What follows belongs to an exercise in optimizing a design on an open flow for small area; a production flow would make more cautious choices.
In this exercise RTL edits were held to simulation tests only and were not proved equivalent to the original.
Not every run is shown, and edits may drop behaviour that the tests do not exercise.

[design.v]
module ilog2_32(
	input 	[31:0]	data_in,
	output 	[4:0]	pos_out
);
wire [4:0]  data_chk;
wire [15:0] data_1;	
wire [7:0]  data_2;
wire [3:0]  data_3;
wire [1:0]  data_4;
assign data_chk[4] = |data_in[31:16]; 
assign data_chk[3] = |data_1[15:8];
assign data_chk[2] = |data_2[7:4];
assign data_chk[1] = |data_3[3:2];
assign data_chk[0] = |data_4[1]; 
assign	data_1	= (data_chk[4]) ? data_in[31:16] : data_in[15:0];  
assign	data_2 	= (data_chk[3]) ? data_1[15:8] 	: data_1[7:0];		 
assign	data_3 	= (data_chk[2]) ? data_2[7:4] : data_2[3:0];		 
assign	data_4 	= (data_chk[1]) ? data_3[3:2] : data_3[1:0];		 
assign 	pos_out = data_chk;
endmodule
module compute_sc(
    input   clock,
    input   resetn,
    input   ivalid,
    output  oready,
    output reg  ovalid,
    input   iready,
    input   [63:0]  a_x,
    input   [31:0]  a_y,
    input   [63:0]  ri,
    input   [31:0]  qi,
	input	[31:0]  q_span,
    input   [31:0]  avg_qspan,
    input   [31:0]  max_dist_x,
    input   [31:0]  max_dist_y,
    input   [31:0]  bw,
    output reg [31:0]  data_return
);
wire    [63:0]  dr;
wire    [31:0]  dq;
wire    [31:0]  dd_pre;
wire    [31:0]  dd;
wire direct_return;
wire direct_return_0, direct_return_1, direct_return_2;
wire branch_extra;
wire    [31:0]  min_d;
wire    [31:0]  sc;
wire    [4:0]   c_log;
wire    [15:0]  c_lin;
wire    [31:0]  c_lin_pre;
wire	  [31:0]	 c_lin_final;
wire	  			 c_lin_round;
wire    [31:0]  branch_data_part;
wire    [31:0]  branch_data;
reg     [31:0]  dr_stage_0;
reg     [31:0]  dq_stage_0;
reg     [31:0]  max_dist_x_stage_0;
reg     [31:0]  max_dist_y_stage_0;
reg     [31:0]  bw_stage_0;
reg     [7:0]   n_segs_stage_0;
reg     [7:0]   q_span_stage_0;
reg     [31:0]  avg_qspan_stage_0;
reg             data_valid_stage_0;
reg				 branch_extra_stage_0;
reg     [31:0]  dd_stage_1;
reg             direct_return_0_stage_1;
reg             direct_return_1_stage_1;
reg     [31:0]  min_d_stage_1;
reg     [31:0]  bw_stage_1;
reg     [7:0]   q_span_stage_1;
reg     [31:0]  avg_qspan_stage_1;
reg             data_valid_stage_1;
reg     [31:0]  sc_stage_2;
reg             direct_return_stage_2;
reg     [4:0]   c_log_stage_2;
reg     [31:0]  c_lin_pre_stage_2;
reg             data_valid_stage_2;
reg     [31:0]  sc_stage_3;
reg     [31:0]  branch_data_part_stage_3;
reg             direct_return_stage_3;
reg             data_valid_stage_3;
assign dr = ri - a_x;   
assign dq = qi - a_y;  
assign branch_extra = (ri > (a_x + max_dist_x));
always @(posedge clock or negedge resetn) begin
    if(~resetn)begin
        dr_stage_0 <= 32'b0;
        dq_stage_0 <= 32'b0;
        max_dist_x_stage_0 <= 32'b0;
        max_dist_y_stage_0 <= 32'b0;
        bw_stage_0 <= 32'b0;
        q_span_stage_0 <= 8'b0;
        avg_qspan_stage_0 <= 32'b0;
        data_valid_stage_0 <= 1'b0;
		  branch_extra_stage_0 <= 1'b0;
    end
    else begin
        dr_stage_0 <= dr[31:0];
        dq_stage_0 <= dq;
        max_dist_x_stage_0 <= max_dist_x;
        max_dist_y_stage_0 <= max_dist_y;
        bw_stage_0 <= bw;
        q_span_stage_0 <= q_span[7:0];
        avg_qspan_stage_0 <= avg_qspan;
        data_valid_stage_0 <= ivalid;
		  branch_extra_stage_0 <= branch_extra;
    end
end
assign dd_pre = dr_stage_0[31:0] - dq_stage_0;
assign dd = dd_pre[31]?((~dd_pre)+1):dd_pre; 
assign direct_return_0 = ((dr_stage_0[31]!=1) && (dr_stage_0[31:0]>max_dist_y_stage_0)) || (|(dr_stage_0)==1'b0) || branch_extra_stage_0;
assign direct_return_1 = (dq_stage_0[31]==1 || |(dq_stage_0)==0  || dq_stage_0 > max_dist_x_stage_0 || (dq_stage_0 > max_dist_y_stage_0));
assign min_d = dd_pre[31]?dr_stage_0[31:0]:dq_stage_0;
always @(posedge clock or negedge resetn) begin
    if(~resetn)begin
        dd_stage_1 <= 32'b0;
        direct_return_0_stage_1 <= 1'b0;
        direct_return_1_stage_1 <= 1'b0;
        min_d_stage_1 <= 32'b0;
        bw_stage_1 <= 32'b0;
        q_span_stage_1 <= 8'b0;
        avg_qspan_stage_1 <= 32'b0;
        data_valid_stage_1 <= 1'b0;
    end
    else begin
        dd_stage_1 <= dd;
        direct_return_0_stage_1 <= direct_return_0;
        direct_return_1_stage_1 <= direct_return_1;
        min_d_stage_1 <= min_d;
        bw_stage_1 <= bw_stage_0;
        q_span_stage_1 <= q_span_stage_0;
        avg_qspan_stage_1 <= avg_qspan_stage_0;
        data_valid_stage_1 <= data_valid_stage_0;
    end
end
assign direct_return_2 =  (dd_stage_1>bw_stage_1);
assign direct_return = direct_return_0_stage_1 | direct_return_1_stage_1 |direct_return_2;
assign sc = (q_span_stage_1 > min_d_stage_1)||min_d_stage_1[31]?min_d_stage_1:q_span_stage_1;
ilog2_32 u_ilog2(dd_stage_1,c_log);
assign c_lin_pre = (dd_stage_1[17:0] * avg_qspan_stage_1[17:0]);  
always @(posedge clock or negedge resetn) begin
    if(!resetn)begin
        sc_stage_2 <= 32'b0;
        direct_return_stage_2 <= 1'b0;
        c_log_stage_2 <= 5'b0;
        c_lin_pre_stage_2 <= 32'b0;
        data_valid_stage_2 <= 1'b0;
    end
    else begin
        sc_stage_2 <= sc;
        direct_return_stage_2 <= direct_return;
        c_log_stage_2 <= c_log;
        c_lin_pre_stage_2 <= c_lin_pre;
        data_valid_stage_2 <= data_valid_stage_1;
    end
end
assign c_lin = c_lin_pre_stage_2[31:19];
assign c_lin_round = (&c_lin_pre_stage_2[18:7]);					 
assign c_lin_final = c_lin + c_lin_round;
assign branch_data_part = c_lin_final + (c_log_stage_2>>1);
always @(posedge clock or negedge resetn) begin
    if(~resetn)begin
        sc_stage_3 <= 32'b0;
        branch_data_part_stage_3 <= 32'b0;
        direct_return_stage_3 <= 1'b0;
        data_valid_stage_3 <= 1'b0;
    end
    else begin
        sc_stage_3 <= sc_stage_2;
        branch_data_part_stage_3 <= branch_data_part;
        direct_return_stage_3 <= direct_return_stage_2;
        data_valid_stage_3 <= data_valid_stage_2;
    end
end
assign branch_data = sc_stage_3 - branch_data_part_stage_3;
always @(posedge clock or negedge resetn) begin
    if(~resetn)begin
        data_return <= 32'b0;
    end
    else begin
        if(direct_return_stage_3)begin
            data_return <= 32'h80000001;
        end
        else begin
            data_return <= branch_data;
        end
    end
end
always @(posedge clock or negedge resetn) begin
    if(~resetn)begin
        ovalid <= 1'b0;
    end
    else begin
        ovalid <= data_valid_stage_3;
    end
end
assign oready=1;
endmodule
[run.sh]
#!/bin/bash
# synth_recipe.tcl (not shown) runs the flow's synth.tcl, then flattens the netlist and writes it again
# the make line also repeats each setting of config.mk as NAME=value (left out here)
make -C /OpenROAD-flow-scripts/flow DESIGN_CONFIG=/design/flow/config.mk WORK_HOME=/design/flow/orfs CLKGATE_MAP_FILE= SYNTH_SCRIPT=/design/flow/synth_recipe.tcl finish
[config.mk]
export PLATFORM = sky130hd
export DESIGN_NAME = compute_sc
export DESIGN_NICKNAME = compute_sc
export VERILOG_FILES = /design/flow/design.v
export SDC_FILE = /design/flow/constraint.sdc
export NUM_CORES = 4
export LEC_CHECK = 0
export CAP_MARGIN = 20
export CORE_MARGIN = 2
export CORE_UTILIZATION = 40
export SLEW_MARGIN = 20
[constraint.sdc]
create_clock -name core_clock -period 7.0 [get_ports {clock}]
set_input_delay 1.4000 -clock core_clock [delete_from_list [all_inputs] [get_ports {clock}]]
set_output_delay 1.4000 -clock core_clock [all_outputs]
set_load 0.01 [all_outputs]
Fig. 1: run 1, wires at chosen ports, followed through buffers
Drawn at 1 px/um.
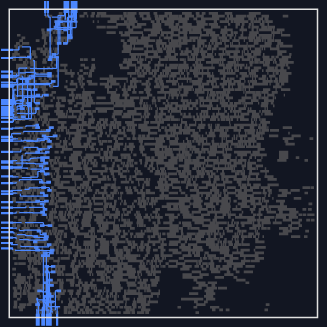
[ri] blue | bits: 64 | direction: input | end cells: 96 | buffers: 64 | wire: 2,590 um
# IOs: 390
Port Buffers: 349

Fig. 2: run 1, local utilization
Drawn at 1 px/um. The die is cut into 31 by 31 equal tiles; dark blue is low, red is high, 0 to 100% covered.
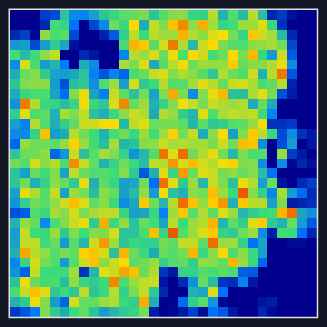
mean over tiles: 45%
fullest tile: 90%
nearly empty tiles: 12%
tiles over 75% full: 7.0%

==> summary.txt, run 1 <==
Worst setup path
  – CP Max Fanout: 18
  – CP max stage delay: about 600 ps
  – Type of the worst setup path: flop to flop

Routing
  – Post-DRT Antenna Nets: 0
  – First DRT Iteration DRCs: roughly 1.6k
  – Vias/cell: slightly above 5
  – DR WL/cell: 18.7 um
  – Via count: ~28k

Outcome
  – Status: no timing/DRC/antenna violations

Yosys
  – EDFF count, synth: 0
  – Library cells used by synthesis: 82
  – Leading area contributor after synthesis: dfrtp_1
  – Yosys reg bits: 457
  – Sequential fraction of the synthesis area: between 30 and 40%
  – Synth Instances: 3,850
  – Synth top cells by count: inv_1, dfrtp_1, ha_1, nand2_1, fa_1
  – Most common cell in the netlist: inv_1

Finish
  – Layout cells sized above 1: between 4 and 5%
  – Final instance area: 43,600 um2
  – Final core utilization: a little under half
  – Commonest non-fill, non-tap cell in the layout: inv_1

Hold path
  – Hold WC Path Type: flop to flop

CTS
  – H-tree levels: 2
  – CTS sink count: between 400 and 500
  – Hold buffer count at cts: 0
  – CTS tree: yes

STA
  – Final Setup Violations: 0
  – Final Max Slew Viols: 0
  – Min Hold Slack: approximately 340 ps
  – Max Clk Rate: about 0.15 GHz
  – RSZ-0062 raised after global routing: false

Floorplanning
  – Initial core utilization: approximately 40%
  – Die H: 307 um
  – Total Die Area: approximately 94,000 um2

Placed design
  – Routability cong.: around 0.9

Global route
  – GRT Total Usage: 21.9%
Fig. 3: run 1, CTS result over the die
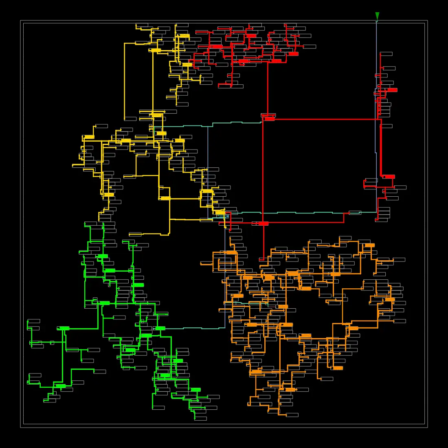
FFs & Latches: 457
root buf cell: clkbuf_16

[run 1: final cells by class]
cell class,count,area (um2),area share [%]
sequential,457,11400,26.2
antenna,3,7.51,0.0172
timing repair buffer,404,3960,9.09
clock inverter,29,410,0.942
inverter,594,2230,5.12
clock buffer,65,1430,3.28
multi-input combinational,2701,22600,51.9
tap,1186,1480,3.40
[run 1: cells by family (layout without fill, tap and decap cells)]
group / Yosys count / after routing / share of synthesized area, %
adder cells (fa/ha/maj): 685 / 685 / 28.6
other: 1 / 4 / 0.0102
AO/OA/AOI/OAI: 701 / 701 / 12.4
buffers and inverters: 692 / 1092 / 7.11
multiplexers: 17 / 17 / 0.508
AND/OR/NAND/NOR: 1076 / 1076 / 14.9
XOR/XNOR: 221 / 221 / 5.28
flip-flops: 457 / 457 / 31.2
[run 1: worst register-to-register path, cell delays in order (launching register included)]
cell       delay (ps)
dfrtp_1           600
and2_1            300
fa_1              500
inv_1              50
fa_1              510
fa_1              520
inv_1              50
fa_1              460
fa_1              540
inv_1              60
fa_1              530
inv_1              40
ha_1              330
a21o_1            180
a21oi_1           130
o21ai_0           120
nor3_1            140
a21oi_1           100
buf_4             160
a21o_1            220
a2111o_1          410
a2111oi_0         380
nor4bb_1          100
[run 1: final timing paths]
check | start | endpoint | slack [ps] | cells after the start
worst max register to register | avg_qspan_stage_1[7] | c_lin_pre_stage_2[31] | 450 | 22
worst min register to register | sc_stage_2[0] | sc_stage_3[0] | 340 | 0
worst min-delay path | sc_stage_2[0] | sc_stage_3[0] | 340 | 0
max in group asynchronous | resetn | dr_stage_0[6] | 4790 | 2
min in group asynchronous | resetn | c_lin_pre_stage_2[7] | 820 | 1
worst max-delay path | avg_qspan_stage_1[7] | c_lin_pre_stage_2[31] | 450 | 22
[run 1: metal layers]
| metal | vias up | GRT usage, % | part of all wire (%) |
|---|---|---|---|
| met4 | 12 | 8.03 | 3.9 |
| met2 | 753 | 37.7 | 48 |
| li1 | 13500 | - | - |
| met5 | - | 0 | 0.087 |
| met3 | 175 | 3.35 | 5.1 |
| met1 | 13500 | 27.9 | 43 |
Fig. 4: run 1, metal layers overlaid
Drawn at 1 px/um.
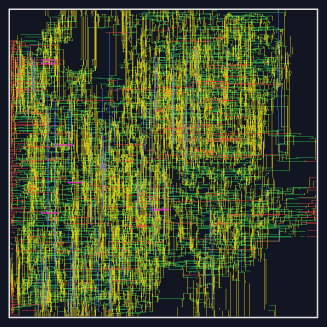

==> run 2: too many edits to list; what changed since run 1 <==
design.v: 198 -> 2231 lines; modules unchanged: 1
  compute_sc: edited, 178 -> 2203 lines
  fa_cell: new, 4 lines
  ha_cell: new, 4 lines
==> module fa_cell as of run 2 <==
module fa_cell(input a, input b, input c, output s, output co);
assign s = a ^ b ^ c;
assign co = (a & b) | (a & c) | (b & c);
endmodule
==> module ha_cell as of run 2 <==
module ha_cell(input a, input b, output s, output co);
assign s = a ^ b;
assign co = a & b;
endmodule
--- a/config.mk
+++ b/config.mk
@@ -10,2 +10,4 @@
 export CORE_UTILIZATION = 40
 export SLEW_MARGIN = 20
+export SYNTH_HIERARCHICAL = 1
+export SYNTH_MINIMUM_KEEP_SIZE = 0
Fig. 5: run 2, metal layers overlaid
Drawn at 1.5 px/um.
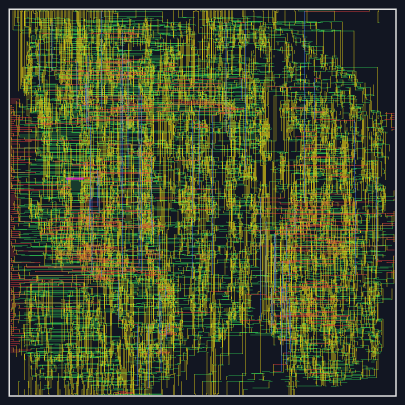
[metal 4] blue | wire length: 2,550 um
[metal 3] red | wire length: 6,870 um
[metal 2] yellow | wire length: 45.5 mm
[metal 5] magenta | wire length: 10.1 um
[metal 1] green | wire length: 40.9 mm

Fig. 6: run 2, CTS result over the die
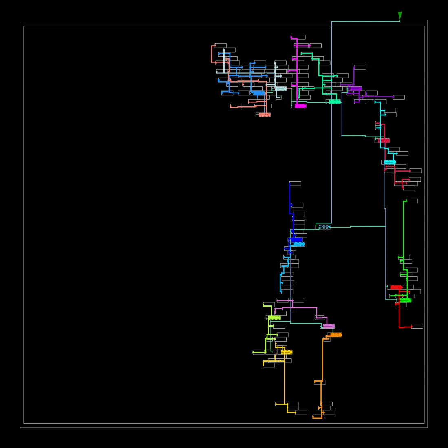
number of buffers created by CTS: 17
CTS sink count: 123
FFs & Latches: 123
H-tree levels: 4

Fig. 7: run 2, drive-strength map
Drawn at 1.5 px/um.
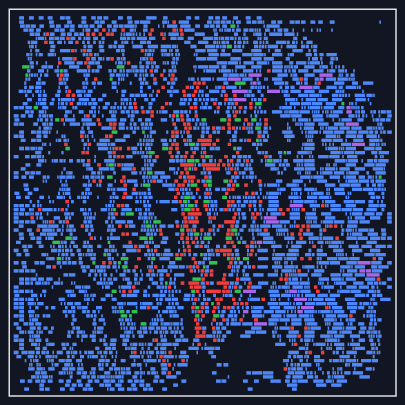
[_0 and _1 cells] blue | cells: 3,214 | share: 86%
[_3 and _4 cells] red | cells: 404 | share: 11%
[_6 and larger] purple | cells: 28 | share: 0.75%
[_2 cells] green | cells: 93 | share: 2.5%

==> run 2 against run 1 <==
Net effect: still clean on timing, DRC and antenna; first-iteration DRC count up 26%; critical path depth grew 4; cell count decreased by 16%.
==> summary.txt, run 2 <==
Outcome
  – Status: no timing/DRC/antenna violations

Placed design
  – Port Buffers: 349 (unchanged)

Yosys
  – Post-synthesis mux area share: 0.357% (-0.15 points)
  – Yosys reg bits: 123 (-73%)
  – Synth Instances: 3,082 (-20%)
  – Post-synthesis simple-gate area fraction: 19.2% (+4.4 points)
  – Largest family of logic cells by synthesized area: adder cells
  – Synth Area in XOR/XNOR: 6.19% (+0.91 points)
  – EDFF count, synth: 0 (unchanged)
  – Post-Synth Adder-Cell Area: 39.0% (+10 points)
  – Sequential fraction of the synthesis area: 9.66% (-22 points)
  – Avg Cell Area, Syn: roughly 8.3 um2
  – Synth top cells by count: nand2_1, fa_1, inv_1, ha_1, nor2_1

Routing
  – Met3 wire len: 6870 um (+32%)
  – Met1 WL: 40,900 um (-5.5%)
  – Vias/cell: 5.60 (+8.9%)
  – DR WL met2: 45,500 um (-7.1%)
  – First DRT Iteration DRCs: 2,004 (+26%)
  – Post-DRT Antenna Nets: 0 (unchanged)
  – Max Used Layer: met5
  – Via count: 25.7k (-8.1%)
  – DR WL/cell: 20.9 um (+12%)

Worst setup path
  – CP max stage delay: 530 ps (-70 ps)
  – Type of the worst setup path: primary input to flop

CTS
  – Hold buffer count at cts: 0 (unchanged)
  – CTS tree: yes
  – Root buf cell: clkbuf_16

STA
  – Worst-margin pin slew: 923 ps
  – Final Setup Violations: 0 (unchanged)
  – RSZ-0062 raised after global routing: true
  – Min Hold Slack: 322 ps (-19.2 ps)
  – Max Clk Rate: 0.145 GHz (-4.7%)

Global route
  – GRT Total Usage: 28.8% (+6.9 points)

Floorplanning
  – Total Die Area: 66,000 um2 (-30%)
  – Die H: 257 um (-16%)
  – # IOs: 390 (unchanged)

Finish
  – Layout cells sized above 1: 14.0% (+9.5 points)
  – Commonest non-fill, non-tap cell in the layout: nand2_1
  – Multi-input logic area: 21,700 um2 (-4.1%)
  – Final core utilization: 52.9% (+5.1 points)
  – Register area: 2470 um2 (-78%)

Hold path
  – Hold WC Path Type: flop to flop
==> run 2: changes by cell type in the layout (fill, tap and decap cells not counted), moves of 69 or more <==
cell	delta
inv_1	-272
buf_4	+331
nand2_1	+94
a21o_1	-93
and2_1	-121
ha_1	-191
dfrtp_1	-451
xnor2_1	-69
dfxtp_1	+120
==> run 2: layout make-up <==
type / count / share of cell area (%)
inverter: 322 / 3.62
multi-input combinational: 2531 / 64.9
antenna: 5 / 0.0374
clock buffer: 17 / 1.27
sequential: 123 / 7.40
tap: 846 / 3.17
timing repair buffer: 731 / 19.1
clock inverter: 15 / 0.517
==> run 2: timing repair <==
| action | in CTS | in global routing |
|---|---|---|
| setup endpoints to repair | 1 | 15 |
| setup buffers | 1 | 6 |
| pin swaps | 0 | 13 |
| resized for setup | 2 | 42 |
==> run 2: kinds of logic (layout without fill, tap and decap cells) <==
group | count (synthesis) | after routing
AND/OR/NAND/NOR | 1031 | 1031
AO/OA/AOI/OAI | 697 | 697
adder cells (fa/ha/maj) | 615 | 615
buffers and inverters | 429 | 1085
XOR/XNOR | 177 | 177
flip-flops | 123 | 123
multiplexers | 9 | 9
other | 1 | 7
==> run 2: path summary, 6_finish.rpt <==
path | cells past startpoint | slack (ps) | startpoint | endpoint
worst max-delay path | 26 | 130 | a_x[1] | rej_r
worst min-delay path | 0 | 320 | sc_r[31] | hi_r2[17]
worst max register to register | 22 | 740 | dd_r[1] | clin_r2[12]
worst min register to register | 0 | 320 | sc_r[31] | hi_r2[17]
max in group asynchronous | 1 | 5760 | resetn | v_r2
min in group asynchronous | 1 | 1120 | resetn | v_r
==> run 2: Yosys stat by module (local to each module, per instance) <==
module | cell area, um2 | flip-flops and latches | times used
fa_cell | 20.0 | 0 | 316
compute_sc | 19300 | 123 | 1
==> run 2: metrics by stage <==
step                cell area, um2
detailed placement           32500
global placement             32500
floorplan                    25600
CTS                          33100
finish                       33400
global route                 33400
==> run 2: per-layer routing <==
layer  vias to the layer above  track usage, %
met2                      1003            48.8
met1                     12600            38.1
met4                         2            7.99
met3                       128            4.37
li1                      12000               -
met5                         -               0
Fig. 8: run 2, local utilization
Drawn at 1.5 px/um. The die is cut into 26 by 26 equal tiles; dark blue is low, red is high, 0 to 100% covered.
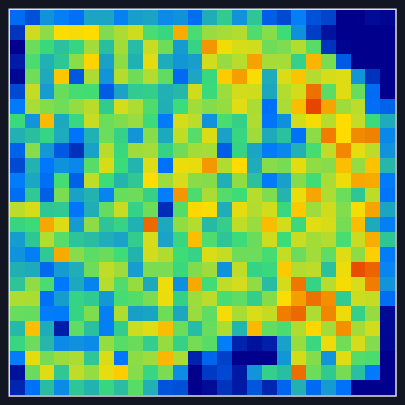

==> inputs of run 3 (changes only) <==
--- a/design.v
+++ b/design.v
@@ -957,8 +957,7 @@
 wire ov = (&ah) & ovc;             
 wire extra = ov ? (c64 | dgtm) : (c64 & dgtm);
 wire rej = (~dr[31] & gt_dr_mdy) | (dr == 32'd0) | extra |
-           dq[31] | (dq == 32'd0) | gt_dq_mdx | gt_dq_mdy |
-           gt_dd_bw;
+           dq[31] | (dq == 32'd0) | gt_dq_mdx | gt_dq_mdy;
 wire [7:0] qs = q_span[7:0];
 wire big = s & dr[31];
 wire k_r = dr[31] | ((dr[30:8] == 23'd0) & (qs > dr[7:0]));
@@ -976,6 +975,7 @@
 reg [31:0] sc_r;
 reg [3:0]  lgh_r;
 reg        rej_r;
+reg        rbw_r;               
 reg        v_r;
 always @(posedge clock) begin
     dd_r  <= dd[17:0];
@@ -983,6 +983,7 @@
     sc_r  <= sc;
     lgh_r <= lgh;
     rej_r <= rej;
+    rbw_r <= gt_dd_bw;
 end
 always @(posedge clock or negedge resetn)
     if (!resetn) v_r <= 1'b0; else v_r <= ivalid;
@@ -2211,7 +2212,7 @@
     r_r2    <= r;
     w_r2    <= w;
     hi_r2   <= sc_r[31:14];
-    rej_r2  <= rej_r;
+    rej_r2  <= rej_r | rbw_r;
 end
 always @(posedge clock or negedge resetn)
     if (!resetn) v_r2 <= 1'b0; else v_r2 <= v_r;
--- a/config.mk
+++ b/config.mk
@@ -5,9 +5,11 @@
 export SDC_FILE = /design/flow/constraint.sdc
 export NUM_CORES = 4
 export LEC_CHECK = 0
+export ABC_AREA = 1
 export CAP_MARGIN = 20
 export CORE_MARGIN = 2
 export CORE_UTILIZATION = 40
+export GPL_TIMING_DRIVEN = 0
 export SLEW_MARGIN = 20
 export SYNTH_HIERARCHICAL = 1
 export SYNTH_MINIMUM_KEEP_SIZE = 0
Fig. 9: run 3, local utilization
Drawn at 1.5 px/um. The die is cut into 26 by 26 equal tiles; dark blue is low, red is high, 0 to 100% covered.
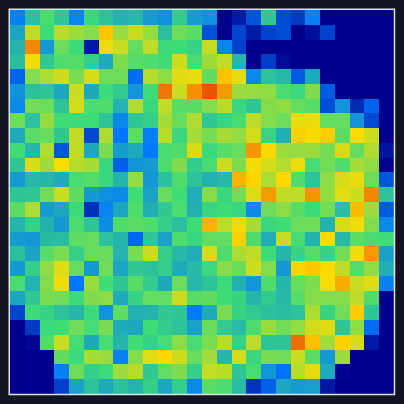
emptiest ninth of the die: upper right
tiles over 75% full: 4.6%
mean over tiles: 45%
nearly empty tiles: 10%
fullest tile: 90%
core area: 62,900 um2
final core utilization: 48.7%

Fig. 10: run 3, metal layers overlaid
Drawn at 1.5 px/um.
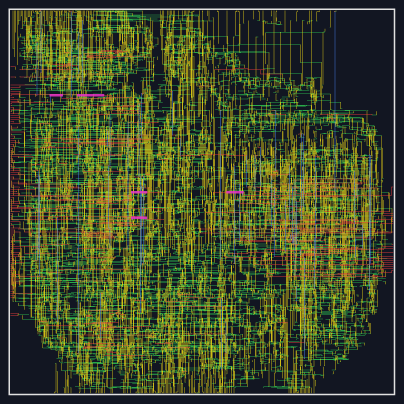
[metal 2] yellow | wire length: 43.9 mm
[metal 3] red | wire length: 5,670 um
[metal 1] green | wire length: 36.3 mm
[metal 4] blue | wire length: 2,430 um
[metal 5] magenta | wire length: 52.4 um

Fig. 11: run 3, CTS result over the die
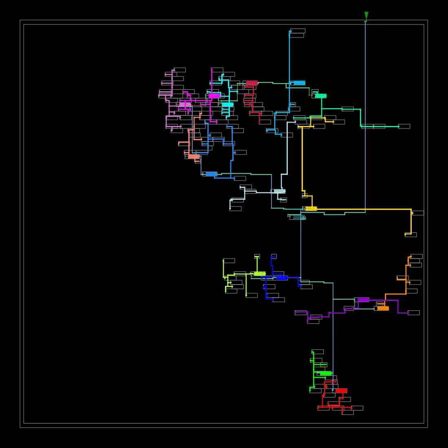
CTS sink count: 124
FFs & Latches: 124

==> run 3 against run 2 <==
Net effect: cell count increased by 4.4%; design area decreased by 8.4%; synthesized area decreased by 0.89%; wire length decreased by 7.8%; synthesized cell count increased by 16%; utilization decreased by 4.2 points; worst hold slack improved by 0.81 ps; sequential cell count increased by 1; critical path depth increased by 17; clock-buffer cell count unchanged; critical endpoint is now data_return[30]; highest routed layer unchanged.
==> summary.txt, run 3 <==
Placed design
  – Port Buffers: 347 (-0.57%)
  – Placed Area: 29,900 um2 (-8.1%)

Worst setup path
  – Worst reg2reg setup slack: 550 ps (-190 ps)
  – Crit path from: clin_r2[1]
  – Worst r2r dst: clin_r2[11]
  – Type of the worst setup path: flop to output pin
  – Worst setup path end: data_return[30]
  – Reg2Reg Depth: 19 (-14%)
  – CP max stage delay: 310 ps (-220 ps)

Yosys
  – Leading area contributor after synthesis: fa_1
  – Sequential fraction of the synthesis area: 9.83% (+0.17 points)
  – Avg Cell Area, Syn: 7.12 um2 (-14%)
  – EDFF count, synth: 0 (unchanged)
  – Synth top cells by count: nand2_1, inv_1, fa_1, nor2_1, ha_1
  – Yosys reg bits: 124 (+0.81%)
  – Synth Instances: 3,560 (+16%)

Global route
  – Met3 Usage GRT: 4.05% (-0.32 points)
  – GRT Total Usage: 26.8% (-2.0 points)
  – Initial antenna violation count: 10
  – GRT Max-Usage Layer: met2
  – Met2 Use GR: 48.1% (-0.75 points)
  – Met1 usage: 33.1% (-5.0 points)

CTS
  – Root buf cell: clkbuf_16
  – CTS tree: yes
  – Number of buffers created by CTS: 17 (unchanged)
  – Clk slew on worst S/H paths: roughly 60 ps
  – H-tree levels: 4 (unchanged)
  – Clock tree buffer depth: 2
  – Hold buffer count at cts: 0 (unchanged)
  – Clock Latency Late Sink: between 400 and 500 ps

Hold path
  – Hold WC Path Type: flop to flop

Routing
  – Post-DRT Antenna Nets: 0 (unchanged)
  – First DRT Iteration DRCs: 1,692 (-16%)
  – DR WL/cell: 18.4 um (-12%)
  – Via count: 24.8k (-3.3%)

STA
  – Max Clk Rate: 0.153 GHz (+5.2%)
  – RSZ-0062 raised after global routing: true
  – Final Setup Violations: 0 (unchanged)
  – Worst-margin pin slew: 972 ps (+48.9 ps)
  – Relative slew slack: between 30% and 40%

Outcome
  – Status: no timing/DRC/antenna violations

Finish
  – Layout cells sized above 1: 3.86% (-10 points)
  – Final instance area: 30,600 um2 (-8.4%)
  – Commonest non-fill, non-tap cell in the layout: nand2_1

Floorplanning
  – Die Wd: ~260 um
  – # IOs: 390 (unchanged)
  – Total Die Area: 65,400 um2 (-0.88%)
  – Die H: 256 um (-0.44%)
[run 3: cell type report]
cell class	count	area (um2)	share of cell area, %
multi-input combinational	2754	20400	66.6
timing repair buffer	348	3470	11.3
sequential	124	2490	8.15
inverter	597	2240	7.32
tap	846	1060	3.46
clock buffer	17	425	1.39
buffer	86	345	1.13
clock inverter	15	168	0.548
antenna	7	17.5	0.0573
[run 3: timing repair]
action                     4_1_cts  5_1_grt
setup endpoints to repair        4        8
gates cloned                     0        0
resized for setup                6       27
setup buffers                    0        1
pin swaps                        0        8
[run 3: how the worst min path moves through the flow]
stage | end | slack [ps] | from | cells past startpoint
floorplan | hi_r2[0] | 310 | sc_r[14] | 0
global placement | hi_r2[5] | 310 | sc_r[19] | 0
finish | hi_r2[5] | 320 | sc_r[19] | 0
global route | hi_r2[7] | 340 | sc_r[21] | 0
detailed placement | hi_r2[5] | 310 | sc_r[19] | 0
CTS | hi_r2[5] | 320 | sc_r[19] | 0
[run 3: routing by layer]
layer | wire length, um | part of all wire, %
met1 | 36300 | 41
met3 | 5670 | 6.4
met2 | 43900 | 50
met5 | 52 | 0.059
met4 | 2430 | 2.8
[run 3: critical path: cells and delay by family (launching register included)]
kind / cells / cell delay (ps)
AO/OA/AOI/OAI: 9 / 1110
adder cells (fa/ha/maj): 3 / 650
buffers and inverters: 11 / 680
flip-flops: 1 / 310
AND/OR/NAND/NOR: 20 / 1900
[run 3: per-module statistics from Yosys, one instance, submodules excluded]
module | cells inside | area (um2) | flops+latches | copies in the design
fa_cell | 1 | 20.0 | 0 | 316
compute_sc | 3244 | 19000 | 124 | 1
[run 3: metrics by stage]
step | instances | hold WS [ps]
after global routing | 4790 | 337
after CTS | 4786 | 321
after detailed placement | 4754 | 312
final | 4794 | 323
after floorplan | 3561 | 310
after global placement | 4754 | 311
[run 3: cell families after synthesis]
logic type / count (synthesis) / share of synthesized area [%]
AND/OR/NAND/NOR: 1513 / 25.6
AO/OA/AOI/OAI: 564 / 13.1
XOR/XNOR: 114 / 3.97
other: 1 / 0.0148
adder cells (fa/ha/maj): 561 / 37.2
flip-flops: 124 / 9.83
buffers and inverters: 683 / 10.2
Fig. 12: run 3, drive-strength map
Drawn at 1.5 px/um.
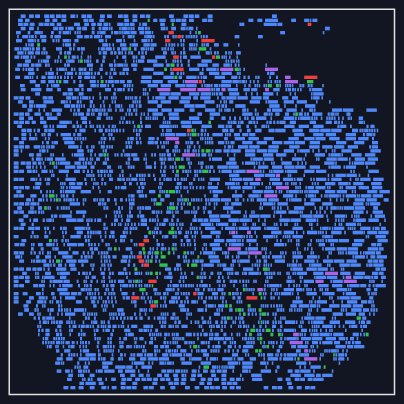

==> run 4: too many edits to list; what changed since run 3 <==
design.v: 2232 -> 2101 lines; modules unchanged: 3
  compute_sc: edited, 2204 -> 2073 lines
==> flow/run.sh (new file) <==
#!/bin/bash
# Standard ORFS layout (standard.sh), with two changes:
#  - ports get buf_1 buffers instead of the default port buffer cell;
#  - Yosys's ABC mapping uses flow/abc_area.script (area-only mapping) in place of ORFS's.
# Everything else, including the synthesis script, is ORFS's own, run from a local copy.
set -e
rm -rf scripts_local
cp -r "$FLOW_HOME/scripts" scripts_local
cp flow/abc_area.script scripts_local/abc_area.script
export SCRIPTS_DIR="$PWD/scripts_local"
export BUFFER_PORTS_ARGS="-buffer_cell sky130_fd_sc_hd__buf_1"
echo "export BUFFER_PORTS_ARGS = -buffer_cell sky130_fd_sc_hd__buf_1" >> config.mk
bash standard.sh > standard.log 2>&1
==> flow/abc_area.script (new file) <==
strash
dch
map -a
topo
stime -c
upsize -c
dnsize -c
==> standard.sh (new file) <==
#!/bin/bash
# synth_recipe.tcl (not shown) runs the flow's synth.tcl, then flattens the netlist and writes it again
# the make line also repeats each setting of config.mk as NAME=value (left out here)
make -C /OpenROAD-flow-scripts/flow DESIGN_CONFIG=/design/flow/config.mk WORK_HOME=/design/flow/orfs CLKGATE_MAP_FILE= SYNTH_SCRIPT=/design/flow/synth_recipe.tcl "${@:-finish}"
--- a/config.mk
+++ b/config.mk
@@ -10,6 +10,9 @@
 export CORE_MARGIN = 2
 export CORE_UTILIZATION = 40
+export GPL_ROUTABILITY_DRIVEN = 0
 export GPL_TIMING_DRIVEN = 0
+export PLACE_DENSITY = 0.75
 export SLEW_MARGIN = 20
 export SYNTH_HIERARCHICAL = 1
 export SYNTH_MINIMUM_KEEP_SIZE = 0
+export BUFFER_PORTS_ARGS = -buffer_cell sky130_fd_sc_hd__buf_1
removed: run.sh
Fig. 13: run 4, drive-strength map
Drawn at 1.5 px/um.
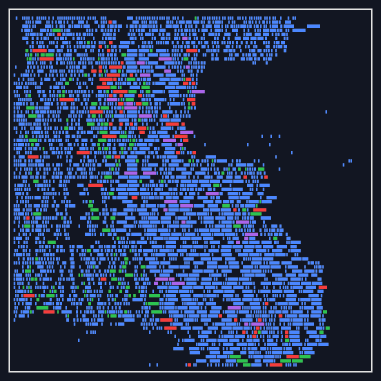
[_3 and _4 cells] red | cells: 76 | share: 2.2%
[_0 and _1 cells] blue | cells: 3,199 | share: 92%
[_2 cells] green | cells: 178 | share: 5.1%
[_6 and larger] purple | cells: 32 | share: 0.92%

Fig. 14: run 4, metal layers overlaid
Drawn at 1.5 px/um.
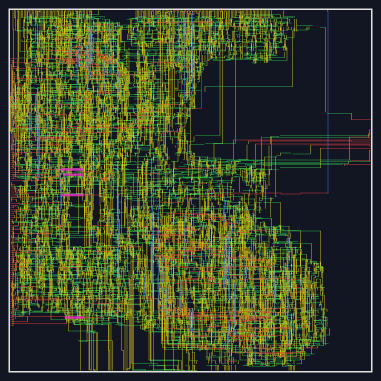
[metal 2] yellow | wire length: 34.5 mm
[metal 5] magenta | wire length: 49.7 um
[metal 1] green | wire length: 28.6 mm
[metal 4] blue | wire length: 2,540 um
[metal 3] red | wire length: 4,840 um
GRT Total Usage: 23.9%
Routed WL: 70,500 um
via count: 22.7k
DR WL/cell: 16.6 um

==> run 4 against run 3 <==
Net effect: still clean on timing, DRC and antenna; clock skew decreased by 5.6 ps; fmax shrank 1.7%; critical path type is now primary input to flop; critical endpoint is now rbw_r; largest cell class unchanged; highest routed layer unchanged.
==> summary.txt, run 4 <==
CTS
  – H-tree levels: 4 (unchanged)
  – CTS sink count: 134 (+8.1%)
  – CTS tree: yes
  – Number of buffers created by CTS: 17 (unchanged)
  – Root buf cell: clkbuf_16
  – Hold buffer count at cts: 0 (unchanged)
  – Clock Latency Late Sink: 440 ps (-20 ps)
  – Clock tree buffer depth: 2 (unchanged)
  – Clk slew on worst S/H paths: 70 ps (about the same)

Routing
  – Drc violations: 0
  – Post-DRT Antenna Nets: 0 (unchanged)
  – First DRT Iteration DRCs: 1,518 (-10%)

Yosys
  – Synth top cells by count: nand2_1, clkinv_1, nor2_1, fa_1, a21oi_1
  – EDFF count, synth: 0 (unchanged)
  – Post-Synth Adder-Cell Area: 34.0% (-3.2 points)
  – Synth top area share: between 20% and 30%
  – Syn. warnings: 7
  – Compound-Gate Fraction of Synth Area: 16.9% (+3.8 points)
  – Sequential fraction of the synthesis area: 12.0% (+2.2 points)
  – Largest family of logic cells by synthesized area: adder cells
  – Avg Cell Area, Syn: 7.29 um2 (+2.4%)
  – Post-synthesis mux area share: 0% (unchanged)
  – Synth Area in XOR/XNOR: 5.53% (+1.6 points)
  – Synth Instances: 3,073 (-14%)
  – Yosys reg bits: 134 (+8.1%)
  – Post-synthesis simple-gate area fraction: 22.3% (-3.3 points)
  – Leading area contributor after synthesis: fa_1

Floorplanning
  – # IOs: 390 (unchanged)
  – Die Wd: 241 um (-5.9%)
  – Total Die Area: 57,900 um2 (-11%)
  – Die H: 241 um (-5.9%)

STA
  – RSZ-0062 raised after global routing: true
  – Min Hold Slack: 319 ps (-3.61 ps)
  – Relative slew slack: 29.4% (-4.1 points)
  – Final worst path period share: a little over nine tenths
  – Fin. Hold Viols: 0
  – Skew final: 10.7 ps
  – Worst-margin pin slew: 1060 ps (+85.3 ps)
  – Max Clk Rate: 0.150 GHz (-1.7%)
  – Final Setup Violations: 0 (unchanged)

Finish
  – Commonest non-fill, non-tap cell in the layout: nand2_1
  – Layout cells sized above 1: 8.21% (+4.3 points)

Hold path
  – Hold WC Path Type: flop to flop

Global route
  – Vias in the first global route: about 22k
  – Initial antenna violation count: 8 (-2)

Worst setup path
  – CP max stage delay: 420 ps (+110 ps)
  – Type of the worst setup path: primary input to flop

Placed design
  – Port Buffers: 349 (+0.58%)

Outcome
  – Status: no timing/DRC/antenna violations
Fig. 15: run 4, local utilization
Drawn at 1.5 px/um. The die is cut into 24 by 24 equal tiles; dark blue is low, red is high, 0 to 100% covered.
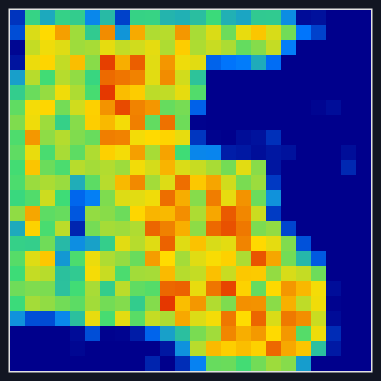
tiles over 75% full: 19%
mean over tiles: 44%
fullest tile: 94%
nearly empty tiles: 27%
densest ninth of the die: center
emptiest ninth of the die: upper right
core area: 55,200 um2
initial core utilization: 40.6%
final core utilization: 47.3%

run 4: Yosys stat by module, one instance, submodules excluded:
module	flops+latches	copies in the design	cell area, um2
fa_cell	0	252	20.0
compute_sc	134	1	17400
run 4: cell type report:
type                    count  area [um2]
clock buffers              19         453
well taps                 748         936
plain buffers               1        7.51
multi-input cells        2394       18200
fillers                  5403       29100
repair buffers            380        1570
flip-flops and latches    134        2720
inverters                 545        2070
diodes                      8        20.0
clock inverters            12         109
run 4: final timing paths:
check	start	end	slack, ps	cells after the start
min	sc_r[25]	hi_r2[11]	320	0
max reg2reg	avg_r[8]	clin_r2[9]	420	25
max in group asynchronous	resetn	v_r	6150	1
min in group asynchronous	resetn	v_r2	720	1
min reg2reg	sc_r[25]	hi_r2[11]	320	0
max	ri[0]	rbw_r	350	38
run 4: per-layer routing:
metal	wire, um	part of all wire [%]	track usage, %
met1	28600	41	29.4
met2	34500	49	41.6
met3	4840	6.9	4.13
met4	2540	3.6	9.66
met5	49	0.069	0
run 4: repair_timing:
item | in CTS | in global routing
cloned | 1 | 0
hold endpoints to repair | 0 | 0
setup endpoints to repair | 72 | 77
resized for setup | 44 | 111
buffers inserted | 2 | 29
pin swaps | 3 | 35
run 4: logic make-up after synthesis:
group | after synthesis
compound gates | 623
fa+ha+maj | 454
buf+inv | 546
xor+xnor | 135
other cells | 1
flops | 134
simple gates | 1180
run 4: critical path, delay by kind of cell:
kind                     cells  cell delay [ps]
AND/OR/NAND/NOR             16             1830
adder cells (fa/ha/maj)      3              700
XOR/XNOR                     1              190
buffers and inverters        5              360
AO/OA/AOI/OAI               13             2540
run 4: stage by stage:
| step | instance area, um2 | util, % | std cells | setup WS (ps) |
|---|---|---|---|---|
| floorplan | 22400 | - | 3073 | 61.1 |
| global placement | 24700 | 44.7 | 4170 | -1220 |
| detailed placement | 24700 | 44.7 | 4170 | -1280 |
| CTS | 25400 | 46.1 | 4204 | 1.99 |
| global route | 26100 | 47.3 | 4237 | -196 |
| finish | 26100 | 47.3 | 4241 | 353 |
Fig. 16: run 4, CTS result over the die
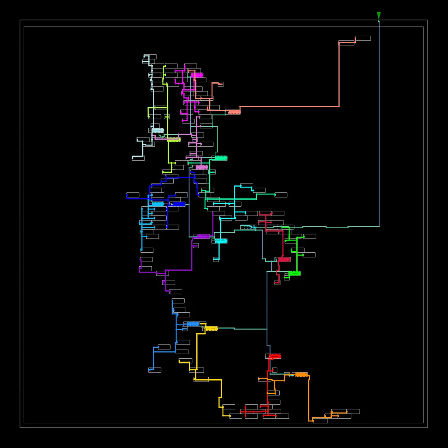

==> inputs of run 5 (changes only) <==
--- a/config.mk
+++ b/config.mk
@@ -12,6 +12,7 @@
 export GPL_ROUTABILITY_DRIVEN = 0
 export GPL_TIMING_DRIVEN = 0
 export PLACE_DENSITY = 0.75
+export SETUP_SLACK_MARGIN = -0.1
 export SLEW_MARGIN = 20
 export SYNTH_HIERARCHICAL = 1
 export SYNTH_MINIMUM_KEEP_SIZE = 0
Fig. 17: run 5, CTS result over the die
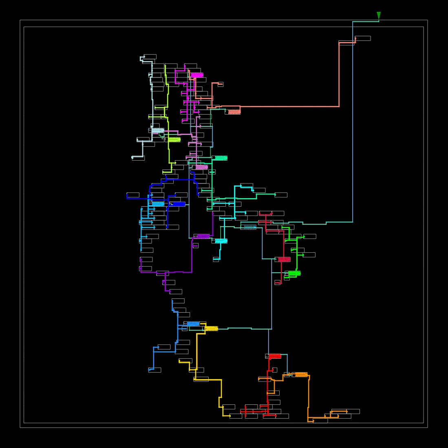
FFs & Latches: 134
CTS sink count: 134

Fig. 18: run 5, wires at chosen ports, followed through buffers
Drawn at 1.5 px/um.
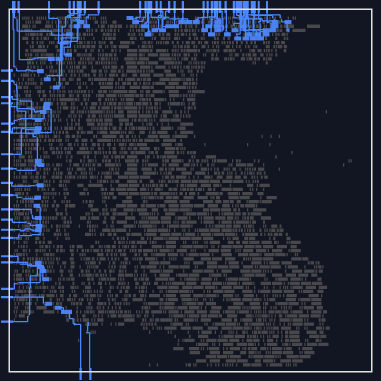
[ri] blue | bits: 64 | direction: input | end cells: 66 | buffers: 64 | wire: 1,850 um

Fig. 19: run 5, metal layers overlaid
Drawn at 1.5 px/um.
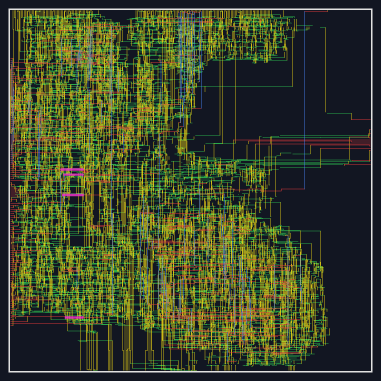
[metal 3] red | wire length: 5,150 um
[metal 4] blue | wire length: 2,650 um
[metal 2] yellow | wire length: 34.2 mm
[metal 1] green | wire length: 28.2 mm
[metal 5] magenta | wire length: 49.7 um
GRT Total Usage: 23.8%
via count: 22.7k
DR WL/cell: 16.6 um
Routed WL: 70,200 um

==> run 5 against run 4 <==
Net effect: wire length decreased by 0.41%; via count decreased by 0.13%; critical endpoint is now sc_r[7]; cell count decreased by 0.14%; sequential share of layout area increased by 0.053 points; utilization decreased by 0.24 points; die area unchanged; clock-buffer cell count unchanged; design area decreased by 0.50%; register-to-register slack got worse by 80 ps.
==> summary.txt, run 5 <==
Outcome
  – Status: no timing/DRC/antenna violations

Yosys
  – EDFF count, synth: 0 (unchanged)
  – Avg Cell Area, Syn: 7.29 um2 (unchanged)
  – Leading area contributor after synthesis: fa_1

Placed design
  – Placed Area: 24,700 um2 (unchanged)

Routing
  – First DRT Iteration DRCs: 1,579 (+4.0%)
  – Drc violations: 0 (unchanged)
  – Post-DRT Antenna Nets: 0 (unchanged)

Finish
  – Layout cells sized above 1: 7.58% (-0.62 points)
  – Commonest non-fill, non-tap cell in the layout: nand2_1
  – Fillcell total: 5,415 (+0.22%)
  – Final instance area: 26,000 um2 (-0.50%)
  – Register area: 2720 um2 (unchanged)
  – Final core utilization: 47.1% (-0.24 points)
  – Final non-filler cell total: 4,235 (-0.14%)

STA
  – Max Clk Rate: 0.149 GHz (-1.3%)
  – Final Setup Violations: 0 (unchanged)
  – Relative slew slack: 30.7% (+1.2 points)

Floorplanning
  – # IOs: 390 (unchanged)
  – Core area: 55,200 um2 (unchanged)
  – Total Die Area: 57,900 um2 (unchanged)

CTS
  – Number of buffers created by CTS: 17 (unchanged)
  – Root buf cell: clkbuf_16
  – CTS tree: yes

Global route
  – Vias in the first global route: 22.0k (-0.25%)

Worst setup path
  – CP max stage delay: 360 ps (-60 ps)
==> run 5: cell counts after synthesis <==
Identical to the previous run, type by type.
==> run 5: cell type report <==
cell class              instances  area share, %
well taps                     748           3.60
diodes                          6         0.0578
clock inverters                12          0.419
inverters                     545           7.97
clock buffers                  19           1.74
multi-input cells            2394           69.8
flip-flops and latches        134           10.5
repair buffers                376           5.88
plain buffers                   1         0.0289
==> run 5: Yosys stat by module (local to each module, per instance) <==
module,flops+latches,cell area [um2],cells inside
fa_cell,0,20.0,1
compute_sc,134,17400,2821
==> run 5: logic make-up (layout without fill, tap and decap cells) <==
logic type	after synthesis	count (layout)	synth area share, %
compound gates	623	623	16.9
xor+xnor	135	135	5.53
fa+ha+maj	454	454	34.0
buf+inv	546	953	9.16
flops	134	134	12.0
other cells	1	7	0.0167
simple gates	1180	1181	22.3
==> run 5: per-stage QoR <==
stage	TNS (ps)	hold WS (ps)	worst slack [ps]
2_1_floorplan	0	310	61.1
3_3_place_gp	-50090	312	-1220
3_5_place_dp	-53480	312	-1280
4_1_cts	-279	313	-97.2
5_1_grt	-3090	327	-322
6_report	0	319	268
==> run 5: what timing repair did <==
item | 4_1_cts | 5_1_grt
resized for setup | 30 | 104
cloned | 0 | 1
buffers inserted | 0 | 27
setup endpoints to repair | 61 | 77
pin swaps | 2 | 23
==> run 5: path summary, 6_finish.rpt <==
path	from	depth (start not counted)	endpoint	slack, ps
worst min-delay path	sc_r[25]	0	hi_r2[11]	320
worst max register to register	avg_r[4]	29	clin_r2[9]	340
min in group asynchronous	resetn	1	v_r2	720
worst min register to register	sc_r[25]	0	hi_r2[11]	320
max in group asynchronous	resetn	1	v_r	6150
worst max-delay path	qi[0]	38	sc_r[7]	270
==> run 5: layer usage <==
layer	vias to the layer above	share of wire, %	global-route usage (%)	routed length [um]
li1	11000	-	-	-
met1	10600	40	29.2	28200
met2	886	49	41.3	34200
met3	190	7.3	4.20	5150
met4	8	3.8	9.60	2650
met5	-	0.070	0	49
Fig. 20: run 5, local utilization
Drawn at 1.5 px/um. The die is cut into 24 by 24 equal tiles; dark blue is low, red is high, 0 to 100% covered.
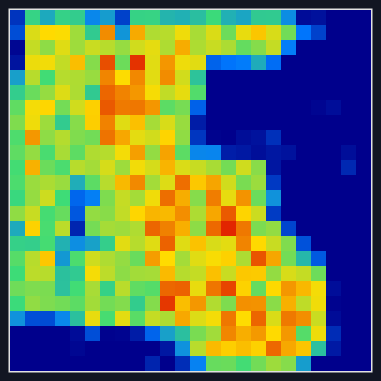

==> inputs of run 6 (changes only) <==
--- a/config.mk
+++ b/config.mk
@@ -12,7 +12,7 @@
 export GPL_ROUTABILITY_DRIVEN = 0
 export GPL_TIMING_DRIVEN = 0
 export PLACE_DENSITY = 0.75
-export SETUP_SLACK_MARGIN = -0.1
+export SETUP_SLACK_MARGIN = -0.2
 export SLEW_MARGIN = 20
 export SYNTH_HIERARCHICAL = 1
 export SYNTH_MINIMUM_KEEP_SIZE = 0
Fig. 21: run 6, local utilization
Drawn at 1.5 px/um. The die is cut into 24 by 24 equal tiles; dark blue is low, red is high, 0 to 100% covered.
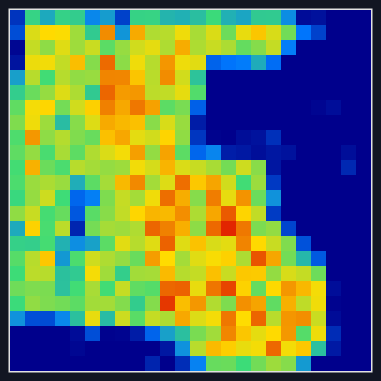
densest ninth of the die: center
fullest tile: 96%
tiles over 75% full: 17%
mean over tiles: 43%
emptiest ninth of the die: upper right
final core utilization: 46.8%

Fig. 22: run 6, wires at chosen ports, followed through buffers
Drawn at 1.5 px/um.
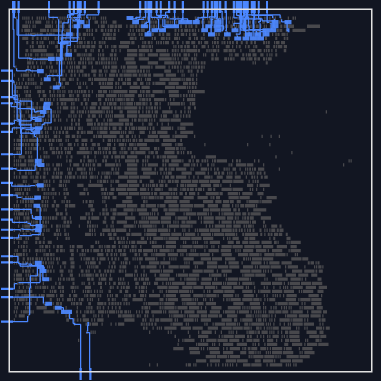
[ri] blue | bits: 64 | direction: input | end cells: 66 | buffers: 64 | wire: 1,830 um

Fig. 23: run 6, metal layers overlaid
Drawn at 1.5 px/um.
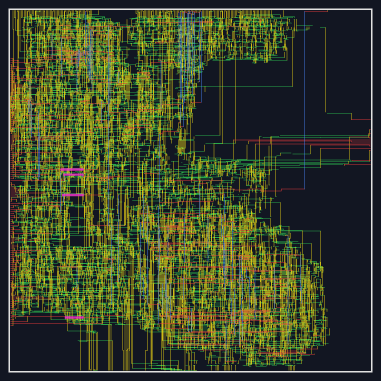
[metal 3] red | wire length: 4,760 um
[metal 1] green | wire length: 28.5 mm
[metal 5] magenta | wire length: 49.7 um
[metal 2] yellow | wire length: 34.1 mm
[metal 4] blue | wire length: 2,560 um

==> run 6 against run 5 <==
Net effect: still clean on timing, DRC and antenna; first-iteration DRC count decreased by 7.4%; design area decreased by 0.67%; fmax decreased by 1.1%; setup slack got worse by 72 ps; global-route usage about the same; clock skew decreased by 2.8 ps; synthesized area unchanged; cell count decreased by 0.26%; critical path type unchanged; critical endpoint is now sc_r[17].
==> summary.txt, run 6 <==
Routing
  – Met3 wire len: 4760 um (-7.6%)
  – Post-DRT Antenna Nets: 0 (unchanged)
  – Via count: 22.6k (-0.54%)
  – DR WL met2: 34,100 um (-0.24%)
  – DR WL/cell: 16.6 um (-0.12%)
  – Max Used Layer: met5
  – First DRT Iteration DRCs: 1,462 (-7.4%)
  – Drc violations: 0 (unchanged)
  – Routed WL: 70,000 um (-0.38%)
  – Met1 WL: 28,500 um (+1.0%)

Hold path
  – Worst Hold Depth: 0 (unchanged)
  – HP Start: sc_r[25]
  – Hold Path End: hi_r2[11]

STA
  – Max Clk Rate: 0.147 GHz (-1.1%)
  – Min Hold Slack: 319 ps (+0.656 ps)
  – Relative slew slack: 29.1% (-1.6 points)
  – Final Setup Violations: 0 (unchanged)
  – Worst Setup Slack, final: 196 ps (-72.0 ps)

Floorplanning
  – Total Die Area: 57,900 um2 (unchanged)
  – Core area: 55,200 um2 (unchanged)
  – # IOs: 390 (unchanged)

Yosys
  – EDFF count, synth: 0 (unchanged)
  – Synth top cells by count: nand2_1, clkinv_1, nor2_1, fa_1, a21oi_1
  – Leading area contributor after synthesis: fa_1

Global route
  – Vias in the first global route: 22.0k (-0.018%)

Finish
  – Commonest non-fill, non-tap cell in the layout: nand2_1
  – Fillcell total: 5,433 (+0.33%)
  – Final instance area: 25,800 um2 (-0.67%)

Worst setup path
  – Worst reg2reg setup slack: 280 ps (-60 ps)
  – Worst r2r dst: clin_r2[9]
  – Reg2Reg Depth: 29 (unchanged)
  – CP max stage delay: 370 ps (about the same)
  – R2r startpoint: avg_r[3]

Outcome
  – Status: no timing/DRC/antenna violations

CTS
  – CTS tree: yes
  – Root buf cell: clkbuf_16
  – CTS sink count: 134 (unchanged)

Placed design
  – Post-place setup slack: -1280 ps (unchanged)
run 6: cell types whose count changed in the layout (fill, tap and decap cells not counted), sizes merged:
cell,before,now
clkinv,482,488
buf,374,363
inv,71,65
run 6: critical path, delay by kind of cell:
kind                       cells  cell delay (ps)
adders and majority gates      3              740
buffers and inverters         10              950
and+or+nand+nor               16             1870
xor gates and xnor gates       1              300
AOI/OAI and AO/OA              8             1810
run 6: cells by family (layout without fill, tap and decap cells):
logic type | after synthesis | count (layout) | share of synthesized area [%]
AOI/OAI and AO/OA | 623 | 623 | 16.9
xor gates and xnor gates | 135 | 135 | 5.53
adders and majority gates | 454 | 454 | 34.0
buffers and inverters | 546 | 942 | 9.16
DFF | 134 | 134 | 12.0
other | 1 | 7 | 0.0167
and+or+nand+nor | 1180 | 1181 | 22.3
run 6: area by class of cell:
cell class | instances | area [um2] | area share, %
Multi-Input combinational cell | 2394 | 18100 | 70.0
Sequential cell | 134 | 2720 | 10.5
Inverter | 545 | 2070 | 8.01
Timing Repair Buffer | 365 | 1430 | 5.55
Tap cell | 748 | 936 | 3.62
Clock buffer | 19 | 453 | 1.75
Clock inverter | 12 | 109 | 0.422
Antenna cell | 6 | 15.0 | 0.0581
Buffer | 1 | 7.51 | 0.0291
run 6: routing by layer:
| metal | vias up | track usage (%) |
|---|---|---|
| met5 | - | 0 |
| met3 | 179 | 4.16 |
| met4 | 8 | 9.58 |
| li1 | 11000 | - |
| met2 | 793 | 41.2 |
| met1 | 10600 | 29.2 |
run 6: through the flow:
stage,cells,setup TNS (ps),utilization (%)
6_report,4224,0,46.8
3_3_place_gp,4170,-50090,44.7
5_1_grt,4221,-5410,46.8
2_1_floorplan,3073,0,-
4_1_cts,4201,-1020,45.8
3_5_place_dp,4170,-53480,44.7
run 6: worst max path at each step:
stage                           end       start  cells past startpoint
floorplan                     rbw_r       qi[0]                     43
global placement              rbw_r       qi[0]                     44
detailed placement            rbw_r       qi[0]                     44
CTS                 data_return[30]  clin_r2[2]                     42
global route                  rbw_r       ri[0]                     38
finish                     sc_r[17]       qi[0]                     38
Fig. 24: run 6, CTS result over the die
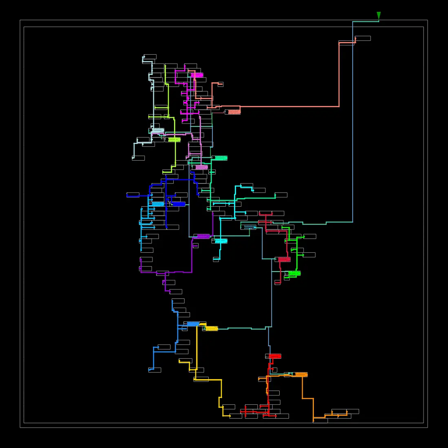

==> inputs of run 7 (changes only) <==
--- a/design.v
+++ b/design.v
@@ -52,7 +52,7 @@
 end endgenerate
 wire [31:0] dd = ddp ^ ({32{s}} & por);
 wire [31:0] rh = ri[63:32], ah = a_x[63:32];
-wire gt_dr_mdx, gt_dr_mdy, gt_dq_mdx, gt_dq_mdy, gt_p_bw, gt_bw_np, ovc;
+wire gt_dr_mdx, gt_dr_mdy, gt_dq_mdx, gt_dq_mdy, gt_p_bw, gt_bw_np, gt_hi, ovc;
 wire cm1;
 wire cm2;
 wire cm3;
@@ -431,6 +431,60 @@
 wire cm376;
 wire cm377;
 wire cm378;
+wire cm379;
+wire cm380;
+wire cm381;
+wire cm382;
+wire cm383;
+wire cm384;
+wire cm385;
+wire cm386;
+wire cm387;
+wire cm388;
+wire cm389;
+wire cm390;
+wire cm391;
+wire cm392;
+wire cm393;
+wire cm394;
+wire cm395;
+wire cm396;
+wire cm397;
+wire cm398;
+wire cm399;
+wire cm400;
+wire cm401;
+wire cm402;
+wire cm403;
+wire cm404;
+wire cm405;
+wire cm406;
+wire cm407;
+wire cm408;
+wire cm409;
+wire cm410;
+wire cm411;
+wire cm412;
+wire cm413;
+wire cm414;
+wire cm415;
+wire cm416;
+wire cm417;
+wire cm418;
+wire cm419;
+wire cm420;
+wire cm421;
+wire cm422;
+wire cm423;
+wire cm424;
+wire cm425;
+wire cm426;
+wire cm427;
+wire cm428;
+wire cm429;
+wire cm430;
+wire cm431;
+wire cm432;
 assign cm1 = dr[0] & ~max_dist_x[0];
 assign cm2 = (dr[1] & ~max_dist_x[1]) | ((dr[1] | ~max_dist_x[1]) & cm1);
 assign cm3 = (dr[2] & ~max_dist_x[2]) | ((dr[2] | ~max_dist_x[2]) & cm2);
@@ -755,46 +809,46 @@
 assign cm322 = cm318 & cm316;
 assign cm323 = cm321 | (cm322 & cm319);
 assign cm324 = cm322 & cm320;
-assign cm325 = max_dist_x[0] & ~~a_x[0];
-assign cm326 = (max_dist_x[1] & ~~a_x[1]) | ((max_dist_x[1] | ~~a_x[1]) & cm325);
-assign cm327 = (max_dist_x[2] & ~~a_x[2]) | ((max_dist_x[2] | ~~a_x[2]) & cm326);
-assign cm328 = (max_dist_x[3] & ~~a_x[3]) | ((max_dist_x[3] | ~~a_x[3]) & cm327);
-assign cm329 = (max_dist_x[0] | ~~a_x[0]) & (max_dist_x[1] | ~~a_x[1]) & (max_dist_x[2] | ~~a_x[2]) & (max_dist_x[3] | ~~a_x[3]);
-assign cm330 = max_dist_x[4] & ~~a_x[4];
-assign cm331 = (max_dist_x[5] & ~~a_x[5]) | ((max_dist_x[5] | ~~a_x[5]) & cm330);
-assign cm332 = (max_dist_x[6] & ~~a_x[6]) | ((max_dist_x[6] | ~~a_x[6]) & cm331);
-assign cm333 = (max_dist_x[7] & ~~a_x[7]) | ((max_dist_x[7] | ~~a_x[7]) & cm332);
-assign cm334 = (max_dist_x[4] | ~~a_x[4]) & (max_dist_x[5] | ~~a_x[5]) & (max_dist_x[6] | ~~a_x[6]) & (max_dist_x[7] | ~~a_x[7]);
-assign cm335 = max_dist_x[8] & ~~a_x[8];
-assign cm336 = (max_dist_x[9] & ~~a_x[9]) | ((max_dist_x[9] | ~~a_x[9]) & cm335);
-assign cm337 = (max_dist_x[10] & ~~a_x[10]) | ((max_dist_x[10] | ~~a_x[10]) & cm336);
-assign cm338 = (max_dist_x[11] & ~~a_x[11]) | ((max_dist_x[11] | ~~a_x[11]) & cm337);
-assign cm339 = (max_dist_x[8] | ~~a_x[8]) & (max_dist_x[9] | ~~a_x[9]) & (max_dist_x[10] | ~~a_x[10]) & (max_dist_x[11] | ~~a_x[11]);
-assign cm340 = max_dist_x[12] & ~~a_x[12];
-assign cm341 = (max_dist_x[13] & ~~a_x[13]) | ((max_dist_x[13] | ~~a_x[13]) & cm340);
-assign cm342 = (max_dist_x[14] & ~~a_x[14]) | ((max_dist_x[14] | ~~a_x[14]) & cm341);
-assign cm343 = (max_dist_x[15] & ~~a_x[15]) | ((max_dist_x[15] | ~~a_x[15]) & cm342);
-assign cm344 = (max_dist_x[12] | ~~a_x[12]) & (max_dist_x[13] | ~~a_x[13]) & (max_dist_x[14] | ~~a_x[14]) & (max_dist_x[15] | ~~a_x[15]);
-assign cm345 = max_dist_x[16] & ~~a_x[16];
-assign cm346 = (max_dist_x[17] & ~~a_x[17]) | ((max_dist_x[17] | ~~a_x[17]) & cm345);
-assign cm347 = (max_dist_x[18] & ~~a_x[18]) | ((max_dist_x[18] | ~~a_x[18]) & cm346);
-assign cm348 = (max_dist_x[19] & ~~a_x[19]) | ((max_dist_x[19] | ~~a_x[19]) & cm347);
-assign cm349 = (max_dist_x[16] | ~~a_x[16]) & (max_dist_x[17] | ~~a_x[17]) & (max_dist_x[18] | ~~a_x[18]) & (max_dist_x[19] | ~~a_x[19]);
-assign cm350 = max_dist_x[20] & ~~a_x[20];
-assign cm351 = (max_dist_x[21] & ~~a_x[21]) | ((max_dist_x[21] | ~~a_x[21]) & cm350);
-assign cm352 = (max_dist_x[22] & ~~a_x[22]) | ((max_dist_x[22] | ~~a_x[22]) & cm351);
-assign cm353 = (max_dist_x[23] & ~~a_x[23]) | ((max_dist_x[23] | ~~a_x[23]) & cm352);
-assign cm354 = (max_dist_x[20] | ~~a_x[20]) & (max_dist_x[21] | ~~a_x[21]) & (max_dist_x[22] | ~~a_x[22]) & (max_dist_x[23] | ~~a_x[23]);
-assign cm355 = max_dist_x[24] & ~~a_x[24];
-assign cm356 = (max_dist_x[25] & ~~a_x[25]) | ((max_dist_x[25] | ~~a_x[25]) & cm355);
-assign cm357 = (max_dist_x[26] & ~~a_x[26]) | ((max_dist_x[26] | ~~a_x[26]) & cm356);
-assign cm358 = (max_dist_x[27] & ~~a_x[27]) | ((max_dist_x[27] | ~~a_x[27]) & cm357);
-assign cm359 = (max_dist_x[24] | ~~a_x[24]) & (max_dist_x[25] | ~~a_x[25]) & (max_dist_x[26] | ~~a_x[26]) & (max_dist_x[27] | ~~a_x[27]);
-assign cm360 = max_dist_x[28] & ~~a_x[28];
-assign cm361 = (max_dist_x[29] & ~~a_x[29]) | ((max_dist_x[29] | ~~a_x[29]) & cm360);
-assign cm362 = (max_dist_x[30] & ~~a_x[30]) | ((max_dist_x[30] | ~~a_x[30]) & cm361);
-assign cm363 = (max_dist_x[31] & ~~a_x[31]) | ((max_dist_x[31] | ~~a_x[31]) & cm362);
-assign cm364 = (max_dist_x[28] | ~~a_x[28]) & (max_dist_x[29] | ~~a_x[29]) & (max_dist_x[30] | ~~a_x[30]) & (max_dist_x[31] | ~~a_x[31]);
+assign cm325 = ri[32] & ~a_x[32];
+assign cm326 = (ri[33] & ~a_x[33]) | ((ri[33] | ~a_x[33]) & cm325);
+assign cm327 = (ri[34] & ~a_x[34]) | ((ri[34] | ~a_x[34]) & cm326);
+assign cm328 = (ri[35] & ~a_x[35]) | ((ri[35] | ~a_x[35]) & cm327);
+assign cm329 = (ri[32] | ~a_x[32]) & (ri[33] | ~a_x[33]) & (ri[34] | ~a_x[34]) & (ri[35] | ~a_x[35]);
+assign cm330 = ri[36] & ~a_x[36];
+assign cm331 = (ri[37] & ~a_x[37]) | ((ri[37] | ~a_x[37]) & cm330);
+assign cm332 = (ri[38] & ~a_x[38]) | ((ri[38] | ~a_x[38]) & cm331);
+assign cm333 = (ri[39] & ~a_x[39]) | ((ri[39] | ~a_x[39]) & cm332);
+assign cm334 = (ri[36] | ~a_x[36]) & (ri[37] | ~a_x[37]) & (ri[38] | ~a_x[38]) & (ri[39] | ~a_x[39]);
+assign cm335 = ri[40] & ~a_x[40];
+assign cm336 = (ri[41] & ~a_x[41]) | ((ri[41] | ~a_x[41]) & cm335);
+assign cm337 = (ri[42] & ~a_x[42]) | ((ri[42] | ~a_x[42]) & cm336);
+assign cm338 = (ri[43] & ~a_x[43]) | ((ri[43] | ~a_x[43]) & cm337);
+assign cm339 = (ri[40] | ~a_x[40]) & (ri[41] | ~a_x[41]) & (ri[42] | ~a_x[42]) & (ri[43] | ~a_x[43]);
+assign cm340 = ri[44] & ~a_x[44];
+assign cm341 = (ri[45] & ~a_x[45]) | ((ri[45] | ~a_x[45]) & cm340);
+assign cm342 = (ri[46] & ~a_x[46]) | ((ri[46] | ~a_x[46]) & cm341);
+assign cm343 = (ri[47] & ~a_x[47]) | ((ri[47] | ~a_x[47]) & cm342);
+assign cm344 = (ri[44] | ~a_x[44]) & (ri[45] | ~a_x[45]) & (ri[46] | ~a_x[46]) & (ri[47] | ~a_x[47]);
+assign cm345 = ri[48] & ~a_x[48];
+assign cm346 = (ri[49] & ~a_x[49]) | ((ri[49] | ~a_x[49]) & cm345);
+assign cm347 = (ri[50] & ~a_x[50]) | ((ri[50] | ~a_x[50]) & cm346);
+assign cm348 = (ri[51] & ~a_x[51]) | ((ri[51] | ~a_x[51]) & cm347);
+assign cm349 = (ri[48] | ~a_x[48]) & (ri[49] | ~a_x[49]) & (ri[50] | ~a_x[50]) & (ri[51] | ~a_x[51]);
+assign cm350 = ri[52] & ~a_x[52];
+assign cm351 = (ri[53] & ~a_x[53]) | ((ri[53] | ~a_x[53]) & cm350);
+assign cm352 = (ri[54] & ~a_x[54]) | ((ri[54] | ~a_x[54]) & cm351);
+assign cm353 = (ri[55] & ~a_x[55]) | ((ri[55] | ~a_x[55]) & cm352);
+assign cm354 = (ri[52] | ~a_x[52]) & (ri[53] | ~a_x[53]) & (ri[54] | ~a_x[54]) & (ri[55] | ~a_x[55]);
+assign cm355 = ri[56] & ~a_x[56];
+assign cm356 = (ri[57] & ~a_x[57]) | ((ri[57] | ~a_x[57]) & cm355);
+assign cm357 = (ri[58] & ~a_x[58]) | ((ri[58] | ~a_x[58]) & cm356);
+assign cm358 = (ri[59] & ~a_x[59]) | ((ri[59] | ~a_x[59]) & cm357);
+assign cm359 = (ri[56] | ~a_x[56]) & (ri[57] | ~a_x[57]) & (ri[58] | ~a_x[58]) & (ri[59] | ~a_x[59]);
+assign cm360 = ri[60] & ~a_x[60];
+assign cm361 = (ri[61] & ~a_x[61]) | ((ri[61] | ~a_x[61]) & cm360);
+assign cm362 = (ri[62] & ~a_x[62]) | ((ri[62] | ~a_x[62]) & cm361);
+assign cm363 = (ri[63] & ~a_x[63]) | ((ri[63] | ~a_x[63]) & cm362);
+assign cm364 = (ri[60] | ~a_x[60]) & (ri[61] | ~a_x[61]) & (ri[62] | ~a_x[62]) & (ri[63] | ~a_x[63]);
 assign cm365 = cm333 | (cm334 & cm328);
 assign cm366 = cm334 & cm329;
 assign cm367 = cm343 | (cm344 & cm338);
@@ -809,18 +863,73 @@
 assign cm376 = cm372 & cm370;
 assign cm377 = cm375 | (cm376 & cm373);
 assign cm378 = cm376 & cm374;
+assign cm379 = max_dist_x[0] & ~~a_x[0];
+assign cm380 = (max_dist_x[1] & ~~a_x[1]) | ((max_dist_x[1] | ~~a_x[1]) & cm379);
+assign cm381 = (max_dist_x[2] & ~~a_x[2]) | ((max_dist_x[2] | ~~a_x[2]) & cm380);
+assign cm382 = (max_dist_x[3] & ~~a_x[3]) | ((max_dist_x[3] | ~~a_x[3]) & cm381);
+assign cm383 = (max_dist_x[0] | ~~a_x[0]) & (max_dist_x[1] | ~~a_x[1]) & (max_dist_x[2] | ~~a_x[2]) & (max_dist_x[3] | ~~a_x[3]);
+assign cm384 = max_dist_x[4] & ~~a_x[4];
+assign cm385 = (max_dist_x[5] & ~~a_x[5]) | ((max_dist_x[5] | ~~a_x[5]) & cm384);
+assign cm386 = (max_dist_x[6] & ~~a_x[6]) | ((max_dist_x[6] | ~~a_x[6]) & cm385);
+assign cm387 = (max_dist_x[7] & ~~a_x[7]) | ((max_dist_x[7] | ~~a_x[7]) & cm386);
+assign cm388 = (max_dist_x[4] | ~~a_x[4]) & (max_dist_x[5] | ~~a_x[5]) & (max_dist_x[6] | ~~a_x[6]) & (max_dist_x[7] | ~~a_x[7]);
+assign cm389 = max_dist_x[8] & ~~a_x[8];
+assign cm390 = (max_dist_x[9] & ~~a_x[9]) | ((max_dist_x[9] | ~~a_x[9]) & cm389);
+assign cm391 = (max_dist_x[10] & ~~a_x[10]) | ((max_dist_x[10] | ~~a_x[10]) & cm390);
+assign cm392 = (max_dist_x[11] & ~~a_x[11]) | ((max_dist_x[11] | ~~a_x[11]) & cm391);
+assign cm393 = (max_dist_x[8] | ~~a_x[8]) & (max_dist_x[9] | ~~a_x[9]) & (max_dist_x[10] | ~~a_x[10]) & (max_dist_x[11] | ~~a_x[11]);
+assign cm394 = max_dist_x[12] & ~~a_x[12];
+assign cm395 = (max_dist_x[13] & ~~a_x[13]) | ((max_dist_x[13] | ~~a_x[13]) & cm394);
+assign cm396 = (max_dist_x[14] & ~~a_x[14]) | ((max_dist_x[14] | ~~a_x[14]) & cm395);
+assign cm397 = (max_dist_x[15] & ~~a_x[15]) | ((max_dist_x[15] | ~~a_x[15]) & cm396);
+assign cm398 = (max_dist_x[12] | ~~a_x[12]) & (max_dist_x[13] | ~~a_x[13]) & (max_dist_x[14] | ~~a_x[14]) & (max_dist_x[15] | ~~a_x[15]);
+assign cm399 = max_dist_x[16] & ~~a_x[16];
+assign cm400 = (max_dist_x[17] & ~~a_x[17]) | ((max_dist_x[17] | ~~a_x[17]) & cm399);
+assign cm401 = (max_dist_x[18] & ~~a_x[18]) | ((max_dist_x[18] | ~~a_x[18]) & cm400);
+assign cm402 = (max_dist_x[19] & ~~a_x[19]) | ((max_dist_x[19] | ~~a_x[19]) & cm401);
+assign cm403 = (max_dist_x[16] | ~~a_x[16]) & (max_dist_x[17] | ~~a_x[17]) & (max_dist_x[18] | ~~a_x[18]) & (max_dist_x[19] | ~~a_x[19]);
+assign cm404 = max_dist_x[20] & ~~a_x[20];
+assign cm405 = (max_dist_x[21] & ~~a_x[21]) | ((max_dist_x[21] | ~~a_x[21]) & cm404);
+assign cm406 = (max_dist_x[22] & ~~a_x[22]) | ((max_dist_x[22] | ~~a_x[22]) & cm405);
+assign cm407 = (max_dist_x[23] & ~~a_x[23]) | ((max_dist_x[23] | ~~a_x[23]) & cm406);
+assign cm408 = (max_dist_x[20] | ~~a_x[20]) & (max_dist_x[21] | ~~a_x[21]) & (max_dist_x[22] | ~~a_x[22]) & (max_dist_x[23] | ~~a_x[23]);
+assign cm409 = max_dist_x[24] & ~~a_x[24];
+assign cm410 = (max_dist_x[25] & ~~a_x[25]) | ((max_dist_x[25] | ~~a_x[25]) & cm409);
+assign cm411 = (max_dist_x[26] & ~~a_x[26]) | ((max_dist_x[26] | ~~a_x[26]) & cm410);
+assign cm412 = (max_dist_x[27] & ~~a_x[27]) | ((max_dist_x[27] | ~~a_x[27]) & cm411);
+assign cm413 = (max_dist_x[24] | ~~a_x[24]) & (max_dist_x[25] | ~~a_x[25]) & (max_dist_x[26] | ~~a_x[26]) & (max_dist_x[27] | ~~a_x[27]);
+assign cm414 = max_dist_x[28] & ~~a_x[28];
+assign cm415 = (max_dist_x[29] & ~~a_x[29]) | ((max_dist_x[29] | ~~a_x[29]) & cm414);
+assign cm416 = (max_dist_x[30] & ~~a_x[30]) | ((max_dist_x[30] | ~~a_x[30]) & cm415);
+assign cm417 = (max_dist_x[31] & ~~a_x[31]) | ((max_dist_x[31] | ~~a_x[31]) & cm416);
+assign cm418 = (max_dist_x[28] | ~~a_x[28]) & (max_dist_x[29] | ~~a_x[29]) & (max_dist_x[30] | ~~a_x[30]) & (max_dist_x[31] | ~~a_x[31]);
+assign cm419 = cm387 | (cm388 & cm382);
+assign cm420 = cm388 & cm383;
+assign cm421 = cm397 | (cm398 & cm392);
+assign cm422 = cm398 & cm393;
+assign cm423 = cm407 | (cm408 & cm402);
+assign cm424 = cm408 & cm403;
+assign cm425 = cm417 | (cm418 & cm412);
+assign cm426 = cm418 & cm413;
+assign cm427 = cm421 | (cm422 & cm419);
+assign cm428 = cm422 & cm420;
+assign cm429 = cm425 | (cm426 & cm423);
+assign cm430 = cm426 & cm424;
+assign cm431 = cm429 | (cm430 & cm427);
+assign cm432 = cm430 & cm428;
 assign gt_dr_mdx = cm53;
 assign gt_dr_mdy = cm107;
 assign gt_dq_mdx = cm161;
 assign gt_dq_mdy = cm215;
 assign gt_p_bw = cm269;
 assign gt_bw_np = cm323;
-assign ovc = cm377;
+assign gt_hi = cm377;
+assign ovc = cm431;
 wire gt_dd_bw = s ? ~gt_bw_np : gt_p_bw;
-wire [32:0] t_hi = {1'b0, rh} + {1'b0, ~ah};
-wire gt_hi = t_hi[32];
-wire eq_hi = &t_hi[31:0];
-wire eq1_hi = ~|t_hi[31:0];
+wire [31:0] e_hi = ~(rh ^ ah);
+wire eq_hi = &e_hi;
+wire [31:0] o_hi = rh | ~ah;
+wire eq1_hi = ~e_hi[0] & (&(e_hi[31:1] ~^ o_hi[30:0]));
 wire c64 = gt_hi | (eq_hi & c_lo);                
 wire z_hi = c_lo ? eq_hi : eq1_hi;                
 wire dgtm = ~z_hi | gt_dr_mdx;            
--- a/config.mk
+++ b/config.mk
@@ -12,7 +12,7 @@
 export GPL_ROUTABILITY_DRIVEN = 0
 export GPL_TIMING_DRIVEN = 0
 export PLACE_DENSITY = 0.75
-export SETUP_SLACK_MARGIN = -0.2
+export SETUP_SLACK_MARGIN = -0.1
 export SLEW_MARGIN = 20
 export SYNTH_HIERARCHICAL = 1
 export SYNTH_MINIMUM_KEEP_SIZE = 0
Fig. 25: run 7, CTS result over the die
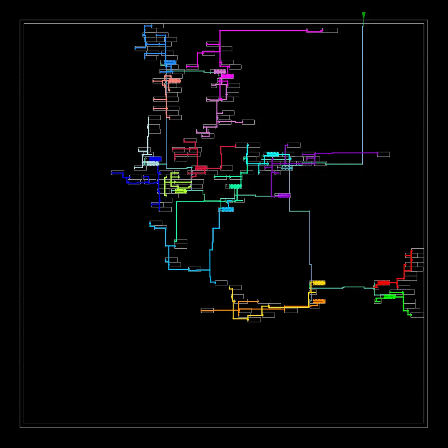

Fig. 26: run 7, local utilization
Drawn at 1.5 px/um. The die is cut into 24 by 24 equal tiles; dark blue is low, red is high, 0 to 100% covered.
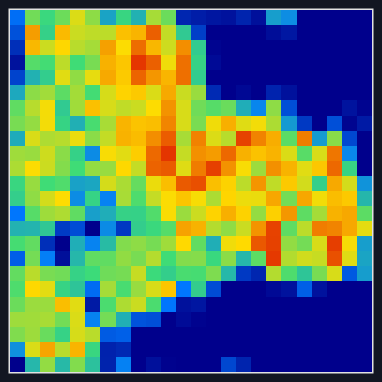
emptiest ninth of the die: upper right
densest ninth of the die: center
tiles over 75% full: 18%
fullest tile: 94%
final core utilization: 46.4%
core area: 56,100 um2
initial core utilization: 40.2%

Fig. 27: run 7, metal layers overlaid
Drawn at 1.5 px/um.
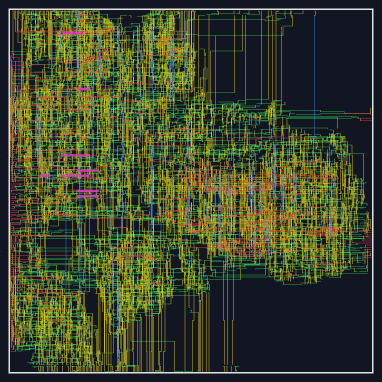
[metal 4] blue | wire length: 3,660 um
[metal 5] magenta | wire length: 99.1 um
[metal 2] yellow | wire length: 35.8 mm
[metal 1] green | wire length: 28.5 mm
[metal 3] red | wire length: 6,280 um
Routed WL: 74,400 um
DR WL/cell: 17.6 um
via count: 22.8k
GRT Total Usage: 25.4%

==> run 7 against run 6 <==
Net effect: cell count is 0.17% lower; utilization down 0.37 points; design area up 0.76%; sequential share of layout area decreased by 0.11 points; sequential cell count is the same; critical endpoint is now data_return[30]; register-to-register slack barely moved; still clean on timing, DRC and antenna; via count rose by 0.93%; fmax barely moved; highest routed layer unchanged; first-iteration DRC count increased by 16%.
==> summary.txt, run 7 <==
Finish
  – Commonest non-fill, non-tap cell in the layout: nand2_1
  – Final instance area: 26,000 um2 (+0.76%)
  – Final non-filler cell total: 4,217 (-0.17%)

Routing
  – Met1 WL: 28,500 um (about the same)
  – First DRT Iteration DRCs: 1,696 (+16%)
  – Max Used Layer: met5
  – DR WL met2: 35,800 um (+5.1%)
  – Met3 wire len: 6280 um (+32%)
  – Drc violations: 0 (unchanged)

STA
  – Setup TNS Final: 0 ps (unchanged)
  – Relative slew slack: 12.1% (-17 points)
  – Worst Setup Slack, final: 198 ps (+2.36 ps)
  – Min Hold Slack: 326 ps (+6.72 ps)
  – Max Clk Rate: 0.147 GHz (about the same)
  – Worst-margin pin slew: 1310 ps
  – Final Setup Violations: 0 (unchanged)
  – Final worst path period share: a little over nine tenths

Floorplanning
  – # IOs: 390 (unchanged)
  – Total Die Area: 58,300 um2 (+0.60%)

Placed design
  – Placed insts: 4,152 (-0.43%)
  – Post-place setup slack: -838 ps (+447 ps)

Worst setup path
  – Crit path from: clin_r2[1]
  – CP max stage delay: 340 ps (-30 ps)
  – R2r startpoint: avg_r[13]
  – Worst r2r dst: clin_r2[11]
  – Critical-path top delay cell: dfxtp_2
  – Worst reg2reg setup slack: 290 ps (about the same)
  – Crit path buffers/inverters: 10 (unchanged)
  – Critical path depth: 42 (+11%)
  – CP most frequent cell: inv_2
  – Reg2Reg Depth: 21 (-28%)

Yosys
  – Synth Instances: 3,047
  – EDFF count, synth: 0 (unchanged)
  – Leading area contributor after synthesis: fa_1
  – Synth top cells by count: nand2_1, clkinv_1, nor2_1, fa_1, a21oi_1

CTS
  – Root buf cell: clkbuf_16
  – CTS sink count: 134 (unchanged)
  – CTS tree: yes

Global route
  – Vias in the first global route: 22.6k (+2.7%)
  – Met1 usage: 29.8% (+0.54 points)
  – Met3 Usage GRT: 5.82% (+1.7 points)
  – Met2 Use GR: 44.0% (+2.8 points)
  – GRT Max-Usage Layer: met2

Outcome
  – Status: no timing/DRC/antenna violations
==> run 7: kinds of logic after synthesis <==
group           count (synthesis)  synth area share, %
other cells                     1               0.0166
simple gates                 1117                 21.1
compound gates                634                 17.4
fa+ha+maj                     486                 35.6
buf+inv                       558                 9.32
mux                             1               0.0444
xor+xnor                      116                 4.57
flops                         134                 11.9
==> run 7: worst register-to-register path, cell delays in order (launching register included) <==
cell and delay (ps):
dfxtp_1 1020, nand2_1 200, fa_1 580, fa_1 460, fa_1 450, fa_1 540, fa_1 440, fa_1 470
ha_1 310, clkinv_1 110, o31ai_1 400, nand3_1 160, nand2_1 110, inv_2 60, nor3_1 180, a2111oi_2 80
o21ai_1 250, a31oi_2 160, o21ai_1 230, a21o_1 180, a21oi_1 80, xor2_1 140
==> run 7: how the worst min path moves through the flow <==
stage	slack [ps]	cells past startpoint	start	endpoint
after detailed placement	310	0	sc_r[28]	hi_r2[14]
after floorplan	310	0	sc_r[14]	hi_r2[0]
final	330	0	sc_r[31]	hi_r2[17]
after global placement	310	0	sc_r[24]	hi_r2[10]
after global routing	330	0	sc_r[21]	hi_r2[7]
after CTS	330	0	sc_r[31]	hi_r2[17]
==> run 7: Yosys stat by module (local to each module, per instance) <==
module | flops+latches | copies in the design | cell area, um2
compute_sc | 134 | 1 | 17500
fa_cell | 0 | 252 | 20.0
==> run 7: what timing repair did <==
| item | 4_1_cts | 5_1_grt |
|---|---|---|
| gates resized for setup | 15 | 106 |
| pin swaps | 2 | 45 |
| gates cloned | 0 | 1 |
| endpoints found under the hold margin | 0 | 0 |
| setup endpoints to repair | 44 | 73 |
| setup buffers | 1 | 23 |
==> run 7: area by class of cell <==
class | count | area (um2)
multi-input cells | 2356 | 18100
fillers | 5570 | 30000
flip-flops and latches | 134 | 2710
plain buffers | 1 | 7.51
repair buffers | 373 | 1490
clock buffers | 17 | 425
clock inverters | 15 | 161
inverters | 557 | 2120
well taps | 756 | 946
diodes | 8 | 20.0
Fig. 28: run 7, wires at chosen ports, followed through buffers
Drawn at 1.5 px/um.
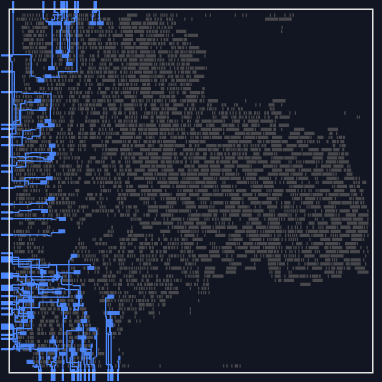

## Run 8: large edit since run 7, in outline
design.v: 2210 -> 2107 lines; modules unchanged: 3
  compute_sc: edited, 2182 -> 2079 lines
--- a/flow/run.sh
+++ b/flow/run.sh
@@ -2,5 +2,5 @@
 # Standard ORFS layout (standard.sh), with two changes:
 #  - ports get buf_1 buffers instead of the default port buffer cell;
-#  - Yosys's ABC mapping uses flow/abc_area.script (area-only mapping) in place of ORFS's.
+#  - Yosys's ABC mapping uses flow/abc_area.script (area-oriented &nf mapping) in place of ORFS's.
 # Everything else, including the synthesis script, is ORFS's own, run from a local copy.
 set -e
==> flow/abc_area.script (replaced) <==
strash
&get -n
&st
&dch
&nf -R 1000 -p -F 8 -A 4 -a
&put
topo
stime -c
upsize -c
dnsize -c
--- a/config.mk
+++ b/config.mk
@@ -13,5 +13,4 @@
 export GPL_TIMING_DRIVEN = 0
 export PLACE_DENSITY = 0.75
-export SETUP_SLACK_MARGIN = -0.1
 export SLEW_MARGIN = 20
 export SYNTH_HIERARCHICAL = 1
Fig. 29: run 8, wires at chosen ports, followed through buffers
Drawn at 1.5 px/um.
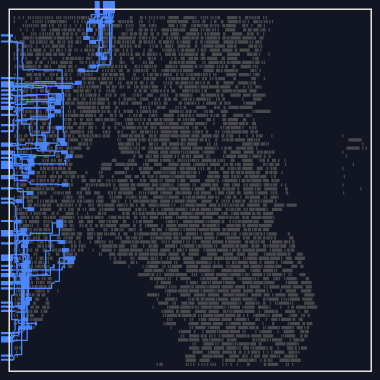
[ri] blue | bits: 64 | direction: input | end cells: 66 | buffers: 64 | wire: 2,490 um

Fig. 30: run 8, local utilization
Drawn at 1.5 px/um. The die is cut into 24 by 24 equal tiles; dark blue is low, red is high, 0 to 100% covered.
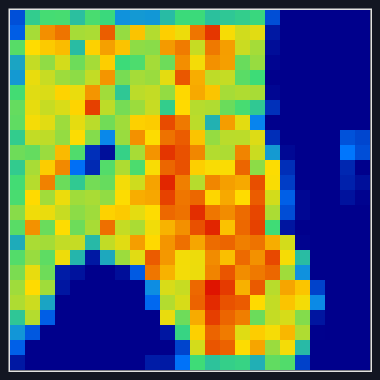
densest ninth of the die: center
fullest tile: 98%
tiles over 75% full: 24%
nearly empty tiles: 28%
emptiest ninth of the die: upper right
mean over tiles: 45%
final core utilization: 49.3%
core area: 55,200 um2

==> run 8 against run 7 <==
Net effect: the layout now fails its checks (negative setup slack); sequential share of layout area grew 0.18 points; clock-buffer cell count grew 2; clock skew shrank 5.4 ps; die area shrank 0.90%; via count grew 1.9%; first-iteration DRC count grew 14%; critical path type is now flop to flop.
==> summary.txt, run 8 <==
STA
  – Relative slew slack: 29.6% (+17 points)
  – Max Clk Rate: 0.141 GHz (-3.9%)
  – Worst-margin pin slew: 1050 ps (-255 ps)
  – Skew final: around 11 ps
  – Worst Setup Slack, final: -76.4 ps (-275 ps)
  – Final Setup Violations: 3 (+3)
  – Final worst path period share: 101% (+3.9 points)
  – Setup TNS Final: -123 ps (-123 ps)

Yosys
  – Compound-Gate Fraction of Synth Area: 19.7% (+2.3 points)
  – Synth area leaders: fa_1, dfxtp_1, ha_1, nand2_1, a21oi_1
  – Post-synthesis mux area share: 0.375% (+0.33 points)
  – Largest family of logic cells by synthesized area: adder cells
  – EDFF count, synth: 0 (unchanged)
  – Post-Synth Adder-Cell Area: 35.5% (-0.041 points)
  – Leading area contributor after synthesis: fa_1
  – Synth Area in XOR/XNOR: 7.76% (+3.2 points)
  – Synth Instances: 2,763 (-9.3%)
  – Post-synthesis simple-gate area fraction: 19.9% (-1.3 points)
  – Synth top cells by count: nand2_1, fa_1, clkinv_1, a21oi_1, ha_1

Flow run
  – Maxcap violations: 0

Routing
  – Routed WL: 77,800 um (+4.6%)
  – Vias/cell: around 5.8
  – First DRT Iteration DRCs: 1,927 (+14%)
  – Drc violations: 0 (unchanged)
  – Via count: 23.2k (+1.9%)
  – DR WL/cell: 19.5 um (+10%)

Worst setup path
  – Critical path depth: 22 (-48%)
  – Critical-path top delay cell: or4_4
  – Crit path buffers/inverters: 1 (-9)
  – Reg2Reg Depth: 22 (+4.8%)
  – CP max stage delay: 570 ps (+230 ps)
  – Critical path cell sequence: or4_4 > nor4_4 > nand2b_4 > or4_4 > or4_4 > o21ai_4 > xnor2_4 > buf_6 > nand2_4 > fa_2 > fa_2 > fa_1 > fa_1 > fa_2 > ha_4 > nand2_4 > o21ai_4 > a21oi_4 > o31ai_4 > a21oi_2 > o31ai_2 > xnor2_1

Finish
  – Commonest non-fill, non-tap cell in the layout: nand2_1
  – Max reg flops: 32
  – Fillcell total: 5,103 (-8.4%)
  – Final instance area: 27,200 um2 (+4.5%)
  – Nets: 4,042
  – Biggest regs: ddp_r (32), dr_r (24)

Hold path
  – Worst Hold Depth: 0 (unchanged)

Floorplanning
  – # IOs: 390 (unchanged)
  – Total Die Area: 57,700 um2 (-0.90%)
  – Initial core utilization: 40.5% (+0.25 points)

Outcome
  – Status: complete, but fails checks
  – Failed Checks: negative setup slack

CTS
  – CTS tree: yes
  – Root buf cell: clkbuf_16
  – CTS sink count: 143 (+6.7%)

Global route
  – GRT Total Usage: 25.8% (+0.40 points)
  – Vias in the first global route: 22.4k (-0.88%)
  – Largest net degree at the start of global routing: 39

Placed design
  – Post-place setup slack: -897 ps (-59.8 ps)
Fig. 31: run 8, drive-strength map
Drawn at 1.5 px/um.
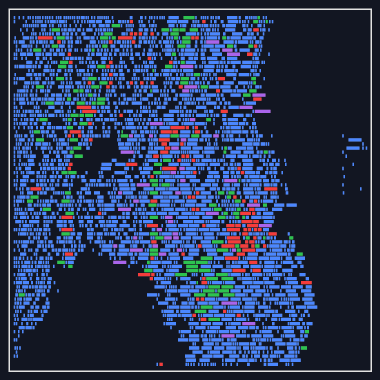
[_6 and larger] purple | cells: 46 | share: 1.4%
[_2 cells] green | cells: 150 | share: 4.6%
[_3 and _4 cells] red | cells: 130 | share: 4.0%
[_0 and _1 cells] blue | cells: 2,907 | share: 90%
Area growth syn-to-layout: 21.7%
Worst Setup Slack, final: -76.4 ps

[run 8: cell count changes after synthesis, sizes merged, moves of 28 or more]
cell / delta
nand3: -55
and2: +37
nor2: -165
xnor2: +74
o21ai: +34
inv: -49
clkinv: -276
a21oi: -28
[run 8: final cells by class]
type	count	area [um2]	share of cell area [%]
Antenna cell	11	27.5	0.101
Clock buffer	19	443	1.63
Buffer	1	7.51	0.0276
Timing Repair Buffer	439	2100	7.71
Clock inverter	12	149	0.548
Sequential cell	143	2880	10.6
Multi-Input combinational cell	2387	19800	72.8
Tap cell	748	936	3.44
Inverter	232	871	3.20
[run 8: through the flow]
stage	hold WS (ps)	cells
2_1_floorplan	331	2763
3_3_place_gp	343	3860
3_5_place_dp	344	3877
4_1_cts	366	3911
5_1_grt	378	3990
6_report	362	3992
[run 8: logic make-up (layout without fill, tap and decap cells)]
logic type | Yosys count | count (layout)
compound gates | 705 | 705
mux | 8 | 8
other cells | 1 | 12
xor+xnor | 197 | 197
flops | 143 | 143
buf+inv | 233 | 703
fa+ha+maj | 482 | 482
simple gates | 994 | 994
[run 8: per-module statistics from Yosys, one instance, submodules excluded]
module | cell area (um2) | flops+latches
fa_cell | 20.0 | 0
compute_sc | 17300 | 143
[run 8: layer usage]
layer	wire length (um)	up-vias	track usage (%)	part of all wire (%)
li1	-	10600	-	-
met1	28300	11000	30.3	36
met2	37900	1249	44.9	49
met3	7270	290	5.03	9.3
met4	4280	14	12.6	5.5
met5	92	-	0	0.12
[run 8: worst paths after layout]
check                          from           to  slack, ps
setup / recovery           ddp_r[0]  clin_r2[11]        -80
hold / removal                  v_r         v_r2        360
setup reg to reg           ddp_r[0]  clin_r2[11]        -80
hold reg to reg                 v_r         v_r2        360
max in group asynchronous    resetn         v_r2       6160
min in group asynchronous    resetn          v_r        710
[run 8: what timing repair did]
item / 4_1_cts / 5_1_grt
gates resized for setup: 38 / 182
setup endpoints to repair: 16 / 22
pin swaps: 5 / 70
gates cloned: 0 / 2
setup buffers: 3 / 67

## what the ideal ports hide
How much do the figures lean on ideal ports? The routed layouts below were timed once more, with nothing changed but the port constraints.
Step 1 (the two cells are an assumption about what drives the block):
set clk [get_ports {clock}]
set_driving_cell -lib_cell sky130_fd_sc_hd__clkbuf_16 $clk
set_driving_cell -lib_cell sky130_fd_sc_hd__buf_2 [delete_from_list [all_inputs] $clk]
Step 2 moves the port delays by t, midway between the first and last clock arrival at a register: inputs arrive t later, outputs are due t later. That takes back most of the time a late clock gives input paths.
Slacks: ideal / step 1 / step 2; pairs: ideal / step 1.
| run | t (ns) | slack for setup (ns) | hold WS [ns] |
|---|---|---|---|
| run 1 | 0.691 | 0.450 / 0.450 / 0.064 | 0.341 / 0.341 / 0.341 |
| run 2 | 0.493 | 0.125 / 0.138 / -0.355 | 0.322 / 0.322 / 0.322 |
| run 3 | 0.499 | 0.464 / 0.412 / 0.132 | 0.323 / 0.323 / 0.323 |
| run 4 | 0.492 | 0.353 / 0.362 / -0.126 | 0.319 / 0.319 / 0.319 |
| run 5 | 0.492 | 0.268 / 0.270 / -0.210 | 0.319 / 0.319 / 0.319 |
| run 6 | 0.490 | 0.196 / 0.211 / -0.279 | 0.319 / 0.319 / 0.319 |
| run 7 | 0.485 | 0.198 / 0.155 / -0.169 | 0.326 / 0.326 / 0.326 |
| run 8 | 0.502 | -0.076 / -0.076 / -0.256 | 0.362 / 0.362 / 0.362 |
With both steps, setup timing fails in 5 of these runs, where it was met with ideal ports. For run 2, which loses most, drivers alone change the setup slack by +0.013 ns; drivers and shift together by -0.480 ns.
